This design comes from an exercise in tuning for small area on the open sky130 flow, not from production work. At most, simulation tests tie the RTL to the original design; equivalence was not proved. The series may have gaps, and a smaller design here may also do less where the tests do not look. Only the layout flow was run in runs 4 to 7; the RTL was not checked for function there.

File: design/flow/config.mk
export PLATFORM = sky130hd
export DESIGN_NAME = car_dashboard_top
export DESIGN_NICKNAME = car_dashboard_top
export VERILOG_FILES = /design/flow/design.v
export SDC_FILE = /design/flow/constraint.sdc
export NUM_CORES = 4
export LEC_CHECK = 0
export CAP_MARGIN = 20
export CORE_MARGIN = 2
export CORE_UTILIZATION = 40
export SLEW_MARGIN = 20
File: design/flow/constraint.sdc
create_clock -name core_clock -period 120.0 [get_ports {clk_50mhz}]
set_input_delay 24.0000 -clock core_clock [delete_from_list [all_inputs] [get_ports {clk_50mhz}]]
set_output_delay 24.0000 -clock core_clock [all_outputs]
set_load 0.01 [all_outputs]
File: design/flow/design.v
module clk_divider #(
    parameter integer INPUT_FREQ = 50_000_000
) (
    input  wire clk,
    input  wire rst,
    output reg  tick_1hz,
    output reg  tick_10hz,
    output reg  tick_1khz
);
    localparam integer DIV_1HZ   = INPUT_FREQ;
    localparam integer DIV_10HZ  = INPUT_FREQ / 10;
    localparam integer DIV_1KHZ  = INPUT_FREQ / 1000;
    integer cnt_1hz;
    integer cnt_10hz;
    integer cnt_1khz;
    always @(posedge clk or posedge rst) begin
        if (rst) begin
            cnt_1hz  <= 0;
            tick_1hz <= 1'b0;
        end else if (cnt_1hz >= DIV_1HZ - 1) begin
            cnt_1hz  <= 0;
            tick_1hz <= 1'b1;
        end else begin
            cnt_1hz  <= cnt_1hz + 1;
            tick_1hz <= 1'b0;
        end
    end
    always @(posedge clk or posedge rst) begin
        if (rst) begin
            cnt_10hz  <= 0;
            tick_10hz <= 1'b0;
        end else if (cnt_10hz >= DIV_10HZ - 1) begin
            cnt_10hz  <= 0;
            tick_10hz <= 1'b1;
        end else begin
            cnt_10hz  <= cnt_10hz + 1;
            tick_10hz <= 1'b0;
        end
    end
    always @(posedge clk or posedge rst) begin
        if (rst) begin
            cnt_1khz  <= 0;
            tick_1khz <= 1'b0;
        end else if (cnt_1khz >= DIV_1KHZ - 1) begin
            cnt_1khz  <= 0;
            tick_1khz <= 1'b1;
        end else begin
            cnt_1khz  <= cnt_1khz + 1;
            tick_1khz <= 1'b0;
        end
    end
endmodule
module button_debouncer #(
    parameter integer STABLE_COUNT = 5
) (
    input  wire clk,
    input  wire rst,
    input  wire tick_1khz,
    input  wire btn_in,
    output reg  btn_state,
    output reg  btn_rise,
    output reg  btn_fall
);
    reg sync_0;
    reg sync_1;
    reg prev_state;
    integer stable_cnt;
    always @(posedge clk or posedge rst) begin
        if (rst) begin
            sync_0 <= 1'b0;
            sync_1 <= 1'b0;
        end else begin
            sync_0 <= btn_in;
            sync_1 <= sync_0;
        end
    end
    always @(posedge clk or posedge rst) begin
        if (rst) begin
            stable_cnt <= 0;
            btn_state  <= 1'b0;
            prev_state <= 1'b0;
            btn_rise   <= 1'b0;
            btn_fall   <= 1'b0;
        end else begin
            btn_rise <= 1'b0;
            btn_fall <= 1'b0;
            if (tick_1khz) begin
                if (sync_1 == btn_state) begin
                    stable_cnt <= 0;
                end else begin
                    if (stable_cnt >= STABLE_COUNT) begin
                        btn_state  <= sync_1;
                        btn_rise   <= (sync_1 & ~btn_state);
                        btn_fall   <= (~sync_1 & btn_state);
                        stable_cnt <= 0;
                    end else begin
                        stable_cnt <= stable_cnt + 1;
                    end
                end
            end
            prev_state <= btn_state;
        end
    end
endmodule
module gear_selector (
    input  wire rst,
    input  wire [5:0] gear_sw,
    output reg  [2:0] gear_level
);
    always @(*) begin
        if (rst) begin
            gear_level = 3'd0;
        end else if (gear_sw[5]) begin
            gear_level = 3'd6;
        end else if (gear_sw[4]) begin
            gear_level = 3'd5;
        end else if (gear_sw[3]) begin
            gear_level = 3'd4;
        end else if (gear_sw[2]) begin
            gear_level = 3'd3;
        end else if (gear_sw[1]) begin
            gear_level = 3'd2;
        end else if (gear_sw[0]) begin
            gear_level = 3'd1;
        end else begin
            gear_level = 3'd0;
        end
    end
endmodule
module engine_model #(
    parameter integer SPEED_MAX      = 400,
    parameter integer IDLE_RPM       = 800,
    parameter integer WARNING_RPM    = 5500,
    parameter integer OVERLOAD_RPM   = 7000,
    parameter integer RPM_LIMIT      = 8000
) (
    input  wire        clk,
    input  wire        rst,
    input  wire        tick_10hz,
    input  wire        throttle,
    input  wire        brake,
    input  wire [2:0]  gear,
    output reg  [8:0]  speed_kmh,
    output reg  [13:0] rpm,
    output wire        overload
);
    reg [8:0] next_speed;
    localparam integer FINAL_DRIVE = 41;     
    localparam integer WHEEL_PER   = 6000;   
    localparam integer GEAR1 = 360;
    localparam integer GEAR2 = 219;
    localparam integer GEAR3 = 141;
    localparam integer GEAR4 = 100;
    localparam integer GEAR5 = 83;
    localparam integer GEAR6 = 72;
    function [13:0] calc_rpm;
        input [8:0] speed;
        input [2:0] g;
        reg [63:0] wheel_rpm_fp;  
        integer    gear_fp;
        reg [63:0] result_fp;
        begin
            if (g == 0) begin
                calc_rpm = IDLE_RPM;
            end else begin
                wheel_rpm_fp = speed * WHEEL_PER;
                case (g)
                    3'd1: gear_fp = GEAR1;
                    3'd2: gear_fp = GEAR2;
                    3'd3: gear_fp = GEAR3;
                    3'd4: gear_fp = GEAR4;
                    3'd5: gear_fp = GEAR5;
                    default: gear_fp = GEAR6;
                endcase
                result_fp = wheel_rpm_fp * FINAL_DRIVE * gear_fp;
                result_fp = result_fp / 1_000_000;
                if (result_fp < IDLE_RPM) begin
                    calc_rpm = IDLE_RPM;
                end else if (result_fp > RPM_LIMIT) begin
                    calc_rpm = RPM_LIMIT;
                end else begin
                    calc_rpm = result_fp[13:0];
                end
            end
        end
    endfunction
    function [3:0] accel_step;
        input [2:0] g;
        begin
            case (g)
                3'd1: accel_step = 4'd2;
                3'd2: accel_step = 4'd3;
                3'd3: accel_step = 4'd4;
                3'd4: accel_step = 4'd5;
                3'd5: accel_step = 4'd6;
                3'd6: accel_step = 4'd6;
                default: accel_step = 4'd0;
            endcase
        end
    endfunction
    function [3:0] brake_step;
        input [2:0] g;
        begin
            case (g)
                3'd1: brake_step = 4'd4;
                3'd2: brake_step = 4'd5;
                3'd3: brake_step = 4'd6;
                3'd4: brake_step = 4'd7;
                3'd5: brake_step = 4'd7;
                default: brake_step = 4'd8;
            endcase
        end
    endfunction
    function [8:0] gear_speed_max;
        input [2:0] g;
        begin
            case (g)
                3'd1: gear_speed_max = 9'd30;
                3'd2: gear_speed_max = 9'd70;
                3'd3: gear_speed_max = 9'd130;
                3'd4: gear_speed_max = 9'd200;
                3'd5: gear_speed_max = 9'd300;
                3'd6: gear_speed_max = 9'd400;
                default: gear_speed_max = SPEED_MAX[8:0];
            endcase
        end
    endfunction
    always @(posedge clk or posedge rst) begin
        if (rst) begin
            speed_kmh <= 9'd0;
            rpm       <= IDLE_RPM;
        end else if (tick_10hz) begin
            next_speed = speed_kmh;
            if (brake) begin
                if (speed_kmh <= brake_step(gear))
                    next_speed = 9'd0;
                else
                    next_speed = speed_kmh - brake_step(gear);
            end else if (throttle) begin
                if (speed_kmh < gear_speed_max(gear)) begin
                    if (speed_kmh + accel_step(gear) >= gear_speed_max(gear))
                        next_speed = gear_speed_max(gear);
                    else
                        next_speed = speed_kmh + accel_step(gear);
                end else if (speed_kmh + accel_step(gear) >= SPEED_MAX) begin
                    next_speed = SPEED_MAX[8:0];
                end else begin
                    next_speed = speed_kmh + accel_step(gear);
                end
            end else begin
                if (speed_kmh > 0)
                    next_speed = speed_kmh - 1'b1;
            end
            speed_kmh <= next_speed;
            rpm       <= calc_rpm(next_speed, gear);
        end
    end
    assign overload = (rpm >= OVERLOAD_RPM);
endmodule
module seg7_decoder (
    input  wire [3:0] value,
    output reg  [7:0] seg
);
    reg [7:0] seg_active_low;
    always @(*) begin
        case (value)
            4'd0: seg_active_low = 8'b1100_0000;
            4'd1: seg_active_low = 8'b1111_1001;
            4'd2: seg_active_low = 8'b1010_0100;
            4'd3: seg_active_low = 8'b1011_0000;
            4'd4: seg_active_low = 8'b1001_1001;
            4'd5: seg_active_low = 8'b1001_0010;
            4'd6: seg_active_low = 8'b1000_0010;
            4'd7: seg_active_low = 8'b1111_1000;
            4'd8: seg_active_low = 8'b1000_0000;
            4'd9: seg_active_low = 8'b1001_0000;
            default: seg_active_low = 8'b1111_1111;
        endcase
        seg = ~seg_active_low;  
    end
endmodule
module seven_seg_display (
    input  wire        clk,
    input  wire        rst,
    input  wire        tick_1khz,
    input  wire [31:0] value,
    output reg  [7:0]  seg,
    output reg  [7:0]  an
);
    reg [1:0] digit_idx;
    wire [2:0] active_digit;
    wire [3:0] digit_val;
    function [3:0] nibble;
        input [31:0] v;
        input [1:0]  idx;
        begin
            case (idx)
                2'd0: nibble = v[11:8];  
                2'd1: nibble = v[7:4];   
                default: nibble = v[3:0];  
            endcase
        end
    endfunction
    wire [7:0] decoded;
    seg7_decoder decoder(
        .value(digit_val),
        .seg(decoded)
    );
    always @(posedge clk or posedge rst) begin
        if (rst) begin
            digit_idx <= 2'd0;
            seg       <= 8'hff;
            an        <= 8'hff;
        end else if (tick_1khz) begin
            if (digit_idx == 2'd2)
                digit_idx <= 2'd0;
            else
                digit_idx <= digit_idx + 1'b1;
            seg <= decoded;
            an  <= ~(8'b1 << active_digit);
        end
    end
    assign active_digit = 3'd5 + digit_idx;  
    assign digit_val    = nibble(value, digit_idx);
endmodule
module servo_driver #(
    parameter integer FRAME_TICKS     = 1_000_000,  
    parameter integer MIN_PULSE_TICK  = 50_000,     
    parameter integer MAX_PULSE_TICK  = 100_000     
) (
    input  wire        clk,
    input  wire        rst,          
    input  wire [9:0]  duty_level,   
    output wire        pwm_out
);
    reg [19:0] cnt;  
    wire [31:0] high_count;
    assign high_count = MIN_PULSE_TICK +
                        ((MAX_PULSE_TICK - MIN_PULSE_TICK) * duty_level) / 1000;
    always @(posedge clk or posedge rst) begin
        if (rst) begin
            cnt <= 20'd0;
        end else if (cnt == FRAME_TICKS - 1) begin
            cnt <= 20'd0;
        end else begin
            cnt <= cnt + 20'd1;
        end
    end
    assign pwm_out = (cnt < high_count);
endmodule
module piezo_beeper #(
    parameter integer INPUT_FREQ = 50_000_000,
    parameter integer FREQ_MIN   = 50,    
    parameter integer FREQ_MAX   = 500    
) (
    input  wire        clk,
    input  wire        rst,
    input  wire [13:0] rpm,
    output reg         piezo_out
);
    integer divider;
    integer counter;
    function integer clamp_freq;
        input [13:0] rpm_val;
        integer freq;
        begin
            freq = FREQ_MIN + (rpm_val * (FREQ_MAX - FREQ_MIN)) / 8000;
            if (freq < FREQ_MIN) freq = FREQ_MIN;
            if (freq > FREQ_MAX) freq = FREQ_MAX;
            clamp_freq = freq;
        end
    endfunction
    always @(posedge clk or posedge rst) begin
        if (rst) begin
            divider   <= INPUT_FREQ / (2 * FREQ_MIN);
            counter   <= 0;
            piezo_out <= 1'b0;
        end else begin
            divider <= INPUT_FREQ / (2 * clamp_freq(rpm));
            if (counter >= divider) begin
                counter   <= 0;
                piezo_out <= ~piezo_out;
            end else begin
                counter <= counter + 1;
            end
        end
    end
endmodule
module car_dashboard_top (
    input  wire clk_50mhz,
    input  wire dip_sw8_reset,
    input  wire [5:0] dip_sw_gears,
    input  wire key_accel_n,
    input  wire key_brake_n,
    output wire [7:0] led_rpm,
    output wire [7:0] seg_single,
    output wire [7:0] ar_seg,
    output wire [7:0] ar_sel,
    output wire servo_ctrl,
    output wire piezo_out,
    output wire f_led1_r,
    output wire f_led1_g,
    output wire f_led1_b,
    output wire f_led2_r,
    output wire f_led2_g,
    output wire f_led2_b,
    output wire f_led3_r,
    output wire f_led3_g,
    output wire f_led3_b,
    output wire f_led4_r,
    output wire f_led4_g,
    output wire f_led4_b
);
    wire rst = dip_sw8_reset;
    localparam integer CLK_FREQ = 100_000;
    wire tick_1hz;
    wire tick_10hz;
    wire tick_1khz;
    clk_divider #(
        .INPUT_FREQ(CLK_FREQ)
    ) u_divider (
        .clk(clk_50mhz),
        .rst(rst),
        .tick_1hz(tick_1hz),
        .tick_10hz(tick_10hz),
        .tick_1khz(tick_1khz)
    );
    wire deb_accel;
    wire deb_brake;
    button_debouncer u_accel (
        .clk(clk_50mhz),
        .rst(rst),
        .tick_1khz(tick_1khz),
        .btn_in(~key_accel_n),
        .btn_state(deb_accel),
        .btn_rise(),
        .btn_fall()
    );
    button_debouncer u_brake (
        .clk(clk_50mhz),
        .rst(rst),
        .tick_1khz(tick_1khz),
        .btn_in(~key_brake_n),
        .btn_state(deb_brake),
        .btn_rise(),
        .btn_fall()
    );
    wire [2:0] gear_level;
    gear_selector u_gear (
        .rst(rst),
        .gear_sw(dip_sw_gears),
        .gear_level(gear_level)
    );
    wire [8:0] speed_kmh;
    wire [13:0] rpm;
    wire overload;
    engine_model u_engine (
        .clk(clk_50mhz),
        .rst(rst),
        .tick_10hz(tick_10hz),
        .throttle(deb_accel),
        .brake(deb_brake),
        .gear(gear_level),
        .speed_kmh(speed_kmh),
        .rpm(rpm),
        .overload(overload)
    );
    reg [7:0] led_level;
    always @(*) begin
        if (rpm < 1000)
            led_level = 8'b0000_0001;
        else if (rpm < 2500)
            led_level = 8'b0000_0011;
        else if (rpm < 4000)
            led_level = 8'b0000_0111;
        else if (rpm < 5500)
            led_level = 8'b0000_1111;
        else if (rpm < 6500)
            led_level = 8'b0001_1111;
        else if (rpm < 7200)
            led_level = 8'b0011_1111;
        else if (rpm < 7800)
            led_level = 8'b0111_1111;
        else
            led_level = 8'b1111_1111;
    end
    assign led_rpm = led_level;
    reg color_r;
    reg color_g;
    reg color_b;
    always @(*) begin
        if (rpm < 5500) begin
            color_r = 1'b0;
            color_g = 1'b1;
            color_b = 1'b1;
        end else if (rpm < 7000) begin
            color_r = 1'b1;
            color_g = 1'b1;
            color_b = 1'b0;
        end else begin
            color_r = 1'b1;
            color_g = 1'b0;
            color_b = 1'b0;
        end
    end
    assign f_led1_r = color_r;
    assign f_led1_g = color_g;
    assign f_led1_b = color_b;
    assign f_led2_r = color_r;
    assign f_led2_g = color_g;
    assign f_led2_b = color_b;
    assign f_led3_r = color_r;
    assign f_led3_g = color_g;
    assign f_led3_b = color_b;
    assign f_led4_r = color_r;
    assign f_led4_g = color_g;
    assign f_led4_b = color_b;
    wire [7:0] gear_seg;
    seg7_decoder u_gear_seg (
        .value({1'b0, gear_level}),
        .seg(gear_seg)
    );
    assign seg_single = gear_seg;
    reg [31:0] speed_value;
    always @(*) begin
        speed_value = 32'hffff_ffff;
        speed_value[3:0]  = speed_kmh % 10;
        speed_value[7:4]  = (speed_kmh / 10) % 10;
        speed_value[11:8] = (speed_kmh / 100) % 10;
    end
    seven_seg_display u_speed (
        .clk(clk_50mhz),
        .rst(rst),
        .tick_1khz(tick_1khz),
        .value(speed_value),
        .seg(ar_seg),
        .an(ar_sel)
    );
    wire [9:0] servo_level = (rpm >= 8000) ? 10'd1000 : (rpm * 32'd1000) / 32'd8000;
    servo_driver #(
        .FRAME_TICKS(CLK_FREQ / 50),
        .MIN_PULSE_TICK(CLK_FREQ / 1000),
        .MAX_PULSE_TICK(CLK_FREQ / 500)
    ) u_servo (
        .clk(clk_50mhz),
        .rst(rst),
        .duty_level(servo_level),
        .pwm_out(servo_ctrl)
    );
    piezo_beeper #(
        .INPUT_FREQ(CLK_FREQ)
    ) u_piezo (
        .clk(clk_50mhz),
        .rst(rst),
        .rpm(rpm),
        .piezo_out(piezo_out)
    );
endmodule
File: design/flow/run.sh
#!/bin/bash
# synth_recipe.tcl (not shown) runs the flow's synth.tcl, then flattens the netlist and writes it again
# the make line also repeats each setting of config.mk as NAME=value (left out here)
make -C /OpenROAD-flow-scripts/flow DESIGN_CONFIG=/design/flow/config.mk WORK_HOME=/design/flow/orfs CLKGATE_MAP_FILE= SYNTH_SCRIPT=/design/flow/synth_recipe.tcl finish
==> run_1/clk_routes.png <==
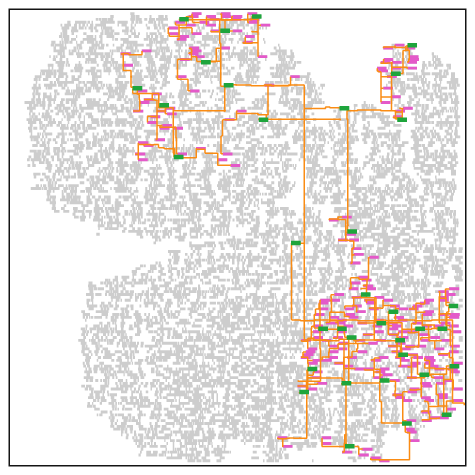
Key: clock drivers = green [count 35]; clock wires = orange [length 5,190 um]; flip-flops = magenta [count 261]
There are 36 routed clock nets.
worst-skew pair later-pin latency: 0.60 ns

==> run_1/layout.png <==
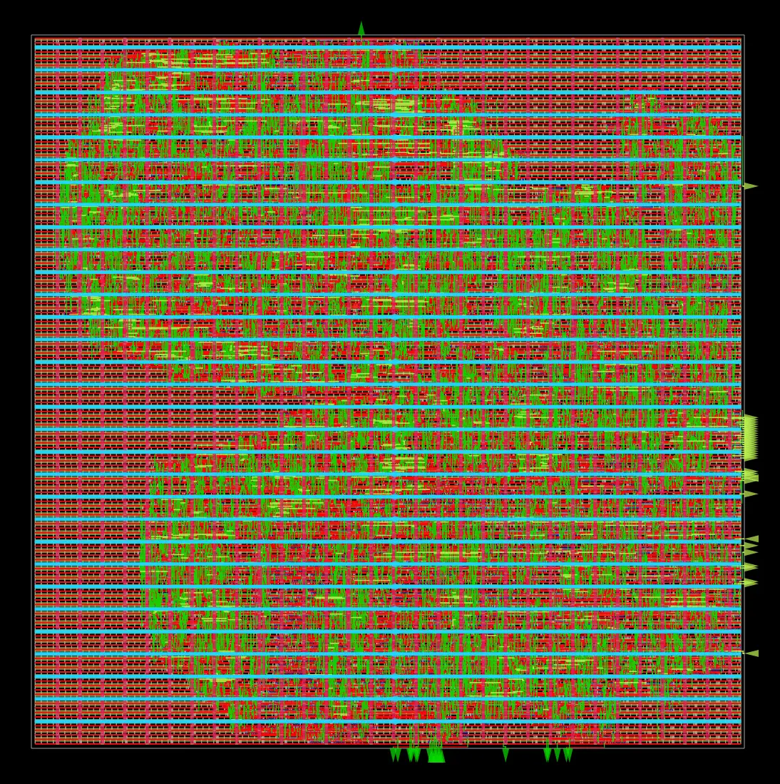
fin util: 42.4%
Die Ht: 432 um
FP Rows: 157
IO Pins: 56

==> run_1/flops_by_reg.png <==
Scale bar: 100 um. Other sequential cells in the stronger gray, the rest of the logic in the fainter gray.
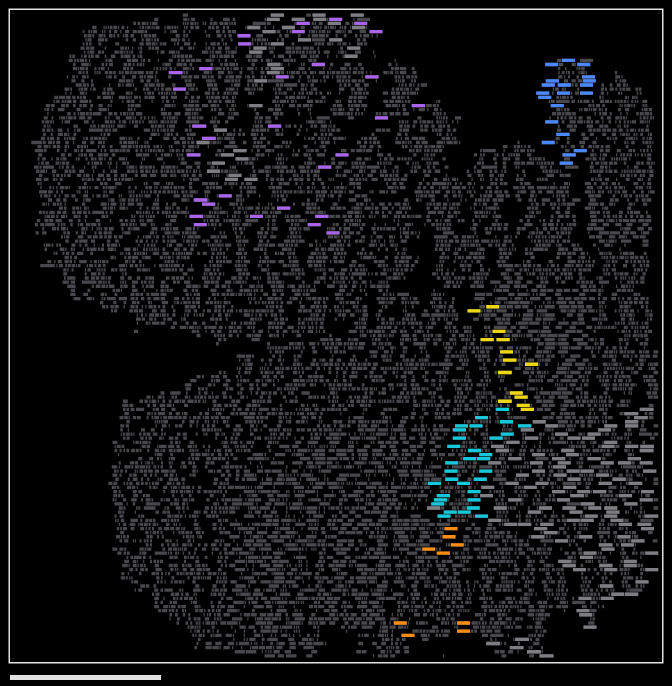
Key: `u_engine.rpm` = yellow [sequential cells 14, where middle right]; `u_engine.speed_kmh` = orange [sequential cells 9]; `u_divider.cnt_10hz` = cyan [sequential cells 32]; `u_piezo.divider` = purple [sequential cells 31, where top center]; `u_servo.cnt` = blue [sequential cells 20, where upper right]
Another 155 sequential cells are not colored.
Seq/total area: 8.48%
register area: 6560 um^2

==> results.py, run 1 <==
metrics = {
    "placement": {
        "place.gp.congestion": 0.900,
        "port_buffers": 53,
        "dp.final_hpwl_um": 165000,
        "dpl.cell_count": 12167,
    },
    "cells_and_area": {
        "nFillCells": 18664,
        "drive_above_1_share_pct": 5.95,
    },
    "global_routing": {
        "grt_use_total_pct": 21.7,
        "grt_pass1_wl_um": 348000,
    },
    "detailed_routing": {
        "remaining_drc_errors": 0,
        "drtAntennaViolNets": 0,
        "vias": 72010,
        "first_iter_violations": 5461,
    },
    "timing": {
        "fin_crit_sh_pct": 84.3,
        "slew_headroom_pct": 22.9,
        "fmax_ghz": 0.00989,
    },
    "yosys": {
        "synth_top_area_share_pct": 14.0,
        "syn_inst": 9881,
        "synth_seq_cells": 261,
        "synth_area_leaders": "ha_1 14%, dfrtp_1 8.1%, fa_1 7.3%",
        "synth_area_um2": 73200,
        "synth_edf_count": 0,
    },
    "cts": {
        "cts_tree": "yes",
        "clockRootBuffer": "clkbuf_16",
        "cts_hold_buf": 0,
        "cts_setup_buffers": 0,
        "cts_buffers": 35,
    },
    "worst_setup_path": {
        "cp-end-kind": "flip-flop",
        "path_common_cell": "a21o_1",
        "critPathLaunch": "u_engine.rpm[3]",
        "critPathMaxFanout": 34,
    },
    "floorplanning": {
        "initial_core_util_pct": 40.1,
        "fp.dieW_um": 432,
    },
    "outcome": {
        "status": "timing/DRC/antenna clean",
    },
}
[run 1: per-stage QoR]
step	cell area [um^2]	hold slack [ns]
6_report	77400	0.359
5_1_grt	77400	0.363
4_1_cts	77400	0.360
3_5_place_dp	76300	0.348
3_3_place_gp	76300	0.343
2_1_floorplan	73500	0.331
[run 1: logic make-up (layout without fill, tap and decap cells)]
family                   after synthesis  count (layout)  share of synthesized area (%)
other                                  2              77                         0.0103
buffers and inverters               1053             944                           5.67
AO/OA/AOI/OAI                       2890            2890                           27.1
XOR/XNOR                             754             754                           9.20
multiplexers                         194             194                           2.85
AND/OR/NAND/NOR                     3615            3615                           24.5
flip-flops                           261             261                           8.96
adder cells (fa/ha/maj)             1112            1112                           21.7
[run 1: layout by cell type (no fill, tap or decap), types with 263 or more instances in the layout]
cell / instances
xor2_1: 263
inv_1: 745
fa_1: 268
ha_1: 819
xnor2_1: 475
nand2_1: 879
nor3_1: 266
o21ai_0: 557
a21oi_1: 639
nand3_1: 289
nor2_1: 988
[run 1: path summary, 6_finish.rpt]
kind | slack (ns) | cells after the start | endpoint
min | 0.36 | 0 | u_brake.sync_1
min in group asynchronous | 23.92 | 2 | u_engine.speed_kmh[7]
max | 18.88 | 452 | u_piezo.divider[0]
max in group asynchronous | 93.90 | 4 | u_piezo.counter[16]
min reg2reg | 0.36 | 0 | u_brake.sync_1
max reg2reg | 18.88 | 452 | u_piezo.divider[0]
[run 1: metal layers]
layer / GRT usage, % / up-vias / part of all wire (%)
li1: - / 35684 / -
met1: 30.6 / 34448 / 48
met2: 36.6 / 1666 / 46
met3: 1.25 / 212 / 3.9
met4: 4.26 / 0 / 1.6
met5: 0 / - / 0
[run 1: sequential cells by signal, indices dropped and copies added (netlist names), 2 cells and up]
name                cells
u_speed.digit_idx       2
u_brake.stable_cnt     32
u_servo.cnt            20
u_engine.speed_kmh      9
u_divider.cnt_10hz     32
u_divider.cnt_1khz     32
u_accel.stable_cnt     32
u_piezo.counter        32
u_engine.rpm           14
u_piezo.divider        31
u_speed.seg             8
u_speed.an              8
[run 1: cell type report]
class | count | area (um^2) | share of cell area, %
Multi-Input combinational cell | 8641 | 62900 | 81.2
Clock buffer | 45 | 973 | 1.26
Timing Repair Buffer | 111 | 970 | 1.25
Clock inverter | 19 | 193 | 0.249
Inverter | 769 | 2890 | 3.74
Tap cell | 2385 | 2980 | 3.85
Antenna cell | 1 | 2.50 | 0.00323
Sequential cell | 261 | 6560 | 8.48
==> run_1/worst_path.png <==
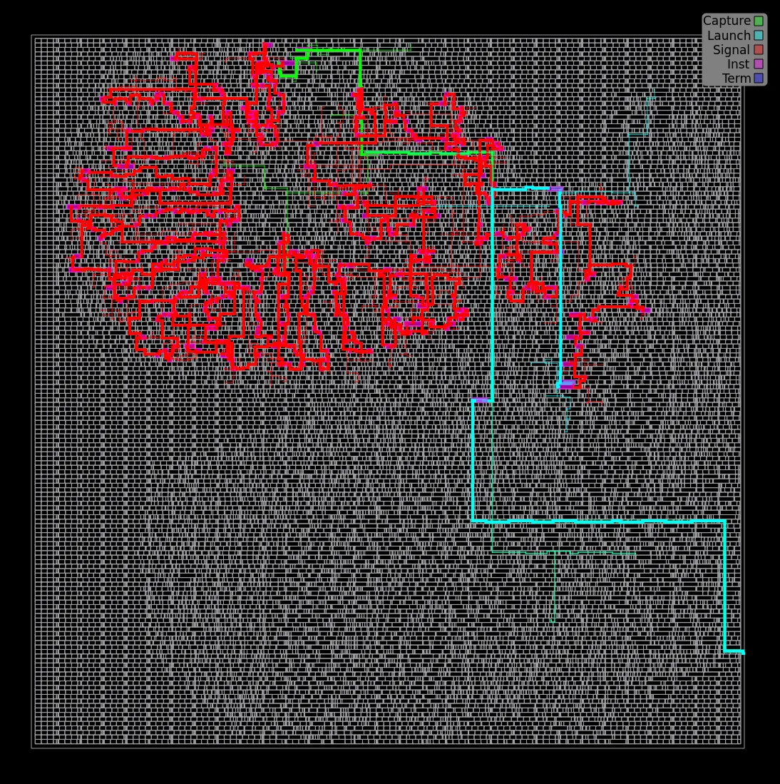

==> run 2: a larger rewrite; changed files in full <==
==> design/flow/design.v <==
module car_dashboard_top (
    input  wire clk_50mhz,
    input  wire dip_sw8_reset,
    input  wire [5:0] dip_sw_gears,
    input  wire key_accel_n,
    input  wire key_brake_n,
    output wire [7:0] led_rpm,
    output wire [7:0] seg_single,
    output wire [7:0] ar_seg,
    output wire [7:0] ar_sel,
    output wire servo_ctrl,
    output wire piezo_out,
    output wire f_led1_r,
    output wire f_led1_g,
    output wire f_led1_b,
    output wire f_led2_r,
    output wire f_led2_g,
    output wire f_led2_b,
    output wire f_led3_r,
    output wire f_led3_g,
    output wire f_led3_b,
    output wire f_led4_r,
    output wire f_led4_g,
    output wire f_led4_b
);
    wire clk = clk_50mhz;
    wire rst = dip_sw8_reset;
    reg [6:0] c_lo;
    reg [6:0] c_hi;
    wire tick_1k = (c_lo == 7'd0);
    wire tick_10 = tick_1k & (c_hi == 7'd99);
    always @(posedge clk or posedge rst) begin
        if (rst) begin
            c_lo <= 7'd100;
            c_hi <= 7'd0;
        end else begin
            c_lo <= tick_1k ? 7'd99 : c_lo - 7'd1;
            if (tick_1k)
                c_hi <= (c_hi == 7'd99) ? 7'd0 : c_hi + 7'd1;
        end
    end
    reg [1:0] a_sync, b_sync;
    reg       a_st, b_st;
    reg [2:0] a_cnt, b_cnt;
    always @(posedge clk or posedge rst) begin
        if (rst) begin
            a_sync <= 2'b00;
            b_sync <= 2'b00;
            a_st   <= 1'b0;
            b_st   <= 1'b0;
            a_cnt  <= 3'd0;
            b_cnt  <= 3'd0;
        end else begin
            a_sync <= {a_sync[0], ~key_accel_n};
            b_sync <= {b_sync[0], ~key_brake_n};
            if (tick_1k) begin
                if (a_sync[1] == a_st) begin
                    a_cnt <= 3'd0;
                end else if (a_cnt == 3'd5) begin
                    a_st  <= ~a_st;
                    a_cnt <= 3'd0;
                end else begin
                    a_cnt <= a_cnt + 3'd1;
                end
                if (b_sync[1] == b_st) begin
                    b_cnt <= 3'd0;
                end else if (b_cnt == 3'd5) begin
                    b_st  <= ~b_st;
                    b_cnt <= 3'd0;
                end else begin
                    b_cnt <= b_cnt + 3'd1;
                end
            end
        end
    end
    reg [2:0] gear_sw;
    always @(*) begin
        casez (dip_sw_gears)
            6'b1?????: gear_sw = 3'd6;
            6'b01????: gear_sw = 3'd5;
            6'b001???: gear_sw = 3'd4;
            6'b0001??: gear_sw = 3'd3;
            6'b00001?: gear_sw = 3'd2;
            6'b000001: gear_sw = 3'd1;
            default:   gear_sw = 3'd0;
        endcase
    end
    wire [2:0] gear = rst ? 3'd0 : gear_sw;
    reg [8:0] speed;
    reg [2:0] gear_l;
    reg [3:0] astep, bstep;
    reg [8:0] gmax;
    always @(*) begin
        case (gear_sw)
            3'd1: begin astep = 4'd2; bstep = 4'd4; gmax = 9'd30;  end
            3'd2: begin astep = 4'd3; bstep = 4'd5; gmax = 9'd70;  end
            3'd3: begin astep = 4'd4; bstep = 4'd6; gmax = 9'd130; end
            3'd4: begin astep = 4'd5; bstep = 4'd7; gmax = 9'd200; end
            3'd5: begin astep = 4'd6; bstep = 4'd7; gmax = 9'd300; end
            3'd6: begin astep = 4'd6; bstep = 4'd8; gmax = 9'd400; end
            default: begin astep = 4'd0; bstep = 4'd8; gmax = 9'd400; end
        endcase
    end
    wire [8:0] s_add = speed + astep;
    wire [8:0] s_lim = (speed < gmax) ? gmax : 9'd400;
    reg  [8:0] next_speed;
    always @(*) begin
        if (b_st)
            next_speed = (speed <= bstep) ? 9'd0 : speed - bstep;
        else if (a_st)
            next_speed = (s_add >= s_lim) ? s_lim : s_add;
        else
            next_speed = (speed != 9'd0) ? speed - 9'd1 : 9'd0;
    end
    always @(posedge clk or posedge rst) begin
        if (rst) begin
            speed  <= 9'd0;
            gear_l <= 3'd0;
        end else if (tick_10) begin
            speed  <= next_speed;
            gear_l <= gear_sw;
        end
    end
    reg [21:0] rc;
    always @(*) begin
        case (gear_l)
            3'd1: rc = 22'd2901935;
            3'd2: rc = 22'd1765342;
            3'd3: rc = 22'd1136591;
            3'd4: rc = 22'd806093;
            3'd5: rc = 22'd669057;
            default: rc = 22'd580387;
        endcase
    end
    wire [30:0] rp = speed * rc;
    wire [15:0] rq = rp[30:15];
    wire [12:0] rpm = (gear_l == 3'd0 || rq < 16'd800) ? 13'd800 :
                      (rq > 16'd8000) ? 13'd8000 : rq[12:0];
    assign led_rpm = {rpm >= 13'd7800, rpm >= 13'd7200, rpm >= 13'd6500, rpm >= 13'd5500,
                      rpm >= 13'd4000, rpm >= 13'd2500, rpm >= 13'd1000, 1'b1};
    wire col_r = (rpm >= 13'd5500);
    wire col_g = (rpm < 13'd7000);
    wire col_b = (rpm < 13'd5500);
    assign {f_led1_r, f_led1_g, f_led1_b} = {col_r, col_g, col_b};
    assign {f_led2_r, f_led2_g, f_led2_b} = {col_r, col_g, col_b};
    assign {f_led3_r, f_led3_g, f_led3_b} = {col_r, col_g, col_b};
    assign {f_led4_r, f_led4_g, f_led4_b} = {col_r, col_g, col_b};
    function [7:0] seg7;
        input [3:0] v;
        begin
            case (v)
                4'd0: seg7 = 8'b0011_1111;
                4'd1: seg7 = 8'b0000_0110;
                4'd2: seg7 = 8'b0101_1011;
                4'd3: seg7 = 8'b0100_1111;
                4'd4: seg7 = 8'b0110_0110;
                4'd5: seg7 = 8'b0110_1101;
                4'd6: seg7 = 8'b0111_1101;
                4'd7: seg7 = 8'b0000_0111;
                4'd8: seg7 = 8'b0111_1111;
                4'd9: seg7 = 8'b0110_1111;
                default: seg7 = 8'b1111_1111;
            endcase
        end
    endfunction
    assign seg_single = seg7({1'b0, gear});
    reg [1:0] disp;
    reg [3:0] dig;
    wire [3:0] d_hun = speed / 100;
    wire [3:0] d_ten = (speed / 10) % 10;
    wire [3:0] d_one = speed % 10;
    wire [3:0] d_sel = (disp == 2'd1) ? d_ten : (disp == 2'd2) ? d_one : d_hun;
    always @(posedge clk or posedge rst) begin
        if (rst) begin
            disp <= 2'd0;
            dig  <= 4'd15;
        end else if (tick_1k) begin
            disp <= (disp == 2'd3) ? 2'd1 : disp + 2'd1;
            dig  <= d_sel;
        end
    end
    assign ar_seg = seg7(dig);
    assign ar_sel = {disp != 2'd3, disp != 2'd2, disp != 2'd1, 5'b11111};
    wire [6:0] sv_r = rpm / 80;
    wire [4:0] h20 = c_hi % 20;
    assign servo_ctrl = (h20 == 5'd0) |
                        ((h20 == 5'd1) & ({1'b0, c_lo} + {1'b0, sv_r} >= 8'd101)) |
                        ((h20 == 5'd19) & tick_1k);
    wire [8:0] pf = 9'd50 + (rpm * 9) / 160;
    wire [9:0] pd = 50000 / pf;
    reg  [9:0] pc;
    reg        pp;
    reg        pz;
    wire [9:0] pc_inc = pc + 10'd1;
    always @(posedge clk or posedge rst) begin
        if (rst) begin
            pc <= 10'd0;
            pp <= 1'b0;
            pz <= 1'b0;
        end else begin
            pc <= pp ? 10'd0 : pc_inc;
            pp <= ~pp & (pc_inc >= pd);
            pz <= pz ^ pp;
        end
    end
    assign piezo_out = pz;
endmodule
==> run_2/worst_path.png <==
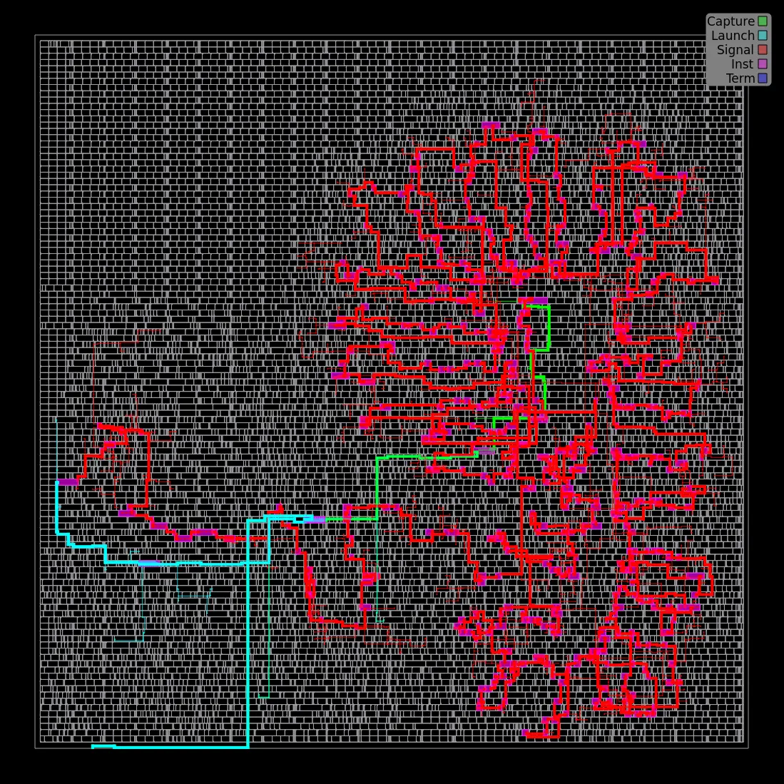
Non-Filler Instances: 6,430
fin worst setup slack: 12.80 ns
fin util: 42.0%

==> run_2/clk_routes.png <==
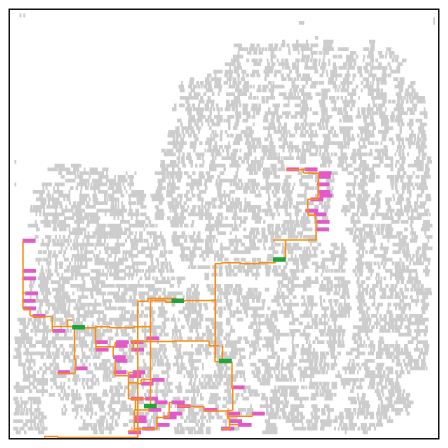
Key: clock wires = orange [length 1,270 um]; flip-flops = magenta [count 56]; clock drivers = green [count 5]
There are 6 routed clock nets.
final clock skew: 0.0122 ns
worst-skew pair later-pin latency: 0.35 ns

==> run 2 against run 1 <==
Via count fell by 46%. Clock skew fell by 0.0048 ns. Utilization fell by 0.45 points. Cell area fell by 50%. Synthesized cell count fell by 47%. Highest routed layer unchanged. Maximum frequency fell by 5.7%. Final cell count fell by 47%. Flip-flop and latch count fell by 205. Register-to-register slack got worse by 6.1 ns. Synthesized area fell by 49%. Critical path type unchanged. Worst hold slack barely moved. Largest cell class unchanged.
==> results.py, run 2 <==
metrics = {
    "cells_and_area": {
        "largest_register_ffs": 10,
        "stdcell_area_um2": 39100,
        "final_common_cell": "nand2_1",
        "layout_common_cells": "507 x nand2_1, 468 x nor2_1, 386 x a21oi_1",
        "largestRegisters": "pc: 10 flops, speed: 9 flops",
        "largest_register": "pc",
        "drive_above_1_share_pct": 5.93,
        "diodes": 0,
        "nFillCells": 9861,
    },
    "yosys": {
        "synth_edf_count": 0,
        "synth_area_um2": 37400,
        "synth_area_leaders": "ha_1 13%, fa_1 7.6%, a21oi_1 5.2%",
        "syn_inst": 5283,
        "synth_seq_cells": 56,
        "synth_top_area_share_pct": 12.6,
    },
    "timing": {
        "fmax_ghz": 0.00933,
        "fin_crit_sh_pct": 89.3,
        "finalHoldViolCount": 0,
        "tightest_slew_ns": 1.02,
        "slew_headroom_pct": 32.2,
    },
    "detailed_routing": {
        "first_iter_violations": 3290,
        "via_per_inst": 6.07,
        "drtAntennaViolNets": 0,
        "remaining_drc_errors": 0,
        "vias": 39025,
    },
    "placement": {
        "placed_cell_area_um2": 38900,
        "dp.final_hpwl_um": 90400,
        "port_buffers": 48,
        "place.gp.congestion": 0.931,
    },
    "global_routing": {
        "grt_pass1_wl_um": 185000,
        "top_usage_layer": "met2",
        "globalRouteMet3Util_pct": 1.62,
        "met2_usage_pct": 39.4,
        "grt_use_met1_pct": 30.9,
        "grt_use_total_pct": 22.8,
        "grt_max_degree": 60,
    },
    "cts": {
        "cts_buffers": 5,
        "cts_setup_buffers": 0,
        "cts.sinks": 56,
        "htree_levels": 2,
        "clockRootBuffer": "clkbuf_16",
        "cts_hold_buf": 0,
        "cts_tree": "yes",
    },
    "worst_setup_path": {
        "r2r_slack_ns": 12.80,
        "critPathMaxFanout": 41,
        "path_common_cell": "a21o_1",
        "cp-end-kind": "flip-flop",
    },
    "run": {
        "cap_violations": 0,
    },
    "floorplanning": {
        "ios": 56,
        "initial_core_util_pct": 40.2,
        "fp.dieW_um": 310,
        "die_h_um": 310,
    },
    "outcome": {
        "status": "timing/DRC/antenna clean",
    },
}
==> run_2/layout.png <==
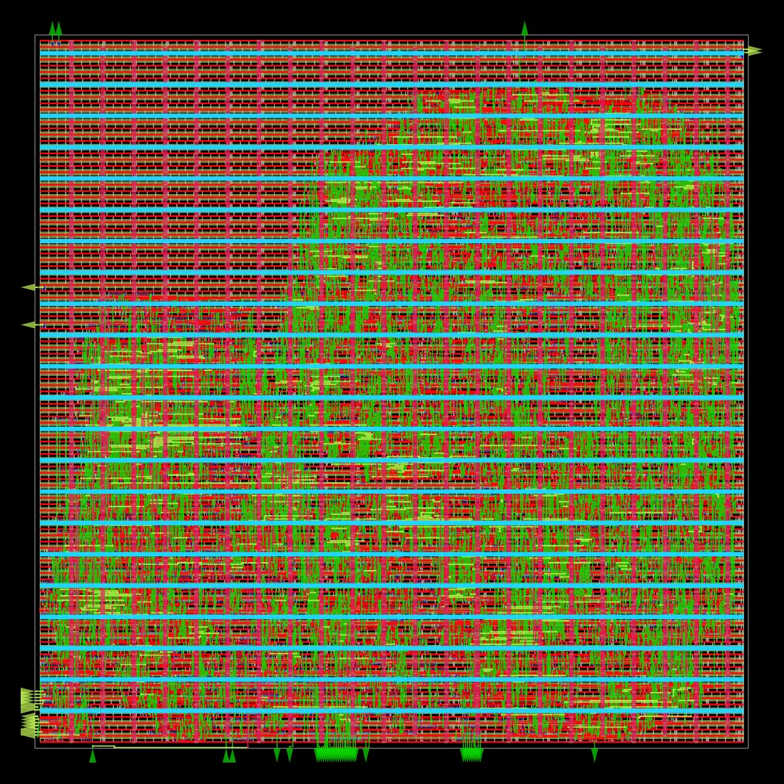
drt total wl: 114,000 um
FP Rows: 112

[run 2: cell count changes in the layout (fill, tap and decap cells not counted), moves of 186 or more]
| cell | delta |
|---|---|
| ha_1 | -443 |
| a21oi_1 | -253 |
| o21ai_0 | -270 |
| dfrtp_1 | -186 |
| inv_1 | -410 |
| xnor2_1 | -293 |
| nand2_1 | -372 |
| nor2_1 | -520 |
[run 2: final timing paths]
kind | start | endpoint | cells after the start
max | gear_l[1] | pp | 476
min | a_sync[0] | a_sync[1] | 0
max reg2reg | gear_l[1] | pp | 476
min reg2reg | a_sync[0] | a_sync[1] | 0
max in group asynchronous | dip_sw8_reset | pz | 3
min in group asynchronous | dip_sw8_reset | speed[5] | 3
[run 2: cells by family after synthesis]
logic type | share of synthesized area [%]
other | 0.0201
DFF | 3.77
xor gates and xnor gates | 7.01
AOI/OAI and AO/OA | 31.8
muxes | 3.01
adders and majority gates | 20.3
buffers and inverters | 6.03
and+or+nand+nor | 28.0
[run 2: per-layer routing]
metal	up-vias	wire (um)	share of wire, %
met2	1131	53400	47
met5	-	0	0
met3	160	5140	4.5
met1	18473	52900	46
met4	0	2350	2.1
li1	19261	-	-
[run 2: through the flow]
stage | std cells | hold WS (ns) | utilization (%)
after detailed placement | 6420 | 0.350 | 41.8
after floorplan | 5288 | 0.331 | -
final | 6430 | 0.360 | 42.0
after global placement | 6420 | 0.337 | 41.8
after CTS | 6428 | 0.368 | 42.0
after global routing | 6430 | 0.369 | 42.0
[run 2: area by class of cell]
type / instances / area, um^2 / share of cell area [%]
clock buffers: 5 / 125 / 0.320
clock inverters: 3 / 22.5 / 0.0576
inverters: 352 / 1320 / 3.39
multi-input cells: 4674 / 33900 / 86.7
flip-flops and latches: 56 / 1410 / 3.61
well taps: 1254 / 1570 / 4.02
repair buffers: 86 / 763 / 1.95
[run 2: worst max-delay path, delay by kind of cell (launching register included)]
family	cells	cell delay (ns)
buf+inv	20	3.27
mux	6	1.64
fa+ha+maj	40	14.06
flops	1	0.77
compound gates	249	51.06
simple gates	161	35.96
==> run_2/flops_by_reg.png <==
Scale bar: 100 um. Other sequential cells in the stronger gray, the rest of the logic in the fainter gray.
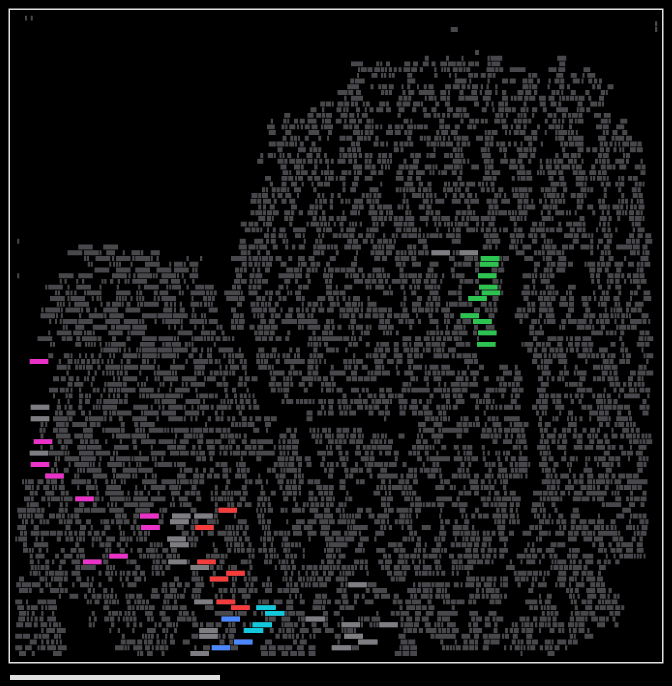

## Run 3: large edit since run 2, in outline
design/flow/design.v: 207 -> 1244 lines; modules unchanged: 0
  car_dashboard_top: edited, 207 -> 119 lines
  dash_timebase: new, 76 lines
  dash_debounce: new, 43 lines
  dash_engine: new, 136 lines
  dash_rpm: new, 246 lines
  dash_rpm_out: new, 238 lines
  dash_display: new, 57 lines
  dash_piezo: new, 329 lines
==> module car_dashboard_top as of run 3 <==
module car_dashboard_top (
    input  wire clk_50mhz,
    input  wire dip_sw8_reset,
    input  wire [5:0] dip_sw_gears,
    input  wire key_accel_n,
    input  wire key_brake_n,
    output wire [7:0] led_rpm,
    output wire [7:0] seg_single,
    output wire [7:0] ar_seg,
    output wire [7:0] ar_sel,
    output wire servo_ctrl,
    output wire piezo_out,
    output wire f_led1_r,
    output wire f_led1_g,
    output wire f_led1_b,
    output wire f_led2_r,
    output wire f_led2_g,
    output wire f_led2_b,
    output wire f_led3_r,
    output wire f_led3_g,
    output wire f_led3_b,
    output wire f_led4_r,
    output wire f_led4_g,
    output wire f_led4_b
);
    wire clk = clk_50mhz;
    wire rst = dip_sw8_reset;
    wire tick_1k, tick_10, sv_h0, sv_h1, sv_h19;
    wire [6:0] c_lo;
    dash_timebase u_tb (
        .clk(clk), .rst(rst), .tick_1k(tick_1k), .tick_10(tick_10), .c_lo(c_lo),
        .sv_h0(sv_h0), .sv_h1(sv_h1), .sv_h19(sv_h19)
    );
    wire a_st, b_st;
    dash_debounce u_acc (.clk(clk), .rst(rst), .tick_1k(tick_1k), .key_n(key_accel_n), .st(a_st));
    dash_debounce u_brk (.clk(clk), .rst(rst), .tick_1k(tick_1k), .key_n(key_brake_n), .st(b_st));
    reg [2:0] gear_sw;
    always @(*) begin
        casez (dip_sw_gears)
            6'b1?????: gear_sw = 3'd6;
            6'b01????: gear_sw = 3'd5;
            6'b001???: gear_sw = 3'd4;
            6'b0001??: gear_sw = 3'd3;
            6'b00001?: gear_sw = 3'd2;
            6'b000001: gear_sw = 3'd1;
            default:   gear_sw = 3'd0;
        endcase
    end
    wire [2:0] gear = rst ? 3'd0 : gear_sw;
    assign seg_single = seg7({1'b0, gear});
    wire [2:0] sp_h;
    wire [3:0] sp_t, sp_o;
    wire [2:0] g_l;
    dash_engine u_eng (
        .clk(clk), .rst(rst), .tick_10(tick_10), .thr(a_st), .brk(b_st), .gear(gear_sw),
        .sp_h(sp_h), .sp_t(sp_t), .sp_o(sp_o), .g_l(g_l)
    );
    wire [12:0] rpm;
    dash_rpm u_rpm (.g(g_l), .sp_h(sp_h), .sp_t(sp_t), .sp_o(sp_o), .rpm(rpm));
    wire [6:0] sv_r;
    wire [8:0] phi;
    wire r5500, r7000;
    dash_rpm_out u_ro (.rpm(rpm), .led(led_rpm), .r5500(r5500), .r7000(r7000), .sv_r(sv_r), .phi(phi));
    assign {f_led1_r, f_led1_g, f_led1_b} = {r5500, ~r7000, ~r5500};
    assign {f_led2_r, f_led2_g, f_led2_b} = {r5500, ~r7000, ~r5500};
    assign {f_led3_r, f_led3_g, f_led3_b} = {r5500, ~r7000, ~r5500};
    assign {f_led4_r, f_led4_g, f_led4_b} = {r5500, ~r7000, ~r5500};
    dash_display u_disp (
        .clk(clk), .rst(rst), .tick_1k(tick_1k), .sp_h(sp_h), .sp_t(sp_t), .sp_o(sp_o),
        .seg(ar_seg), .an(ar_sel)
    );
    assign servo_ctrl = sv_h0 | (sv_h1 & ge8(add8({1'b0, c_lo}, {1'b0, sv_r}, 1'b0), 8'd101)) |
                        (sv_h19 & tick_1k);
    dash_piezo u_pz (.clk(clk), .rst(rst), .phi(phi), .pz(piezo_out));
    function [7:0] add8;
        input [7:0] a;
        input [7:0] b;
        input ci;
        integer i;
        reg c;
        begin
            c = ci;
            for (i = 0; i < 8; i = i + 1) begin
                add8[i] = a[i] ^ b[i] ^ c;
                c = (a[i] & b[i]) | (c & (a[i] | b[i]));
            end
        end
    endfunction
    function ge8;
        input [7:0] a;
        input [7:0] b;
        integer i;
        reg c;
        begin
            c = 1'b1;
            for (i = 0; i < 8; i = i + 1)
                c = (a[i] & ~b[i]) | (c & (a[i] | ~b[i]));
            ge8 = c;
        end
    endfunction
    function [7:0] seg7;
        input [3:0] v;
        begin
            case (v)
                4'd0: seg7 = 8'b0011_1111;
                4'd1: seg7 = 8'b0000_0110;
                4'd2: seg7 = 8'b0101_1011;
                4'd3: seg7 = 8'b0100_1111;
                4'd4: seg7 = 8'b0110_0110;
                4'd5: seg7 = 8'b0110_1101;
                4'd6: seg7 = 8'b0111_1101;
                4'd7: seg7 = 8'b0000_0111;
                4'd8: seg7 = 8'b0111_1111;
                4'd9: seg7 = 8'b0110_1111;
                default: seg7 = 8'b1111_1111;
            endcase
        end
    endfunction
endmodule
==> module dash_rpm_out as of run 3 <==
module dash_rpm_out (
    input  wire [12:0] rpm,
    output wire [7:0] led,
    output wire r5500,
    output wire r7000,
    output wire [6:0] sv_r,
    output wire [8:0] phi
);
    assign r5500 = ge13(rpm, 13'd5500);
    assign r7000 = ge13(rpm, 13'd7000);
    assign led = {ge13(rpm, 13'd7800), ge13(rpm, 13'd7200), ge13(rpm, 13'd6500), r5500,
                  ge13(rpm, 13'd4000), ge13(rpm, 13'd2500), ge13(rpm, 13'd1000), 1'b1};
    reg [7:0] a;
    reg [2:0] r;
    integer i;
    always @(*) begin
        r = 3'd0;
        for (i = 7; i >= 0; i = i - 1) begin
            {a[i], r} = step5({r, rpm[5 + i]});
        end
    end
    wire [7:0] b = {r, rpm[4:0]};
    wire b80 = (r == 3'd4) | (r == 3'd3) | ((r == 3'd2) & rpm[4]);
    assign sv_r = {a[5:0], b80};
    assign phi = add9(add9({a[5:0], 3'd0}, {3'd0, a[5:0]}, 1'b0), {5'd0, ninth(b)}, 1'b0);
    function [3:0] step5;
        input [3:0] v;
        begin
            case (v)
                4'd0: step5 = {1'b0, 3'd0};
                4'd1: step5 = {1'b0, 3'd1};
                4'd2: step5 = {1'b0, 3'd2};
                4'd3: step5 = {1'b0, 3'd3};
                4'd4: step5 = {1'b0, 3'd4};
                4'd5: step5 = {1'b1, 3'd0};
                4'd6: step5 = {1'b1, 3'd1};
                4'd7: step5 = {1'b1, 3'd2};
                4'd8: step5 = {1'b1, 3'd3};
                4'd9: step5 = {1'b1, 3'd4};
                default: step5 = 4'bxxxx;
            endcase
        end
    endfunction
    function [3:0] ninth;
        input [7:0] b;
        begin
            case (b)
                8'd0: ninth = 4'd0;
                8'd1: ninth = 4'd0;
                8'd2: ninth = 4'd0;
                8'd3: ninth = 4'd0;
                8'd4: ninth = 4'd0;
                8'd5: ninth = 4'd0;
                8'd6: ninth = 4'd0;
                8'd7: ninth = 4'd0;
                8'd8: ninth = 4'd0;
                8'd9: ninth = 4'd0;
                8'd10: ninth = 4'd0;
                8'd11: ninth = 4'd0;
                8'd12: ninth = 4'd0;
                8'd13: ninth = 4'd0;
                8'd14: ninth = 4'd0;
                8'd15: ninth = 4'd0;
                8'd16: ninth = 4'd0;
                8'd17: ninth = 4'd0;
                8'd18: ninth = 4'd1;
                8'd19: ninth = 4'd1;
                8'd20: ninth = 4'd1;
                8'd21: ninth = 4'd1;
                8'd22: ninth = 4'd1;
                8'd23: ninth = 4'd1;
                8'd24: ninth = 4'd1;
                8'd25: ninth = 4'd1;
                8'd26: ninth = 4'd1;
                8'd27: ninth = 4'd1;
                8'd28: ninth = 4'd1;
                8'd29: ninth = 4'd1;
                8'd30: ninth = 4'd1;
                8'd31: ninth = 4'd1;
                8'd32: ninth = 4'd1;
                8'd33: ninth = 4'd1;
                8'd34: ninth = 4'd1;
                8'd35: ninth = 4'd1;
                8'd36: ninth = 4'd2;
                8'd37: ninth = 4'd2;
                8'd38: ninth = 4'd2;
                8'd39: ninth = 4'd2;
                8'd40: ninth = 4'd2;
                8'd41: ninth = 4'd2;
                8'd42: ninth = 4'd2;
                8'd43: ninth = 4'd2;
                8'd44: ninth = 4'd2;
                8'd45: ninth = 4'd2;
                8'd46: ninth = 4'd2;
                8'd47: ninth = 4'd2;
                8'd48: ninth = 4'd2;
                8'd49: ninth = 4'd2;
                8'd50: ninth = 4'd2;
                8'd51: ninth = 4'd2;
                8'd52: ninth = 4'd2;
                8'd53: ninth = 4'd2;
                8'd54: ninth = 4'd3;
                8'd55: ninth = 4'd3;
                8'd56: ninth = 4'd3;
                8'd57: ninth = 4'd3;
                8'd58: ninth = 4'd3;
                8'd59: ninth = 4'd3;
                8'd60: ninth = 4'd3;
                8'd61: ninth = 4'd3;
                8'd62: ninth = 4'd3;
                8'd63: ninth = 4'd3;
                8'd64: ninth = 4'd3;
                8'd65: ninth = 4'd3;
                8'd66: ninth = 4'd3;
                8'd67: ninth = 4'd3;
                8'd68: ninth = 4'd3;
                8'd69: ninth = 4'd3;
                8'd70: ninth = 4'd3;
                8'd71: ninth = 4'd3;
                8'd72: ninth = 4'd4;
                8'd73: ninth = 4'd4;
                8'd74: ninth = 4'd4;
                8'd75: ninth = 4'd4;
                8'd76: ninth = 4'd4;
                8'd77: ninth = 4'd4;
                8'd78: ninth = 4'd4;
                8'd79: ninth = 4'd4;
                8'd80: ninth = 4'd4;
                8'd81: ninth = 4'd4;
                8'd82: ninth = 4'd4;
                8'd83: ninth = 4'd4;
                8'd84: ninth = 4'd4;
                8'd85: ninth = 4'd4;
                8'd86: ninth = 4'd4;
                8'd87: ninth = 4'd4;
                8'd88: ninth = 4'd4;
                8'd89: ninth = 4'd5;
                8'd90: ninth = 4'd5;
                8'd91: ninth = 4'd5;
                8'd92: ninth = 4'd5;
                8'd93: ninth = 4'd5;
                8'd94: ninth = 4'd5;
                8'd95: ninth = 4'd5;
                8'd96: ninth = 4'd5;
                8'd97: ninth = 4'd5;
                8'd98: ninth = 4'd5;
                8'd99: ninth = 4'd5;
                8'd100: ninth = 4'd5;
                8'd101: ninth = 4'd5;
                8'd102: ninth = 4'd5;
                8'd103: ninth = 4'd5;
                8'd104: ninth = 4'd5;
                8'd105: ninth = 4'd5;
                8'd106: ninth = 4'd5;
                8'd107: ninth = 4'd6;
                8'd108: ninth = 4'd6;
                8'd109: ninth = 4'd6;
                8'd110: ninth = 4'd6;
                8'd111: ninth = 4'd6;
                8'd112: ninth = 4'd6;
                8'd113: ninth = 4'd6;
                8'd114: ninth = 4'd6;
                8'd115: ninth = 4'd6;
                8'd116: ninth = 4'd6;
                8'd117: ninth = 4'd6;
                8'd118: ninth = 4'd6;
                8'd119: ninth = 4'd6;
                8'd120: ninth = 4'd6;
                8'd121: ninth = 4'd6;
                8'd122: ninth = 4'd6;
                8'd123: ninth = 4'd6;
                8'd124: ninth = 4'd6;
                8'd125: ninth = 4'd7;
                8'd126: ninth = 4'd7;
                8'd127: ninth = 4'd7;
                8'd128: ninth = 4'd7;
                8'd129: ninth = 4'd7;
                8'd130: ninth = 4'd7;
                8'd131: ninth = 4'd7;
                8'd132: ninth = 4'd7;
                8'd133: ninth = 4'd7;
                8'd134: ninth = 4'd7;
                8'd135: ninth = 4'd7;
                8'd136: ninth = 4'd7;
                8'd137: ninth = 4'd7;
                8'd138: ninth = 4'd7;
                8'd139: ninth = 4'd7;
                8'd140: ninth = 4'd7;
                8'd141: ninth = 4'd7;
                8'd142: ninth = 4'd7;
                8'd143: ninth = 4'd8;
                8'd144: ninth = 4'd8;
                8'd145: ninth = 4'd8;
                8'd146: ninth = 4'd8;
                8'd147: ninth = 4'd8;
                8'd148: ninth = 4'd8;
                8'd149: ninth = 4'd8;
                8'd150: ninth = 4'd8;
                8'd151: ninth = 4'd8;
                8'd152: ninth = 4'd8;
                8'd153: ninth = 4'd8;
                8'd154: ninth = 4'd8;
                8'd155: ninth = 4'd8;
                8'd156: ninth = 4'd8;
                8'd157: ninth = 4'd8;
                8'd158: ninth = 4'd8;
                8'd159: ninth = 4'd8;
                default: ninth = 4'd0;
            endcase
        end
    endfunction
    function [8:0] add9;
        input [8:0] a;
        input [8:0] b;
        input ci;
        integer i;
        reg c;
        begin
            c = ci;
            for (i = 0; i < 9; i = i + 1) begin
                add9[i] = a[i] ^ b[i] ^ c;
                c = (a[i] & b[i]) | (c & (a[i] | b[i]));
            end
        end
    endfunction
    function ge13;
        input [12:0] a;
        input [12:0] b;
        integer i;
        reg c;
        begin
            c = 1'b1;
            for (i = 0; i < 13; i = i + 1)
                c = (a[i] & ~b[i]) | (c & (a[i] | ~b[i]));
            ge13 = c;
        end
    endfunction
endmodule
==> module dash_timebase as of run 3 <==
module dash_timebase (
    input  wire clk,
    input  wire rst,
    output wire tick_1k,
    output wire tick_10,
    output reg  [6:0] c_lo,
    output wire sv_h0,
    output wire sv_h1,
    output wire sv_h19
);
    reg [4:0] k20;
    reg [2:0] k5;
    assign tick_1k = (c_lo == 7'd0);
    wire k20_last = (k20 == 5'd19);
    wire k5_last = (k5 == 3'd4);
    assign tick_10 = tick_1k & k20_last & k5_last;
    assign sv_h0 = (k20 == 5'd0);
    assign sv_h1 = (k20 == 5'd1);
    assign sv_h19 = k20_last;
    always @(posedge clk or posedge rst) begin
        if (rst) begin
            c_lo <= 7'd100;
            k20  <= 5'd0;
            k5   <= 3'd0;
        end else begin
            c_lo <= tick_1k ? 7'd99 : add7(c_lo, 7'h7f, 1'b0);
            if (tick_1k) begin
                k20 <= k20_last ? 5'd0 : add5(k20, 5'd0, 1'b1);
                if (k20_last)
                    k5 <= k5_last ? 3'd0 : add3(k5, 3'd0, 1'b1);
            end
        end
    end
    function [6:0] add7;
        input [6:0] a;
        input [6:0] b;
        input ci;
        integer i;
        reg c;
        begin
            c = ci;
            for (i = 0; i < 7; i = i + 1) begin
                add7[i] = a[i] ^ b[i] ^ c;
                c = (a[i] & b[i]) | (c & (a[i] | b[i]));
            end
        end
    endfunction
    function [4:0] add5;
        input [4:0] a;
        input [4:0] b;
        input ci;
        integer i;
        reg c;
        begin
            c = ci;
            for (i = 0; i < 5; i = i + 1) begin
                add5[i] = a[i] ^ b[i] ^ c;
                c = (a[i] & b[i]) | (c & (a[i] | b[i]));
            end
        end
    endfunction
    function [2:0] add3;
        input [2:0] a;
        input [2:0] b;
        input ci;
        integer i;
        reg c;
        begin
            c = ci;
            for (i = 0; i < 3; i = i + 1) begin
                add3[i] = a[i] ^ b[i] ^ c;
                c = (a[i] & b[i]) | (c & (a[i] | b[i]));
            end
        end
    endfunction
endmodule
==> module dash_display as of run 3 <==
module dash_display (
    input  wire clk,
    input  wire rst,
    input  wire tick_1k,
    input  wire [2:0] sp_h,
    input  wire [3:0] sp_t,
    input  wire [3:0] sp_o,
    output wire [7:0] seg,
    output wire [7:0] an
);
    reg [1:0] disp;
    reg [3:0] dig;
    wire [3:0] d_sel = (disp == 2'd1) ? sp_t : (disp == 2'd2) ? sp_o : {1'b0, sp_h};
    always @(posedge clk or posedge rst) begin
        if (rst) begin
            disp <= 2'd0;
            dig  <= 4'd15;
        end else if (tick_1k) begin
            disp <= (disp == 2'd3) ? 2'd1 : add2(disp, 2'd0, 1'b1);
            dig  <= d_sel;
        end
    end
    assign seg = seg7(dig);
    assign an = {disp != 2'd3, disp != 2'd2, disp != 2'd1, 5'b11111};
    function [1:0] add2;
        input [1:0] a;
        input [1:0] b;
        input ci;
        integer i;
        reg c;
        begin
            c = ci;
            for (i = 0; i < 2; i = i + 1) begin
                add2[i] = a[i] ^ b[i] ^ c;
                c = (a[i] & b[i]) | (c & (a[i] | b[i]));
            end
        end
    endfunction
    function [7:0] seg7;
        input [3:0] v;
        begin
            case (v)
                4'd0: seg7 = 8'b0011_1111;
                4'd1: seg7 = 8'b0000_0110;
                4'd2: seg7 = 8'b0101_1011;
                4'd3: seg7 = 8'b0100_1111;
                4'd4: seg7 = 8'b0110_0110;
                4'd5: seg7 = 8'b0110_1101;
                4'd6: seg7 = 8'b0111_1101;
                4'd7: seg7 = 8'b0000_0111;
                4'd8: seg7 = 8'b0111_1111;
                4'd9: seg7 = 8'b0110_1111;
                default: seg7 = 8'b1111_1111;
            endcase
        end
    endfunction
endmodule
==> module dash_debounce as of run 3 <==
module dash_debounce (
    input  wire clk,
    input  wire rst,
    input  wire tick_1k,
    input  wire key_n,
    output reg  st
);
    reg [1:0] sync;
    reg [2:0] cnt;
    always @(posedge clk or posedge rst) begin
        if (rst) begin
            sync <= 2'b00;
            st   <= 1'b0;
            cnt  <= 3'd0;
        end else begin
            sync <= {sync[0], ~key_n};
            if (tick_1k) begin
                if (sync[1] == st) begin
                    cnt <= 3'd0;
                end else if (cnt == 3'd5) begin
                    st  <= ~st;
                    cnt <= 3'd0;
                end else begin
                    cnt <= add3(cnt, 3'd0, 1'b1);
                end
            end
        end
    end
    function [2:0] add3;
        input [2:0] a;
        input [2:0] b;
        input ci;
        integer i;
        reg c;
        begin
            c = ci;
            for (i = 0; i < 3; i = i + 1) begin
                add3[i] = a[i] ^ b[i] ^ c;
                c = (a[i] & b[i]) | (c & (a[i] | b[i]));
            end
        end
    endfunction
endmodule
--- a/design/flow/config.mk
+++ b/design/flow/config.mk
@@ -6,6 +6,8 @@
 export NUM_CORES = 4
 export LEC_CHECK = 0
+export ABC_AREA = 1
+export ABC_CLOCK_PERIOD_IN_PS = 120000
 export CAP_MARGIN = 20
 export CORE_MARGIN = 2
-export CORE_UTILIZATION = 40
+export CORE_UTILIZATION = 60
 export SLEW_MARGIN = 20
==> run_3/flops_by_reg.png <==
Scale bar: 50 um. Other sequential cells in the stronger gray, the rest of the logic in the fainter gray.
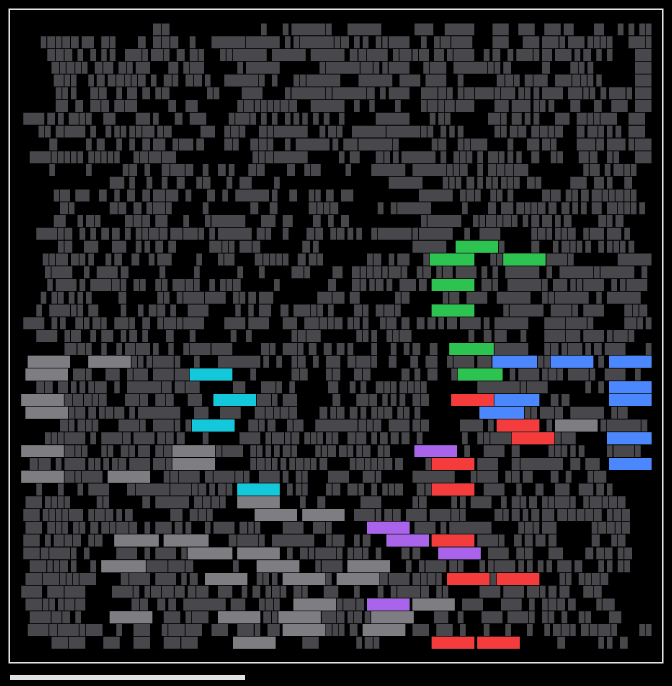
Key: `u_pz.pc` = red [sequential cells 10]; `u_tb.c_lo` = green [sequential cells 7]; `u_pz.qr` = blue [sequential cells 9, where middle right]; `u_eng.sp_o` = cyan [sequential cells 4]; `u_tb.k20` = purple [sequential cells 5, where bottom center]
fin util: 65.0%
register area: 1720 um^2
Seq/total area: 14.7%

==> run_3/metal_density.png <==
Scale bar: 50 um. The die is cut into 28 by 28 equal tiles; white is low, dark blue is high, scaled to the fullest tile. Values are wire area over tile area, all layers added.
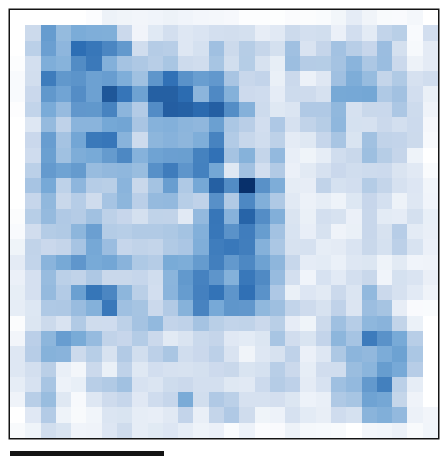
The emptiest ninth of the die: middle right. The densest ninth of the die: center. 16% of the tiles are over half the peak.
drt total wl: 31,400 um
Avg WL per Cell: 16.7 um
GR Util All Layers: 32.2%

==> run_3/worst_path.png <==
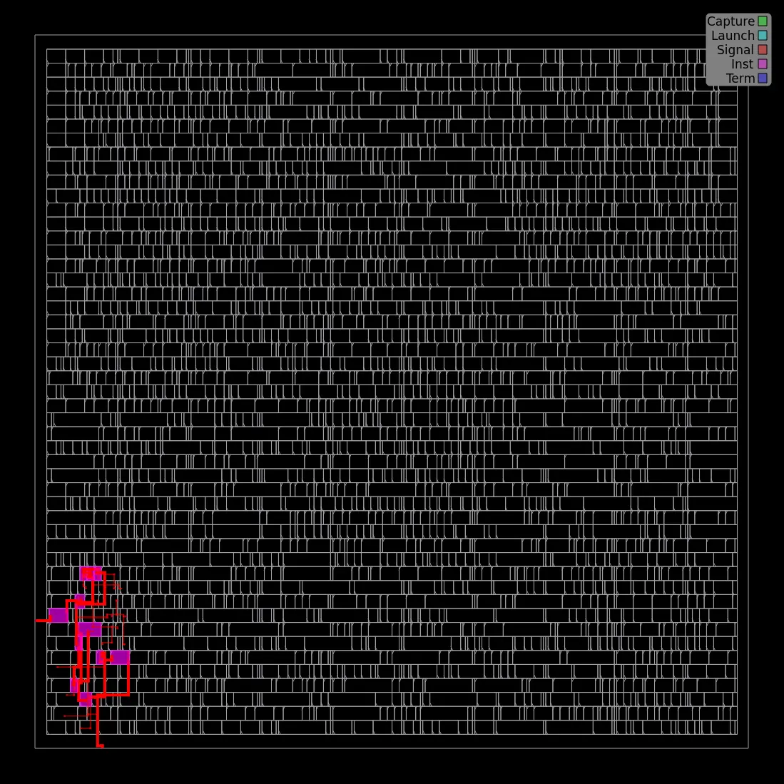
fin crit period: 50.72 ns
setup tns final: 0 ns
Non-Filler Instances: 1,884
fin worst setup slack: 69.28 ns

==> run 3 against run 2 <==
Synthesized cell count is 69% lower. Global-route usage up 9.3 points. Clock skew is 0.0059 ns lower. Worst setup slack gained 56 ns. Critical path type is now in2out. Die area fell by 80%. Register-to-register slack better by 91 ns. Still clean on timing, DRC and antenna. Worst hold slack better by 0.0066 ns. Routed wire length fell by 72%.
==> results.py, run 3 <==
metrics = {
    "cts": {
        "cts_setup_buffers": 0,
        "clock_latency_ns": 0.34,
        "htree_levels": 3,
        "cts_tree": "yes",
        "cts_buffers": 9,
        "cts.sinks": 68,
    },
    "floorplanning": {
        "initial_core_util_pct": 60.9,
        "fp.dieW_um": 139,
        "num_rows": 49,
        "ios": 56,
        "die_h_um": 139,
    },
    "cells_and_area": {
        "largest_register_ffs": 10,
        "layout_common_cells": "287 x nand2_1, 260 x inv_1, 194 x nor2_1",
        "nFillCells": 1724,
        "drive_above_1_share_pct": 6.59,
        "stdcell_area_um2": 11600,
        "final_common_cell": "nand2_1",
    },
    "worst_setup_path": {
        "cp-end-kind": "output port",
        "critPathMaxFanout": 5,
        "cpLargestDelayFamily": "buffers and inverters",
    },
    "yosys": {
        "synth_top_area_share_pct": 13.1,
        "synth_edf_count": 0,
        "synthAdderAreaFrac_pct": 21.5,
        "muxShareOfSynthArea_pct": 0,
        "synth_area_um2": 10900,
        "synth_area_leaders": "dfrtp_1 13%, ha_1 12%, nand2_1 9.9%",
        "synth_top_family_by_area": "simple AND/OR/NAND/NOR gates",
        "synth_seq_cells": 68,
        "synth_xor_area_share_pct": 0.965,
        "synth-simple-area-share_pct": 27.3,
    },
    "detailed_routing": {
        "via_per_inst": 5.99,
        "drtAntennaViolNets": 0,
        "first_iter_violations": 1000,
        "remaining_drc_errors": 0,
    },
    "timing": {
        "slew_headroom_pct": 40.2,
        "holdWs_ns": 0.366,
        "finalHoldViolCount": 0,
        "fin_crit_sh_pct": 42.3,
        "skew_ns": 0.00634,
    },
    "placement": {
        "placed_cell_area_um2": 11400,
        "place.gp.congestion": 0.977,
        "dp.final_hpwl_um": 24200,
        "port_buffers": 48,
    },
    "global_routing": {
        "grt_max_degree": 62,
        "grt_pass1_wl_um": 51400,
    },
    "outcome": {
        "status": "timing/DRC/antenna clean",
    },
    "run": {
        "cap_violations": 0,
    },
}
-- run 3: cell count changes after synthesis, sizes merged, moves of 164 or more --
cell / change
xnor2: -181
nand2: -210
ha: -272
nor3: -164
a21oi: -302
a21o: -220
o21ai: -167
nor2: -268
-- run 3: cell type report --
| class | instances | area (um^2) | area share [%] |
|---|---|---|---|
| Tap cell | 229 | 287 | 2.46 |
| Timing Repair Buffer | 57 | 548 | 4.71 |
| Multi-Input combinational cell | 1234 | 7750 | 66.6 |
| Clock inverter | 4 | 23.8 | 0.204 |
| Sequential cell | 68 | 1720 | 14.7 |
| Clock buffer | 12 | 256 | 2.20 |
| Inverter | 280 | 1050 | 9.03 |
-- run 3: per-layer routing --
layer | GRT usage [%] | part of all wire (%) | wire (um) | vias to the layer above
li1 | - | - | - | 5425
met1 | 42.6 | 41 | 12900 | 5209
met2 | 54.1 | 47 | 14900 | 563
met3 | 4.04 | 8.1 | 2560 | 91
met4 | 12.3 | 3.4 | 1080 | 0
met5 | 0 | 0 | 0 | -
-- run 3: logic make-up (layout without fill, tap and decap cells) --
| family | after synthesis | in the layout |
|---|---|---|
| AO/OA/AOI/OAI | 387 | 387 |
| XOR/XNOR | 12 | 12 |
| adder cells (fa/ha/maj) | 156 | 156 |
| buffers and inverters | 361 | 353 |
| flip-flops | 68 | 68 |
| other | 2 | 7 |
| AND/OR/NAND/NOR | 672 | 672 |
-- run 3: path summary, 6_finish.rpt --
check | slack [ns] | end | cells past startpoint | startpoint
worst max-delay path | 69.28 | seg_single[3] | 11 | dip_sw_gears[5]
worst min-delay path | 0.37 | u_brk.sync[1] | 0 | u_brk.sync[0]
worst max register to register | 103.32 | u_pz.pp | 70 | u_eng.sp_t[3]
worst min register to register | 0.37 | u_brk.sync[1] | 0 | u_brk.sync[0]
max in group asynchronous | 95.04 | u_eng.sp_o[1] | 3 | dip_sw8_reset
min in group asynchronous | 23.97 | u_eng.g_l[0] | 2 | dip_sw8_reset
==> run_3/layout.png <==
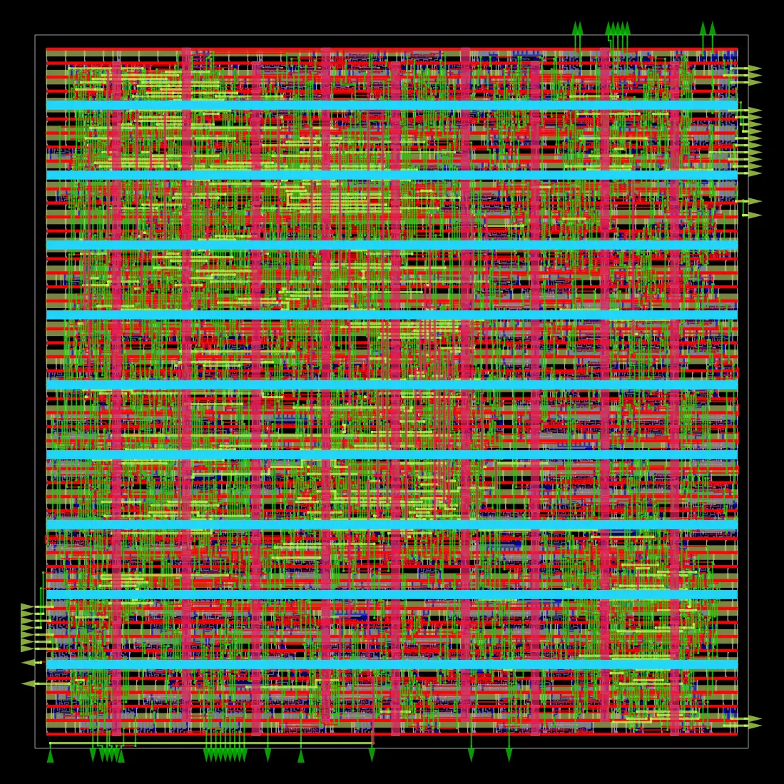

==> run 4, diff against run 3 <==
--- a/design/flow/design.v
+++ b/design/flow/design.v
@@ -212,29 +212,15 @@
             if (tick_1k) begin
                 if (sync[1] == st) begin
                     cnt <= 3'd0;
-                end else if (cnt == 3'd5) begin
+                end else if (cnt == 3'b100) begin
                     st  <= ~st;
                     cnt <= 3'd0;
                 end else begin
-                    cnt <= add3(cnt, 3'd0, 1'b1);
+                    cnt <= {cnt[1:0], ~cnt[2]};
                 end
             end
         end
     end
-    function [2:0] add3;
-        input [2:0] a;
-        input [2:0] b;
-        input ci;
-        integer i;
-        reg c;
-        begin
-            c = ci;
-            for (i = 0; i < 3; i = i + 1) begin
-                add3[i] = a[i] ^ b[i] ^ c;
-                c = (a[i] & b[i]) | (c & (a[i] | b[i]));
-            end
-        end
-    endfunction
 endmodule
 module dash_engine (
     input  wire clk,
@@ -386,7 +372,7 @@
     wire fc1 = ge11(fsum, 11'd500);
     wire fc2 = ge11(fsum, 11'd1000);
     wire [14:0] rsum = add15(add15({2'd0, vh[21:9]}, {2'd0, vt[21:9]}, fc1), {5'd0, vo[18:9]}, fc2);
-    assign rpm = ~ge15(rsum, 15'd800) ? 13'd800 :
+    assign rpm = (g == 3'd0) | ~ge15(rsum, 15'd800) ? 13'd800 :
                  ge15(rsum, 15'd8001) ? 13'd8000 : rsum[12:0];
     function [21:0] tab_h;
         input [2:0] g;
@@ -423,7 +409,7 @@
                 {3'd6, 4'd2}: tab_h = {13'd3542, 9'd200};
                 {3'd6, 4'd3}: tab_h = {13'd5313, 9'd300};
                 {3'd6, 4'd4}: tab_h = {13'd7084, 9'd400};
-                default: tab_h = 22'd0;
+                default: tab_h = 22'bx;
             endcase
         end
     endfunction
@@ -492,7 +478,7 @@
                 {3'd6, 4'd7}: tab_t = {13'd1239, 9'd420};
                 {3'd6, 4'd8}: tab_t = {13'd1416, 9'd480};
                 {3'd6, 4'd9}: tab_t = {13'd1594, 9'd40};
-                default: tab_t = 22'd0;
+                default: tab_t = 22'bx;
             endcase
         end
     endfunction
@@ -561,7 +547,7 @@
                 {3'd6, 4'd7}: tab_o = {10'd123, 9'd492};
                 {3'd6, 4'd8}: tab_o = {10'd141, 9'd348};
                 {3'd6, 4'd9}: tab_o = {10'd159, 9'd204};
-                default: tab_o = 19'd0;
+                default: tab_o = 19'bx;
             endcase
         end
     endfunction
==> design/flow/flow/run.sh (new file) <==
#!/bin/bash
# Layout flow: the standard flow (standard.sh) with two changes to its
# synthesis, both in the combinational mapping only (registers untouched):
#  - yosys extract_fa is skipped, so adders are mapped by ABC like the rest
#    of the logic instead of being forced onto fa/ha cells;
#  - the final ABC mapping uses flow/abc_area.script (AIG resynthesis with
#    &deepsyn for up to 2 minutes, then area-recovery mapping with &nf)
#    instead of ORFS's abc_area.script.
# Everything else (floorplan, placement, CTS, routing, finishing) is
# standard.sh unchanged. Each tool's output goes to a log file here.
set -euo pipefail
W=$(pwd)
ABC_SCRIPT="$W/flow/abc_area.script"

# synthesis script: synth_recipe.tcl with the two overrides inserted before
# it sources ORFS's synth.tcl
{
  head -n 1 synth_recipe.tcl
  cat <<EOS
proc extract_fa {args} { puts "flow: extract_fa skipped" }
proc abc {args} {
  set i [lsearch -exact \$args -script]
  if {\$i >= 0} { set args [lreplace \$args [expr {\$i + 1}] [expr {\$i + 1}] $ABC_SCRIPT] }
  set i [lsearch -exact \$args -D]
  if {\$i >= 0} { set args [lreplace \$args \$i [expr {\$i + 1}]] }
  puts "flow: abc \$args"
  yosys abc {*}\$args
}
EOS
  tail -n +2 synth_recipe.tcl
} > flow_synth.tcl

sed "s|SYNTH_SCRIPT=[^ ]*|SYNTH_SCRIPT=$W/flow_synth.tcl|" standard.sh > flow_standard.sh
grep -q "SYNTH_SCRIPT=$W/flow_synth.tcl" flow_standard.sh

bash flow_standard.sh > flow_make.log 2>&1
==> design/flow/flow/abc_area.script (new file) <==
strash
&get -n
&fraig -x
&deepsyn -T 120 -S 1
&dch -f
&nf -R 1000 -p
&put
==> design/flow/standard.sh (new file) <==
#!/bin/bash
# synth_recipe.tcl (not shown) runs the flow's synth.tcl, then flattens the netlist and writes it again
# the make line also repeats each setting of config.mk as NAME=value (left out here)
make -C /OpenROAD-flow-scripts/flow DESIGN_CONFIG=/design/flow/config.mk WORK_HOME=/design/flow/orfs CLKGATE_MAP_FILE= SYNTH_SCRIPT=/design/flow/synth_recipe.tcl "${@:-finish}"
--- a/design/flow/config.mk
+++ b/design/flow/config.mk
@@ -6,8 +6,9 @@
 export NUM_CORES = 4
 export LEC_CHECK = 0
 export ABC_AREA = 1
-export ABC_CLOCK_PERIOD_IN_PS = 120000
 export CAP_MARGIN = 20
 export CORE_MARGIN = 2
 export CORE_UTILIZATION = 60
+export CTS_BUF_LIST = sky130_fd_sc_hd__clkbuf_4 sky130_fd_sc_hd__clkbuf_8
+export CTS_CLUSTER_SIZE = 20
 export SLEW_MARGIN = 20
removed: design/flow/run.sh
==> run_4/layout.png <==
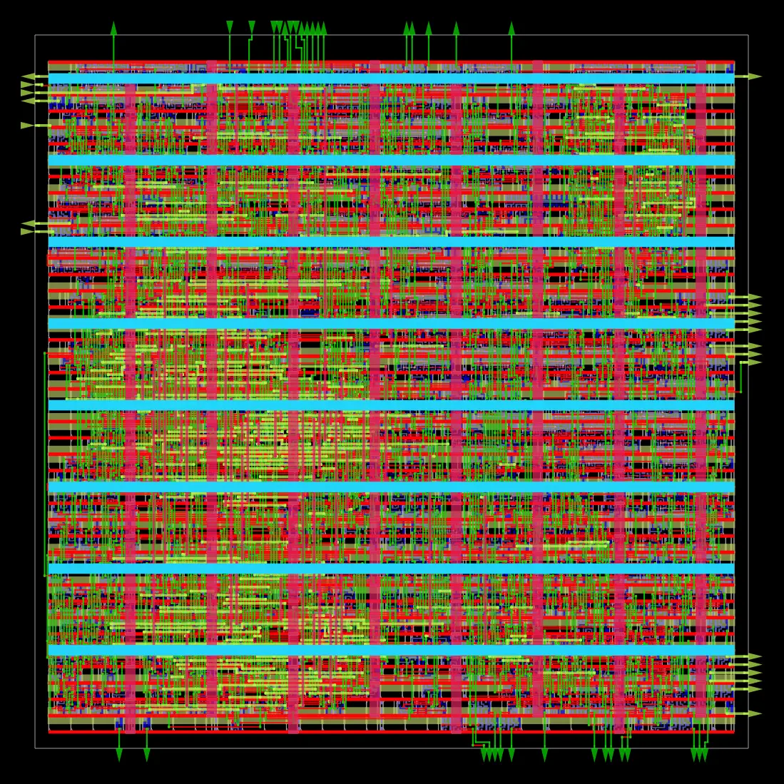
FP Rows: 41
post-route cell area: 8790 um^2
Die Ht: 119 um
Non-Filler Instances: 1,376

==> run_4/worst_path.png <==
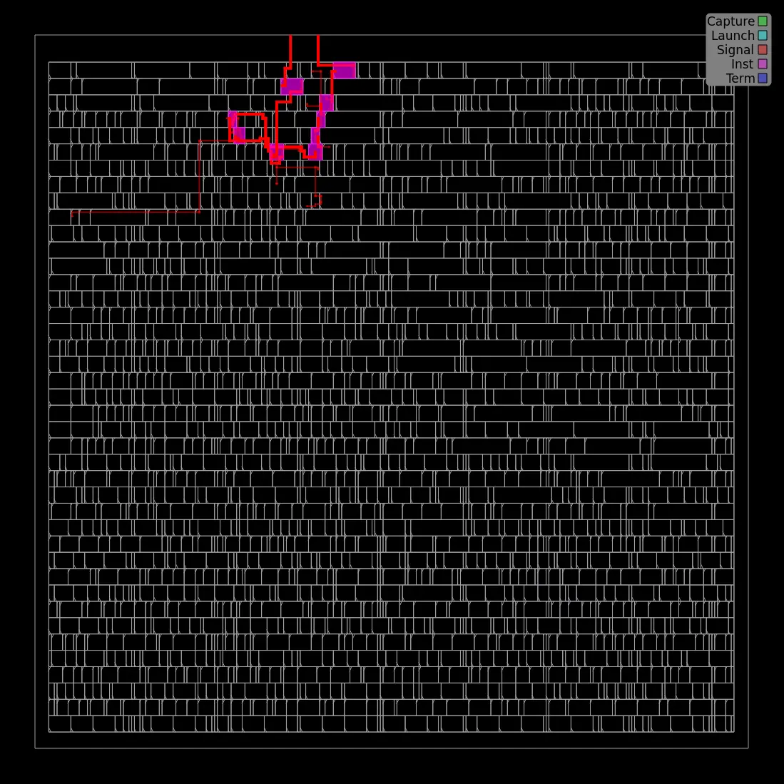
fin crit period: 50.58 ns
fin worst setup slack: 69.42 ns
fin util: 69.1%

==> run 4 against run 3 <==
Die area decreased by 27%. Synthesized cell count decreased by 31%. Non-clock buffer count up 7. Critical endpoint unchanged. Worst setup slack better by 0.15 ns. Critical path depth fell by 2. Worst hold slack worse by 0.015 ns.
==> results.py, run 4 <==
metrics = {
    "outcome": {
        "status": "timing/DRC/antenna clean",
    },
    "yosys": {
        "ys_async_sr_fraction_pct": 100,
        "synth_seq_cells": 68,
        "syn_inst": 1142,
        "synth_edf_count": 0,
        "synth_top_area_share_pct": 18.0,
        "synth_area_um2": 7900,
    },
    "cells_and_area": {
        "final_common_cell": "nor2_1",
        "drive_above_1_share_pct": 3.74,
        "largest_register": "u_pz.pc",
        "diodes": 0,
        "layout_common_cells": "167 x nor2_1, 161 x nand2_1, 85 x o21ai_0",
        "nFillCells": 1161,
        "regArea_um2": 1720,
        "largestRegisters": "u_pz.pc: 10 flops, u_pz.qr: 9 flops, u_tb.c_lo: 7 flops",
        "multi_input_area_um2": 5890,
    },
    "timing": {
        "slew_headroom_pct": 14.9,
        "finalHoldViolCount": 0,
        "fin_crit_sh_pct": 42.1,
        "tightest_slew_ns": 1.24,
        "holdWs_ns": 0.352,
        "tns_ns": 0,
        "skew_ns": 0.0112,
        "fmax_ghz": 0.0198,
    },
    "placement": {
        "place.gp.congestion": 0.988,
        "dp.final_hpwl_um": 17900,
        "port_buffers": 48,
        "dpl.cell_count": 1360,
    },
    "detailed_routing": {
        "first_iter_violations": 1161,
        "routedWlPerCell_um": 17.2,
        "vias": 8795,
        "remaining_drc_errors": 0,
        "wirelength_um": 23700,
        "drtAntennaViolNets": 0,
        "via_per_inst": 6.39,
    },
    "cts": {
        "htree_levels": 3,
        "cts_tree": "yes",
        "cts_hold_buf": 0,
        "cts.sinks": 68,
        "cts_buffers": 9,
        "clockRootBuffer": "clkbuf_8",
    },
    "worst_setup_path": {
        "r2r_slack_ns": 102.68,
        "critPathMaxFanout": 6,
        "cp-end-kind": "output port",
    },
    "floorplanning": {
        "initial_core_util_pct": 62.1,
        "ios": 56,
        "fp.dieW_um": 119,
    },
    "global_routing": {
        "grt_max_degree": 73,
    },
    "run": {
        "cap_violations": 0,
    },
}
==> run_4/by_instance.png <==
Other sequential cells in the stronger gray, the rest of the logic in the fainter gray.
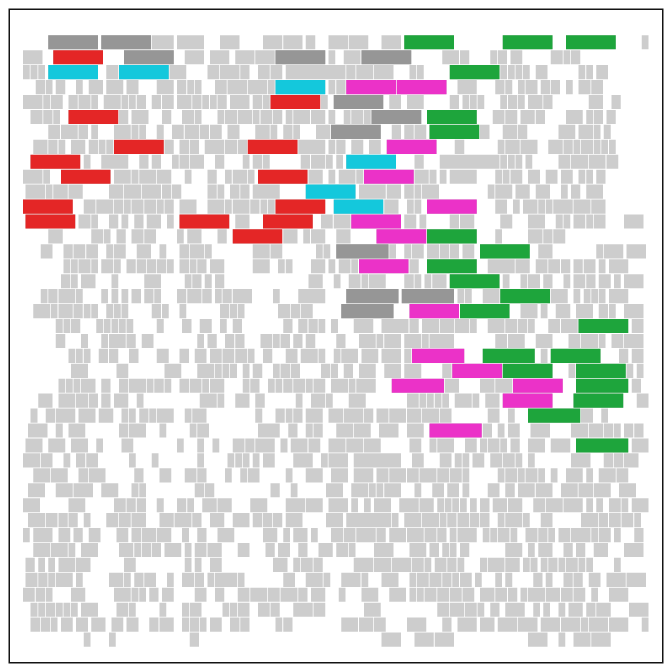
Key: `u_pz` = green [sequential cells 21]; `u_eng` = red [sequential cells 14]; `u_brk` = cyan [sequential cells 6, where top center]; `u_tb` = magenta [sequential cells 15]
Another 12 sequential cells are not colored.
full die area: 14,100 um^2

run 4: cell count changes in the layout (fill, tap and decap cells not counted), sizes merged, moves of 52 or more:
| cell | previous run | this run |
|---|---|---|
| nand2 | 301 | 161 |
| xnor2 | 4 | 70 |
| nand3 | 99 | 19 |
| fa | 52 | 0 |
| o21ai | 167 | 85 |
| inv | 276 | 2 |
| ha | 104 | 0 |
run 4: per-stage QoR:
step,cell area (um^2),utilization [%]
6_report,8790,69.1
5_1_grt,8790,69.1
4_1_cts,8790,69.1
3_5_place_dp,8570,67.4
3_3_place_gp,8570,67.4
2_1_floorplan,7920,-
run 4: area by class of cell:
class,count,share of cell area (%)
Clock buffer,9,1.41
Clock inverter,7,1.12
Inverter,39,1.66
Multi-Input combinational cell,1017,67.0
Sequential cell,68,19.5
Tap cell,172,2.45
Timing Repair Buffer,64,6.83
run 4: logic make-up after synthesis:
kind of cell / count (synthesis) / share of synthesized area (%)
simple gates: 535 / 31.3
fa+ha+maj: 22 / 2.79
other cells: 2 / 0.0950
flops: 68 / 21.7
buf+inv: 62 / 4.04
mux: 3 / 0.396
compound gates: 350 / 28.2
xor+xnor: 100 / 11.4
run 4: path summary, 6_finish.rpt:
kind	start	endpoint	depth (start not counted)
setup / recovery	dip_sw_gears[4]	seg_single[3]	9
hold / removal	u_acc.sync[0]	u_acc.sync[1]	0
setup reg to reg	u_eng.g_l[2]	u_pz.pp	71
hold reg to reg	u_acc.sync[0]	u_acc.sync[1]	0
max in group asynchronous	dip_sw8_reset	u_tb.c_lo[3]	3
min in group asynchronous	dip_sw8_reset	u_eng.sp_t[1]	3
run 4: routing by layer:
metal	up-vias	wire length, um	GRT usage [%]
li1	4240	-	-
met1	3998	10000	45.0
met2	463	10600	53.3
met3	94	2160	6.03
met4	0	862	10.6
met5	-	0	0
run 4: worst max-delay path, stage by stage:
cell             delay (ns)
clkdlybuf4s50_1        0.51
or3_1                  0.45
nor3_1                 0.40
nand2_1                0.20
and2_0                 0.21
nand2_1                0.06
nand2_1                0.07
nand2b_1               0.19
clkdlybuf4s50_1        0.50
==> run_4/metal_density.png <==
Scale bar: 20 um. The die is cut into 24 by 24 equal tiles; white is low, dark blue is high, scaled to the fullest tile. Values are wire area over tile area, all layers added.
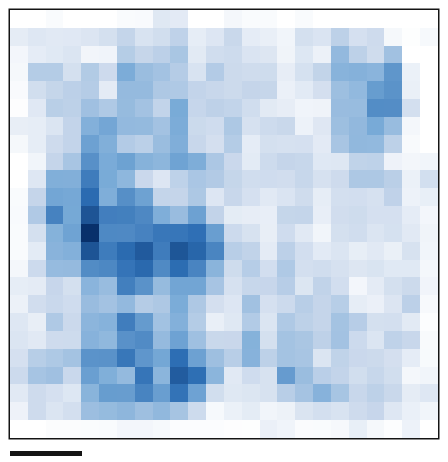

==> run 5, diff against run 4 <==
--- a/design/flow/config.mk
+++ b/design/flow/config.mk
@@ -9,6 +9,6 @@
 export CAP_MARGIN = 20
 export CORE_MARGIN = 2
 export CORE_UTILIZATION = 60
-export CTS_BUF_LIST = sky130_fd_sc_hd__clkbuf_4 sky130_fd_sc_hd__clkbuf_8
-export CTS_CLUSTER_SIZE = 20
+export CTS_BUF_LIST = sky130_fd_sc_hd__clkbuf_2 sky130_fd_sc_hd__clkbuf_4
+export CTS_CLUSTER_SIZE = 12
 export SLEW_MARGIN = 20
==> run_5/metal_density.png <==
Scale bar: 20 um. The die is cut into 24 by 24 equal tiles; white is low, dark blue is high, scaled to the fullest tile. Values are wire area over tile area, all layers added.
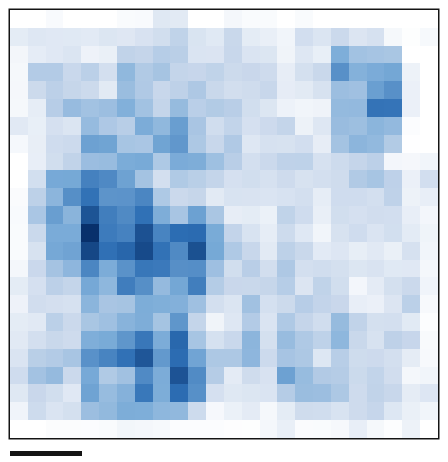
The densest ninth of the die: middle left. The fullest tile reaches 1.0. 13% of the tiles are over half the peak. The emptiest ninth of the die: middle right. 6.9% of the tiles are nearly empty. The mean over all tiles is 0.28.
Avg WL per Cell: 17.2 um
vias: 8,825
drt total wl: 23,700 um
GR Util All Layers: 33.0%

==> run_5/clk_routes.png <==
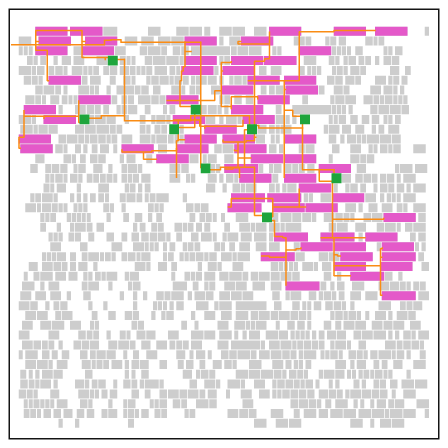
final clock skew: 0.0189 ns
worst-skew pair later-pin latency: 0.42 ns

==> run_5/flops_by_reg.png <==
Scale bar: 20 um. Other sequential cells in the stronger gray, the rest of the logic in the fainter gray.
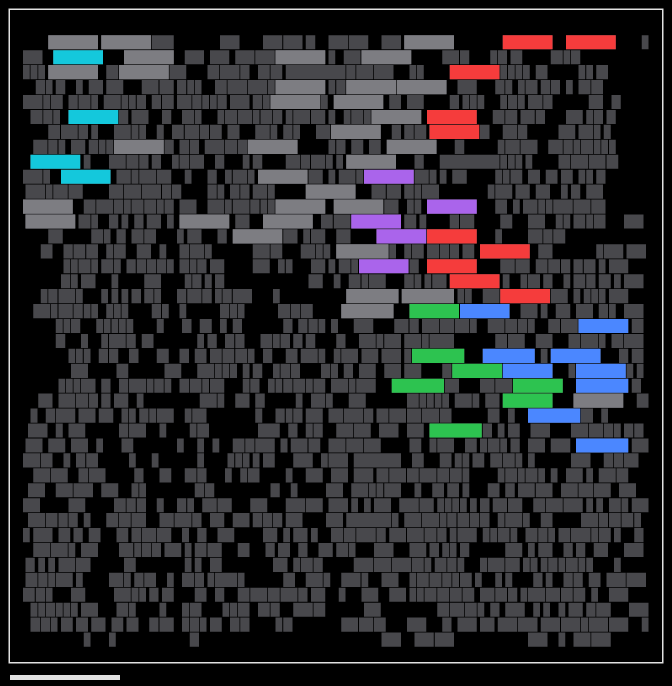
Key: `u_tb.c_lo` = green [sequential cells 7]; `u_tb.k20` = purple [sequential cells 5]; `u_pz.qr` = blue [sequential cells 9, where middle right]; `u_pz.pc` = red [sequential cells 10]; `u_eng.sp_o` = cyan [sequential cells 4, where upper left]
Another 33 sequential cells are not colored.
Seq/total area: 19.6%
fin util: 68.7%

==> run 5 against run 4 <==
Still clean. Critical path depth is the same. Die area is the same. Via count grew 0.34%. Synthesized cell count is the same. Worst hold slack gained 0.0075 ns. Synthesized area is the same. Maximum frequency is essentially flat. First-iteration DRC count grew 4.6%. Critical path type unchanged.
==> results.py, run 5 <==
metrics = {
    "timing": {
        "setup_slack_ns": 69.43,
        "fmax_ghz": 0.0198,
        "tightest_slew_ns": 1.25,
        "fin_crit_sh_pct": 42.1,
        "tns_ns": 0,
    },
    "worst_setup_path": {
        "crit_chain": "clkdlybuf4s50_1 -> or3_1 -> nor3_1 -> nand2_1 -> and2_0 -> nand2_1 -> nand2_1 -> nand2b_1 -> clkdlybuf4s50_1",
        "critPathMaxFanout": 6,
    },
    "cts": {
        "cts_tree": "yes",
        "cts.sinks": 68,
        "cts_setup_buffers": 0,
        "htree_levels": 3,
    },
    "floorplanning": {
        "num_rows": 41,
    },
    "detailed_routing": {
        "drt-met1-wl_um": 9990,
        "drtAntennaViolNets": 0,
        "wl_met3_um": 2230,
        "top_layer_used": "met4",
        "wl_met2_um": 10700,
        "remaining_drc_errors": 0,
        "via_per_inst": 6.41,
    },
    "cells_and_area": {
        "largest_register_ffs": 10,
        "layout_common_cells": "167 x nor2_1, 161 x nand2_1, 85 x o21ai_0",
        "largestRegisters": "u_pz.pc: 10 flops, u_pz.qr: 9 flops, u_tb.c_lo: 7 flops",
        "drive_above_1_share_pct": 3.74,
        "final_common_cell": "nor2_1",
    },
    "placement": {
        "port_buffers": 48,
        "place.gp.congestion": 0.988,
    },
    "yosys": {
        "synth_area_um2": 7900,
        "synth_edf_count": 0,
        "ys_async_sr_fraction_pct": 100,
        "synth_seq_cells": 68,
    },
    "outcome": {
        "status": "timing/DRC/antenna clean",
    },
}
## run 5: cell count changes in the layout (fill, tap and decap cells not counted)
cell      previous run  this run
clkbuf_8             9         0
clkbuf_4             0         9
## run 5: worst paths after layout
kind,from,endpoint,slack (ns)
worst max-delay path,dip_sw_gears[4],seg_single[3],69.43
worst min-delay path,u_acc.sync[0],u_acc.sync[1],0.36
worst max register to register,u_eng.g_l[2],u_pz.pp,102.72
worst min register to register,u_acc.sync[0],u_acc.sync[1],0.36
max in group asynchronous,dip_sw8_reset,u_tb.c_lo[3],95.26
min in group asynchronous,dip_sw8_reset,u_eng.sp_t[1],24.17
## run 5: area by class of cell
class | count | area, um^2 | area share [%]
Multi-Input combinational cell | 1017 | 5890 | 67.4
Sequential cell | 68 | 1720 | 19.6
Timing Repair Buffer | 64 | 601 | 6.87
Tap cell | 172 | 215 | 2.46
Inverter | 39 | 146 | 1.68
Clock inverter | 7 | 98.8 | 1.13
Clock buffer | 9 | 67.6 | 0.773
## run 5: critical path, delay by kind of cell
family                 cells  cell delay, ns
and+or+nand+nor            7            1.57
buffers and inverters      2            1.00
## run 5: cell families after synthesis
kind of cell,after synthesis,synth area share (%)
and+or+nand+nor,535,31.3
AOI/OAI and AO/OA,350,28.2
xor gates and xnor gates,100,11.4
DFF,68,21.7
buffers and inverters,62,4.04
adders and majority gates,22,2.79
muxes,3,0.396
other,2,0.0950
## run 5: stage by stage
step	area, um^2	hold WS (ns)
after global routing	8740	0.368
after floorplan	7920	0.331
after CTS	8740	0.361
after detailed placement	8570	0.336
after global placement	8570	0.333
final	8740	0.359
## run 5: metal layers
layer  GRT usage [%]  vias up
li1                -     4236
met1            44.8     4030
met2            53.2      483
met3            6.18       76
met4            10.4        0
met5               0        -
==> run_5/by_instance.png <==
Other sequential cells in the stronger gray, the rest of the logic in the fainter gray.
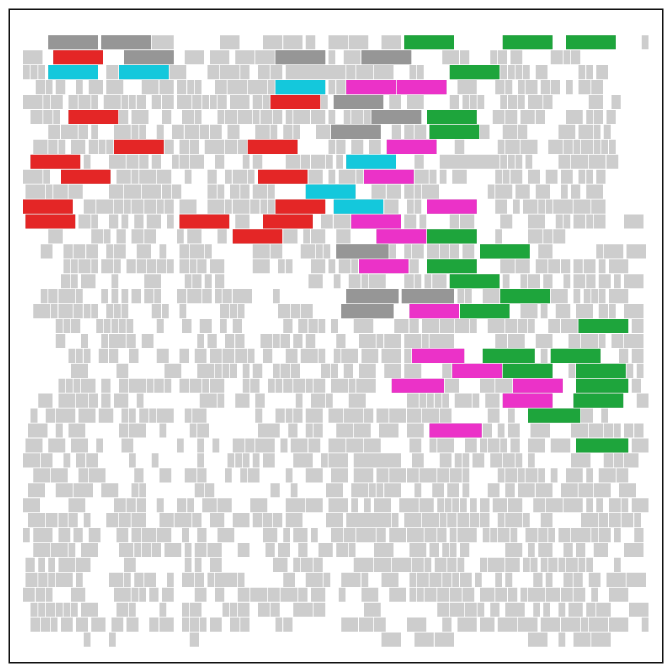

==> run 6, diff against run 5 <==
--- a/design/flow/config.mk
+++ b/design/flow/config.mk
@@ -9,6 +9,7 @@
 export CAP_MARGIN = 20
 export CORE_MARGIN = 2
 export CORE_UTILIZATION = 60
-export CTS_BUF_LIST = sky130_fd_sc_hd__clkbuf_2 sky130_fd_sc_hd__clkbuf_4
-export CTS_CLUSTER_SIZE = 12
+export CTS_BUF_LIST = sky130_fd_sc_hd__clkbuf_8 sky130_fd_sc_hd__clkbuf_16
+export CTS_CLUSTER_DIAMETER = 100
+export CTS_CLUSTER_SIZE = 35
 export SLEW_MARGIN = 20
==> run_6/by_instance.png <==
Other sequential cells in the stronger gray, the rest of the logic in the fainter gray.
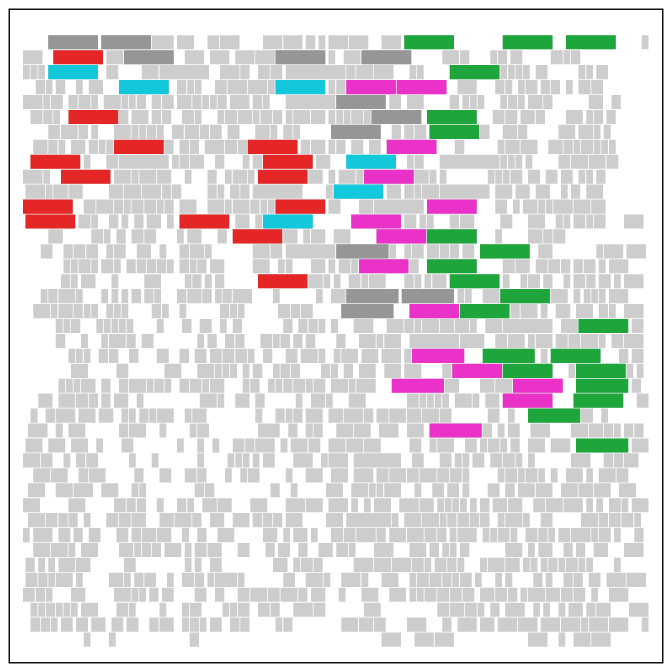
Key: `u_brk` = cyan [sequential cells 6]; `u_tb` = magenta [sequential cells 15]; `u_pz` = green [sequential cells 21]; `u_eng` = red [sequential cells 14]
fin util: 69.9%

==> run_6/layout.png <==
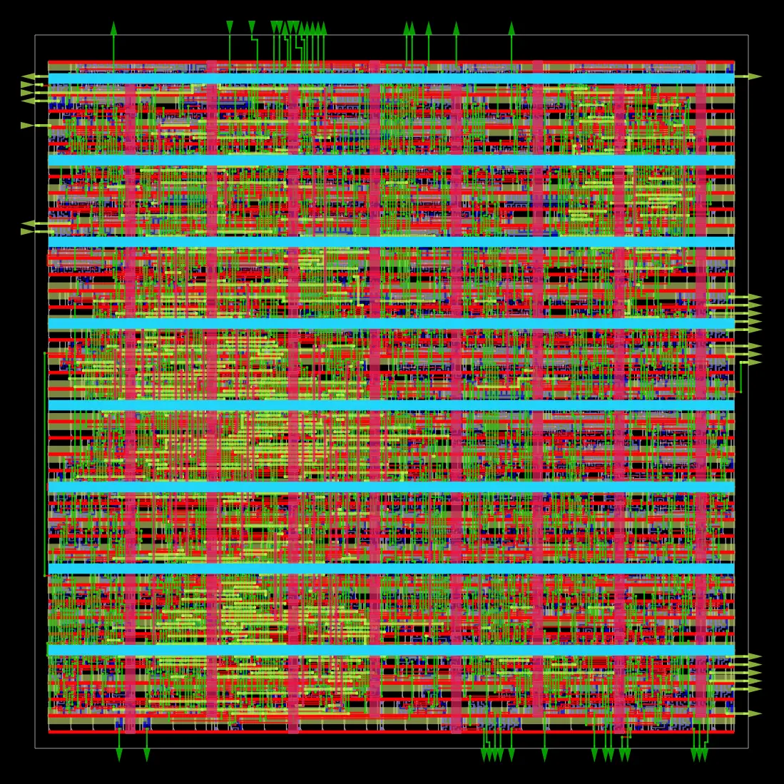
Die W: 119 um
post-route cell area: 8890 um^2

==> run_6/clk_routes.png <==
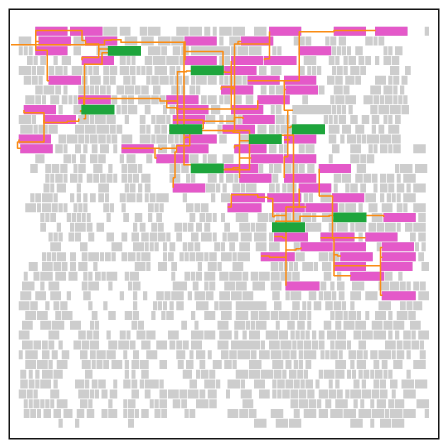
Key: clock wires = orange [length 853 um]; clock drivers = green [count 9]; flip-flops = magenta [count 68]
There are 10 routed clock nets.
final clock skew: 0.00562 ns
worst-skew pair later-pin latency: 0.33 ns

==> run 6 against run 5 <==
Synthesized area stayed put. Final cell count stayed put. Count of clock-buffer cells in the layout stayed put. First-iteration DRC count is 12% higher. Global-route usage is 0.43 points higher. Worst hold slack worse by 0.013 ns. Via count is 0.59% higher.
==> results.py, run 6 <==
metrics = {
    "detailed_routing": {
        "via_per_inst": 6.45,
        "first_iter_violations": 1356,
        "drtAntennaViolNets": 0,
    },
    "yosys": {
        "synth_edf_count": 0,
        "syn_inst": 1142,
    },
    "cells_and_area": {
        "diodes": 0,
        "largest_register_ffs": 10,
        "final_common_cell": "nor2_1",
        "final_cells": 1376,
        "drive_above_1_share_pct": 3.74,
        "largest_register": "u_pz.pc",
        "layout_common_cells": "167 x nor2_1, 161 x nand2_1, 85 x o21ai_0",
    },
    "placement": {
        "place.gp.congestion": 0.988,
        "placed_cell_area_um2": 8570,
        "port_buffers": 48,
    },
    "worst_setup_path": {
        "reg2reg_depth": 71,
        "critPathMaxFanout": 6,
        "timing.rr.end": "u_pz.pp",
    },
    "global_routing": {
        "grt_max_degree": 73,
        "grt_use_total_pct": 33.5,
    },
    "floorplanning": {
        "num_rows": 41,
        "initial_core_util_pct": 62.1,
        "dieArea_um2": 14100,
    },
    "timing": {
        "fin_crit_sh_pct": 42.1,
        "holdWs_ns": 0.346,
        "setup_slack_ns": 69.43,
        "finalHoldViolCount": 0,
    },
    "cts": {
        "cts_buffers": 9,
        "cts_setup_buffers": 0,
        "cts_tree": "yes",
        "clockRootBuffer": "clkbuf_16",
    },
    "min_path": {
        "whs_path_depth": 0,
    },
    "outcome": {
        "status": "timing/DRC/antenna clean",
    },
}
-- run 6: how the worst max path moves through the flow --
stage | startpoint | endpoint | cells past startpoint
after floorplan | dip_sw8_reset | seg_single[0] | 3
after global placement | dip_sw_gears[5] | seg_single[3] | 9
after detailed placement | dip_sw_gears[4] | seg_single[3] | 9
after CTS | dip_sw_gears[4] | seg_single[3] | 9
after global routing | dip_sw_gears[4] | seg_single[3] | 9
final | dip_sw_gears[4] | seg_single[3] | 9
-- run 6: kinds of logic (layout without fill, tap and decap cells) --
group / count (synthesis) / count (layout) / synth area share, %
XOR/XNOR: 100 / 100 / 11.4
multiplexers: 3 / 3 / 0.396
buffers and inverters: 62 / 119 / 4.04
AO/OA/AOI/OAI: 350 / 350 / 28.2
adder cells (fa/ha/maj): 22 / 22 / 2.79
other: 2 / 7 / 0.0950
flip-flops: 68 / 68 / 21.7
AND/OR/NAND/NOR: 535 / 535 / 31.3
-- run 6: metal layers --
layer / share of wire [%] / track usage, %
met5: 0 / 0
met4: 4.0 / 10.9
met3: 9.8 / 6.08
met2: 45 / 53.6
met1: 41 / 45.6
-- run 6: critical path, stage by stage --
cell	delay (ns)
clkdlybuf4s50_1	0.50
or3_1	0.44
nor3_1	0.40
nand2_1	0.20
and2_0	0.21
nand2_1	0.06
nand2_1	0.07
nand2b_1	0.19
clkdlybuf4s50_1	0.50
-- run 6: area by class of cell --
| type | instances | area (um^2) |
|---|---|---|
| clock buffers | 9 | 225 |
| clock inverters | 7 | 98.8 |
| fillers | 1144 | 3830 |
| inverters | 39 | 146 |
| multi-input cells | 1017 | 5890 |
| flip-flops and latches | 68 | 1720 |
| well taps | 172 | 215 |
| repair buffers | 64 | 601 |
-- run 6: through the flow --
stage                     utilization, %
after floorplan                        -
after global placement              67.4
after detailed placement            67.4
after CTS                           69.9
after global routing                69.9
final                               69.9
==> run_6/worst_path.png <==
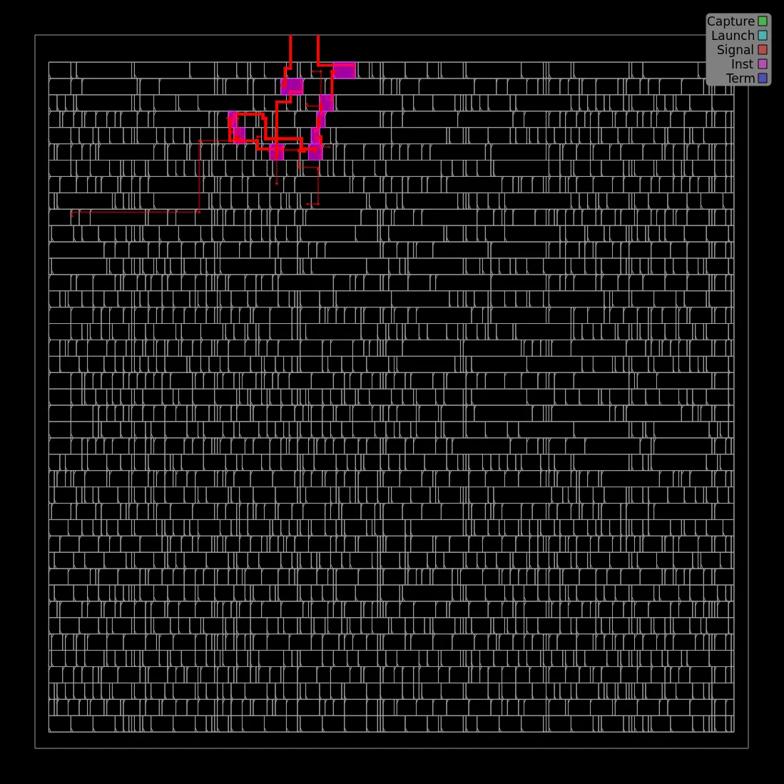

==> run 7, diff against run 6 <==
--- a/design/flow/flow/run.sh
+++ b/design/flow/flow/run.sh
@@ -6,8 +6,9 @@
 #  - the final ABC mapping uses flow/abc_area.script (AIG resynthesis with
 #    &deepsyn for up to 2 minutes, then area-recovery mapping with &nf)
 #    instead of ORFS's abc_area.script.
-# Everything else (floorplan, placement, CTS, routing, finishing) is
-# standard.sh unchanged. Each tool's output goes to a log file here.
+# The ports are buffered as in the standard flow, with the smallest buffer
+# (buf_1) instead of the one ORFS picks. Everything else (floorplan,
+# placement, CTS, routing, finishing) is standard.sh unchanged. Each tool's output goes to a log file here.
 set -euo pipefail
 W=$(pwd)
 ABC_SCRIPT="$W/flow/abc_area.script"
@@ -30,7 +31,7 @@
   tail -n +2 synth_recipe.tcl
 } > flow_synth.tcl
 
-sed "s|SYNTH_SCRIPT=[^ ]*|SYNTH_SCRIPT=$W/flow_synth.tcl|" standard.sh > flow_standard.sh
+sed "s|SYNTH_SCRIPT=[^ ]*|SYNTH_SCRIPT=$W/flow_synth.tcl BUFFER_PORTS_ARGS='-buffer_cell sky130_fd_sc_hd__buf_1' MIN_BUF_CELL_AND_PORTS='sky130_fd_sc_hd__buf_1 A X'|" standard.sh > flow_standard.sh
 grep -q "SYNTH_SCRIPT=$W/flow_synth.tcl" flow_standard.sh
 
 bash flow_standard.sh > flow_make.log 2>&1
--- a/design/flow/config.mk
+++ b/design/flow/config.mk
@@ -9,7 +9,6 @@
 export CAP_MARGIN = 20
 export CORE_MARGIN = 2
 export CORE_UTILIZATION = 60
-export CTS_BUF_LIST = sky130_fd_sc_hd__clkbuf_8 sky130_fd_sc_hd__clkbuf_16
-export CTS_CLUSTER_DIAMETER = 100
-export CTS_CLUSTER_SIZE = 35
+export CTS_BUF_LIST = sky130_fd_sc_hd__clkbuf_4 sky130_fd_sc_hd__clkbuf_8
+export CTS_CLUSTER_SIZE = 20
 export SLEW_MARGIN = 20
==> run_7/worst_path.png <==
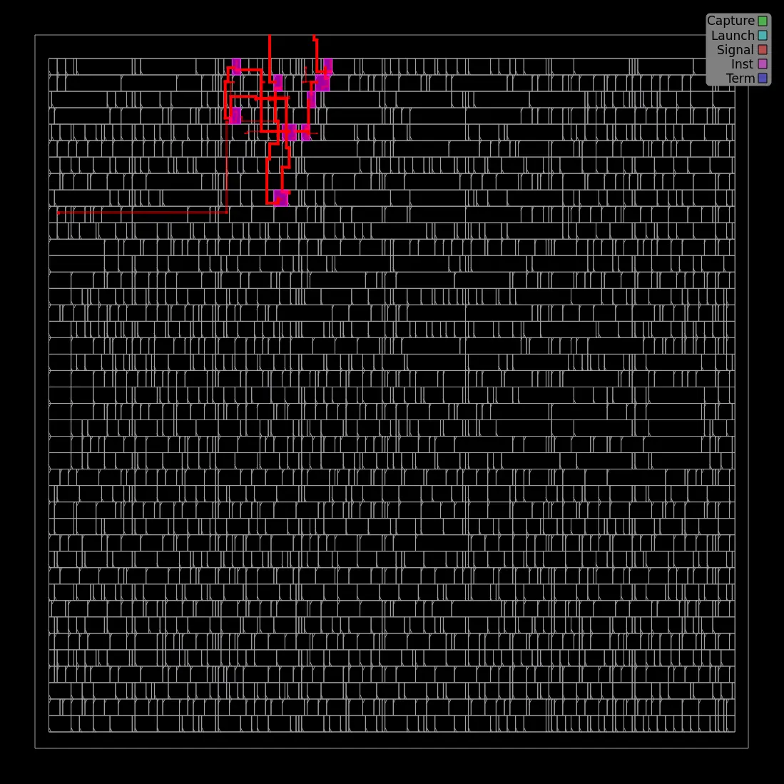
fin util: 67.0%
fin worst setup slack: 70.10 ns
Non-Filler Instances: 1,377
fin crit period: 49.90 ns

==> run_7/by_instance.png <==
Other sequential cells in the stronger gray, the rest of the logic in the fainter gray.
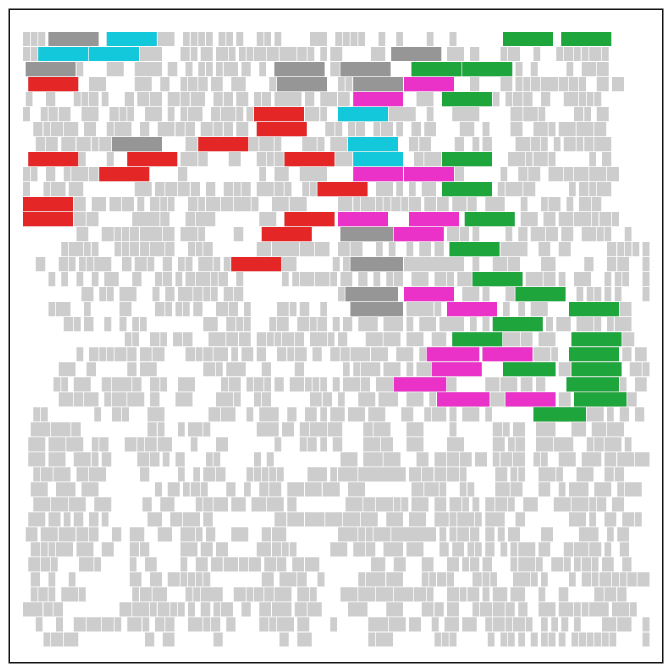
Key: `u_tb` = magenta [sequential cells 15]; `u_pz` = green [sequential cells 21]; `u_eng` = red [sequential cells 14]; `u_brk` = cyan [sequential cells 6]
Another 12 sequential cells are not colored.
full die area: 14,000 um^2

==> run_7/flops_by_reg.png <==
Scale bar: 20 um. Other sequential cells in the stronger gray, the rest of the logic in the fainter gray.
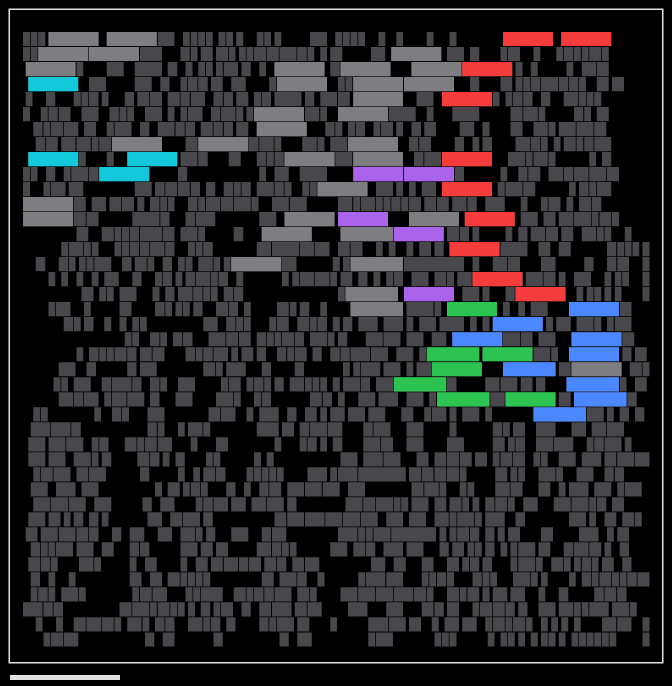
Key: `u_eng.sp_o` = cyan [sequential cells 4, where upper left]; `u_tb.c_lo` = green [sequential cells 7]; `u_tb.k20` = purple [sequential cells 5]; `u_pz.pc` = red [sequential cells 10]; `u_pz.qr` = blue [sequential cells 9, where middle right]
Seq/total area: 20.2%

==> run 7 against run 6 <==
Worst hold slack gained 0.0046 ns. Final cell count is essentially flat. Worst setup slack improved by 0.67 ns. Synthesized area shrank 1.1%. Die area shrank 1.1%. Utilization down 2.9 points. Still clean on timing, DRC and antenna. Maximum frequency increased by 1.4%. Critical path type unchanged. Highest routed layer unchanged. Sequential share of layout area rose by 0.93 points. Synthesized cell count unchanged. Largest cell class unchanged. Critical endpoint unchanged.
==> results.py, run 7 <==
metrics = {
    "cells_and_area": {
        "drive_above_1_share_pct": 3.82,
        "diodes": 0,
        "largest_register": "u_pz.pc",
        "stdcell_area_um2": 8490,
        "final_common_cell": "nor2_1",
        "nFillCells": 1196,
    },
    "floorplanning": {
        "ios": 56,
        "die_h_um": 118,
        "fp.dieW_um": 118,
    },
    "cts": {
        "clock_latency_ns": 0.36,
        "cts.sinks": 68,
        "cts_setup_buffers": 0,
        "cts_hold_buf": 0,
        "htree_levels": 3,
    },
    "worst_setup_path": {
        "critPathMaxFanout": 6,
        "path_common_cell": "nand2_1",
        "crit_buf_inv": 2,
        "cp-end-kind": "output port",
        "crit_chain": "buf_1 -> or3_1 -> nor3_1 -> nand2_1 -> and2_0 -> nand2_1 -> nand2_1 -> nand2b_1 -> buf_1",
    },
    "timing": {
        "fmax_ghz": 0.0200,
        "holdWs_ns": 0.351,
        "fin_crit_sh_pct": 41.6,
    },
    "detailed_routing": {
        "routedWlPerCell_um": 17.3,
        "remaining_drc_errors": 0,
        "wirelength_um": 23800,
    },
    "yosys": {
        "synth_seq_cells": 68,
        "synth_edf_count": 0,
    },
    "global_routing": {
        "grt_pass1_wl_um": 38600,
        "grt_use_total_pct": 33.4,
        "grt_max_degree": 73,
    },
    "placement": {
        "dp.final_hpwl_um": 17800,
    },
    "outcome": {
        "status": "timing/DRC/antenna clean",
    },
}
==> run 7: cell count changes in the layout (fill, tap and decap cells not counted), sizes merged <==
cell	before	now
clkinv	41	40
buf	16	65
inv	2	4
bufinv	2	1
clkdlybuf4s50	48	0
==> run 7: worst paths after layout <==
| kind | start | end | cells past startpoint |
|---|---|---|---|
| worst min-delay path | u_brk.sync[0] | u_brk.sync[1] | 0 |
| min in group asynchronous | dip_sw8_reset | u_eng.sp_t[1] | 3 |
| worst max register to register | u_eng.g_l[2] | u_pz.pp | 71 |
| worst min register to register | u_brk.sync[0] | u_brk.sync[1] | 0 |
| worst max-delay path | dip_sw_gears[5] | seg_single[3] | 9 |
| max in group asynchronous | dip_sw8_reset | u_tb.c_lo[3] | 3 |
==> run 7: per-stage QoR <==
stage / util, % / setup WS (ns) / instances
final: 67.0 / 70.10 / 1377
after global routing: 67.0 / 69.90 / 1377
after CTS: 67.0 / 70.12 / 1377
after detailed placement: 65.3 / 70.12 / 1361
after global placement: 65.3 / 70.20 / 1361
after floorplan: - / 69.73 / 1147
==> run 7: layout make-up <==
| class | count | area (um^2) | share of cell area [%] |
|---|---|---|---|
| Clock buffer | 9 | 124 | 1.46 |
| Sequential cell | 68 | 1720 | 20.2 |
| Clock inverter | 7 | 83.8 | 0.988 |
| Inverter | 39 | 146 | 1.72 |
| Multi-Input combinational cell | 1017 | 5890 | 69.5 |
| Tap cell | 172 | 215 | 2.54 |
| Timing Repair Buffer | 65 | 308 | 3.63 |
==> run 7: layer usage <==
layer | part of all wire [%] | global-route usage [%] | routed length (um) | vias to the layer above
met1 | 42 | 44.8 | 10000 | 3964
met5 | 0 | 0 | 0 | -
met2 | 44 | 53.1 | 10600 | 521
met4 | 3.8 | 11.7 | 910 | 0
li1 | - | - | - | 4248
met3 | 9.8 | 7.34 | 2330 | 112
==> run 7: logic make-up (layout without fill, tap and decap cells) <==
logic type | after synthesis | in the layout | synth area share (%)
mux | 3 | 3 | 0.400
simple gates | 535 | 535 | 31.7
buf+inv | 62 | 120 | 2.98
compound gates | 350 | 350 | 28.5
other cells | 2 | 7 | 0.0961
fa+ha+maj | 22 | 22 | 2.82
xor+xnor | 100 | 100 | 11.6
flops | 68 | 68 | 21.9

## Gallery

Clock distribution.
panel A
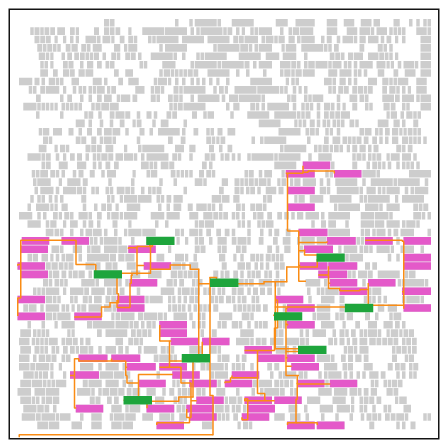
panel B
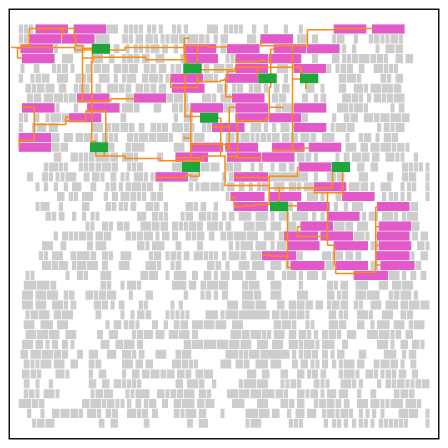
For run 3, see panel A.
For run 7, see panel B.


==> gallery <==
Wire density map.
(a)
Scale bar: 100 um. The die is cut into 31 by 31 equal tiles; white is low, dark blue is high, scaled to the fullest tile. Values are wire area over tile area, all layers added.
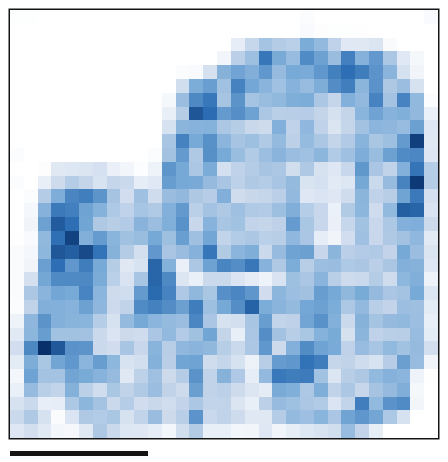
(b)
Scale bar: 20 um. The die is cut into 24 by 24 equal tiles; white is low, dark blue is high, scaled to the fullest tile. Values are wire area over tile area, all layers added.
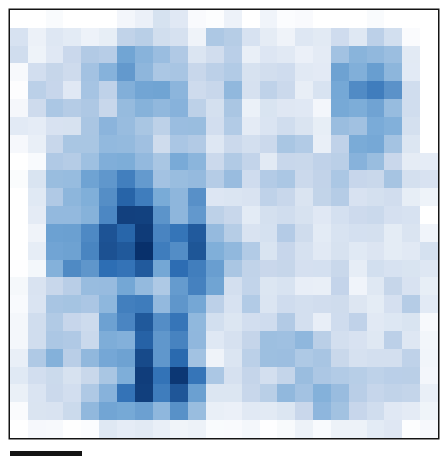
(c)
Scale bar: 100 um. The die is cut into 22 by 22 equal tiles; white is low, dark blue is high, scaled to the fullest tile. Values are wire area over tile area, all layers added.
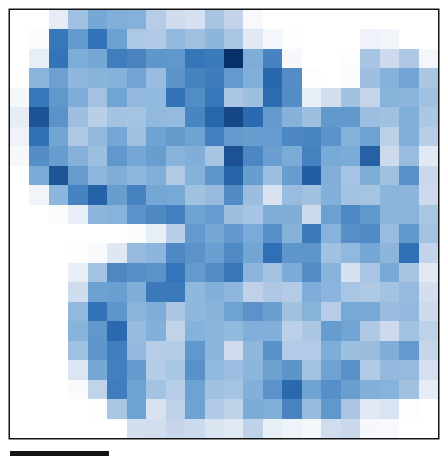
(a): run 2
(c): run 1
(b): run 7

Key to (c):
32% of the tiles are over half the peak. The fullest tile reaches 0.47. 16% of the tiles are nearly empty. The mean over all tiles is 0.17.

==> what the ideal ports hide <==
The results above use ideal ports. As a check the final layouts listed here were re-extracted and re-timed, cells and wires unchanged.
Step 1, drivers: a clkbuf_16 drives clk_50mhz and a buf_2 each remaining input, both assumed.
Step 2 moves the port delays by t, midway between the first and last clock arrival at a register: inputs arrive t later, outputs are due t later. That takes back most of the time a late clock gives input paths.
a / b / c = ideal / step 1 / step 2; a / b = the first two.
| run | t (ns) | setup slack, ns | clock arrival spread, ns | worst slew at a driven data input, ns | pins driven straight from the clock port |
|---|---|---|---|---|---|
| run 1 | 0.671 | 18.878 / 18.878 / 18.878 | 0.025 / 0.025 | 0.04 | 1 |
| run 2 | 0.392 | 12.801 / 12.801 / 12.801 | 0.012 / 0.012 | 0.03 | 1 |
| run 3 | 0.374 | 69.279 / 69.259 / 69.259 | 0.006 / 0.006 | 0.03 | 1 |
| run 4 | 0.378 | 69.425 / 69.401 / 69.401 | 0.012 / 0.011 | 0.04 | 1 |
| run 5 | 0.441 | 69.431 / 69.402 / 69.402 | 0.019 / 0.019 | 0.04 | 1 |
| run 6 | 0.367 | 69.427 / 69.404 / 69.404 | 0.006 / 0.006 | 0.04 | 1 |
| run 7 | 0.390 | 70.102 / 70.079 / 70.079 | 0.005 / 0.005 | 0.03 | 1 |
After both steps setup and hold are still met in every run listed. For run 5, which loses most, drivers alone change the setup slack by -0.029 ns; drivers and shift together by -0.029 ns.
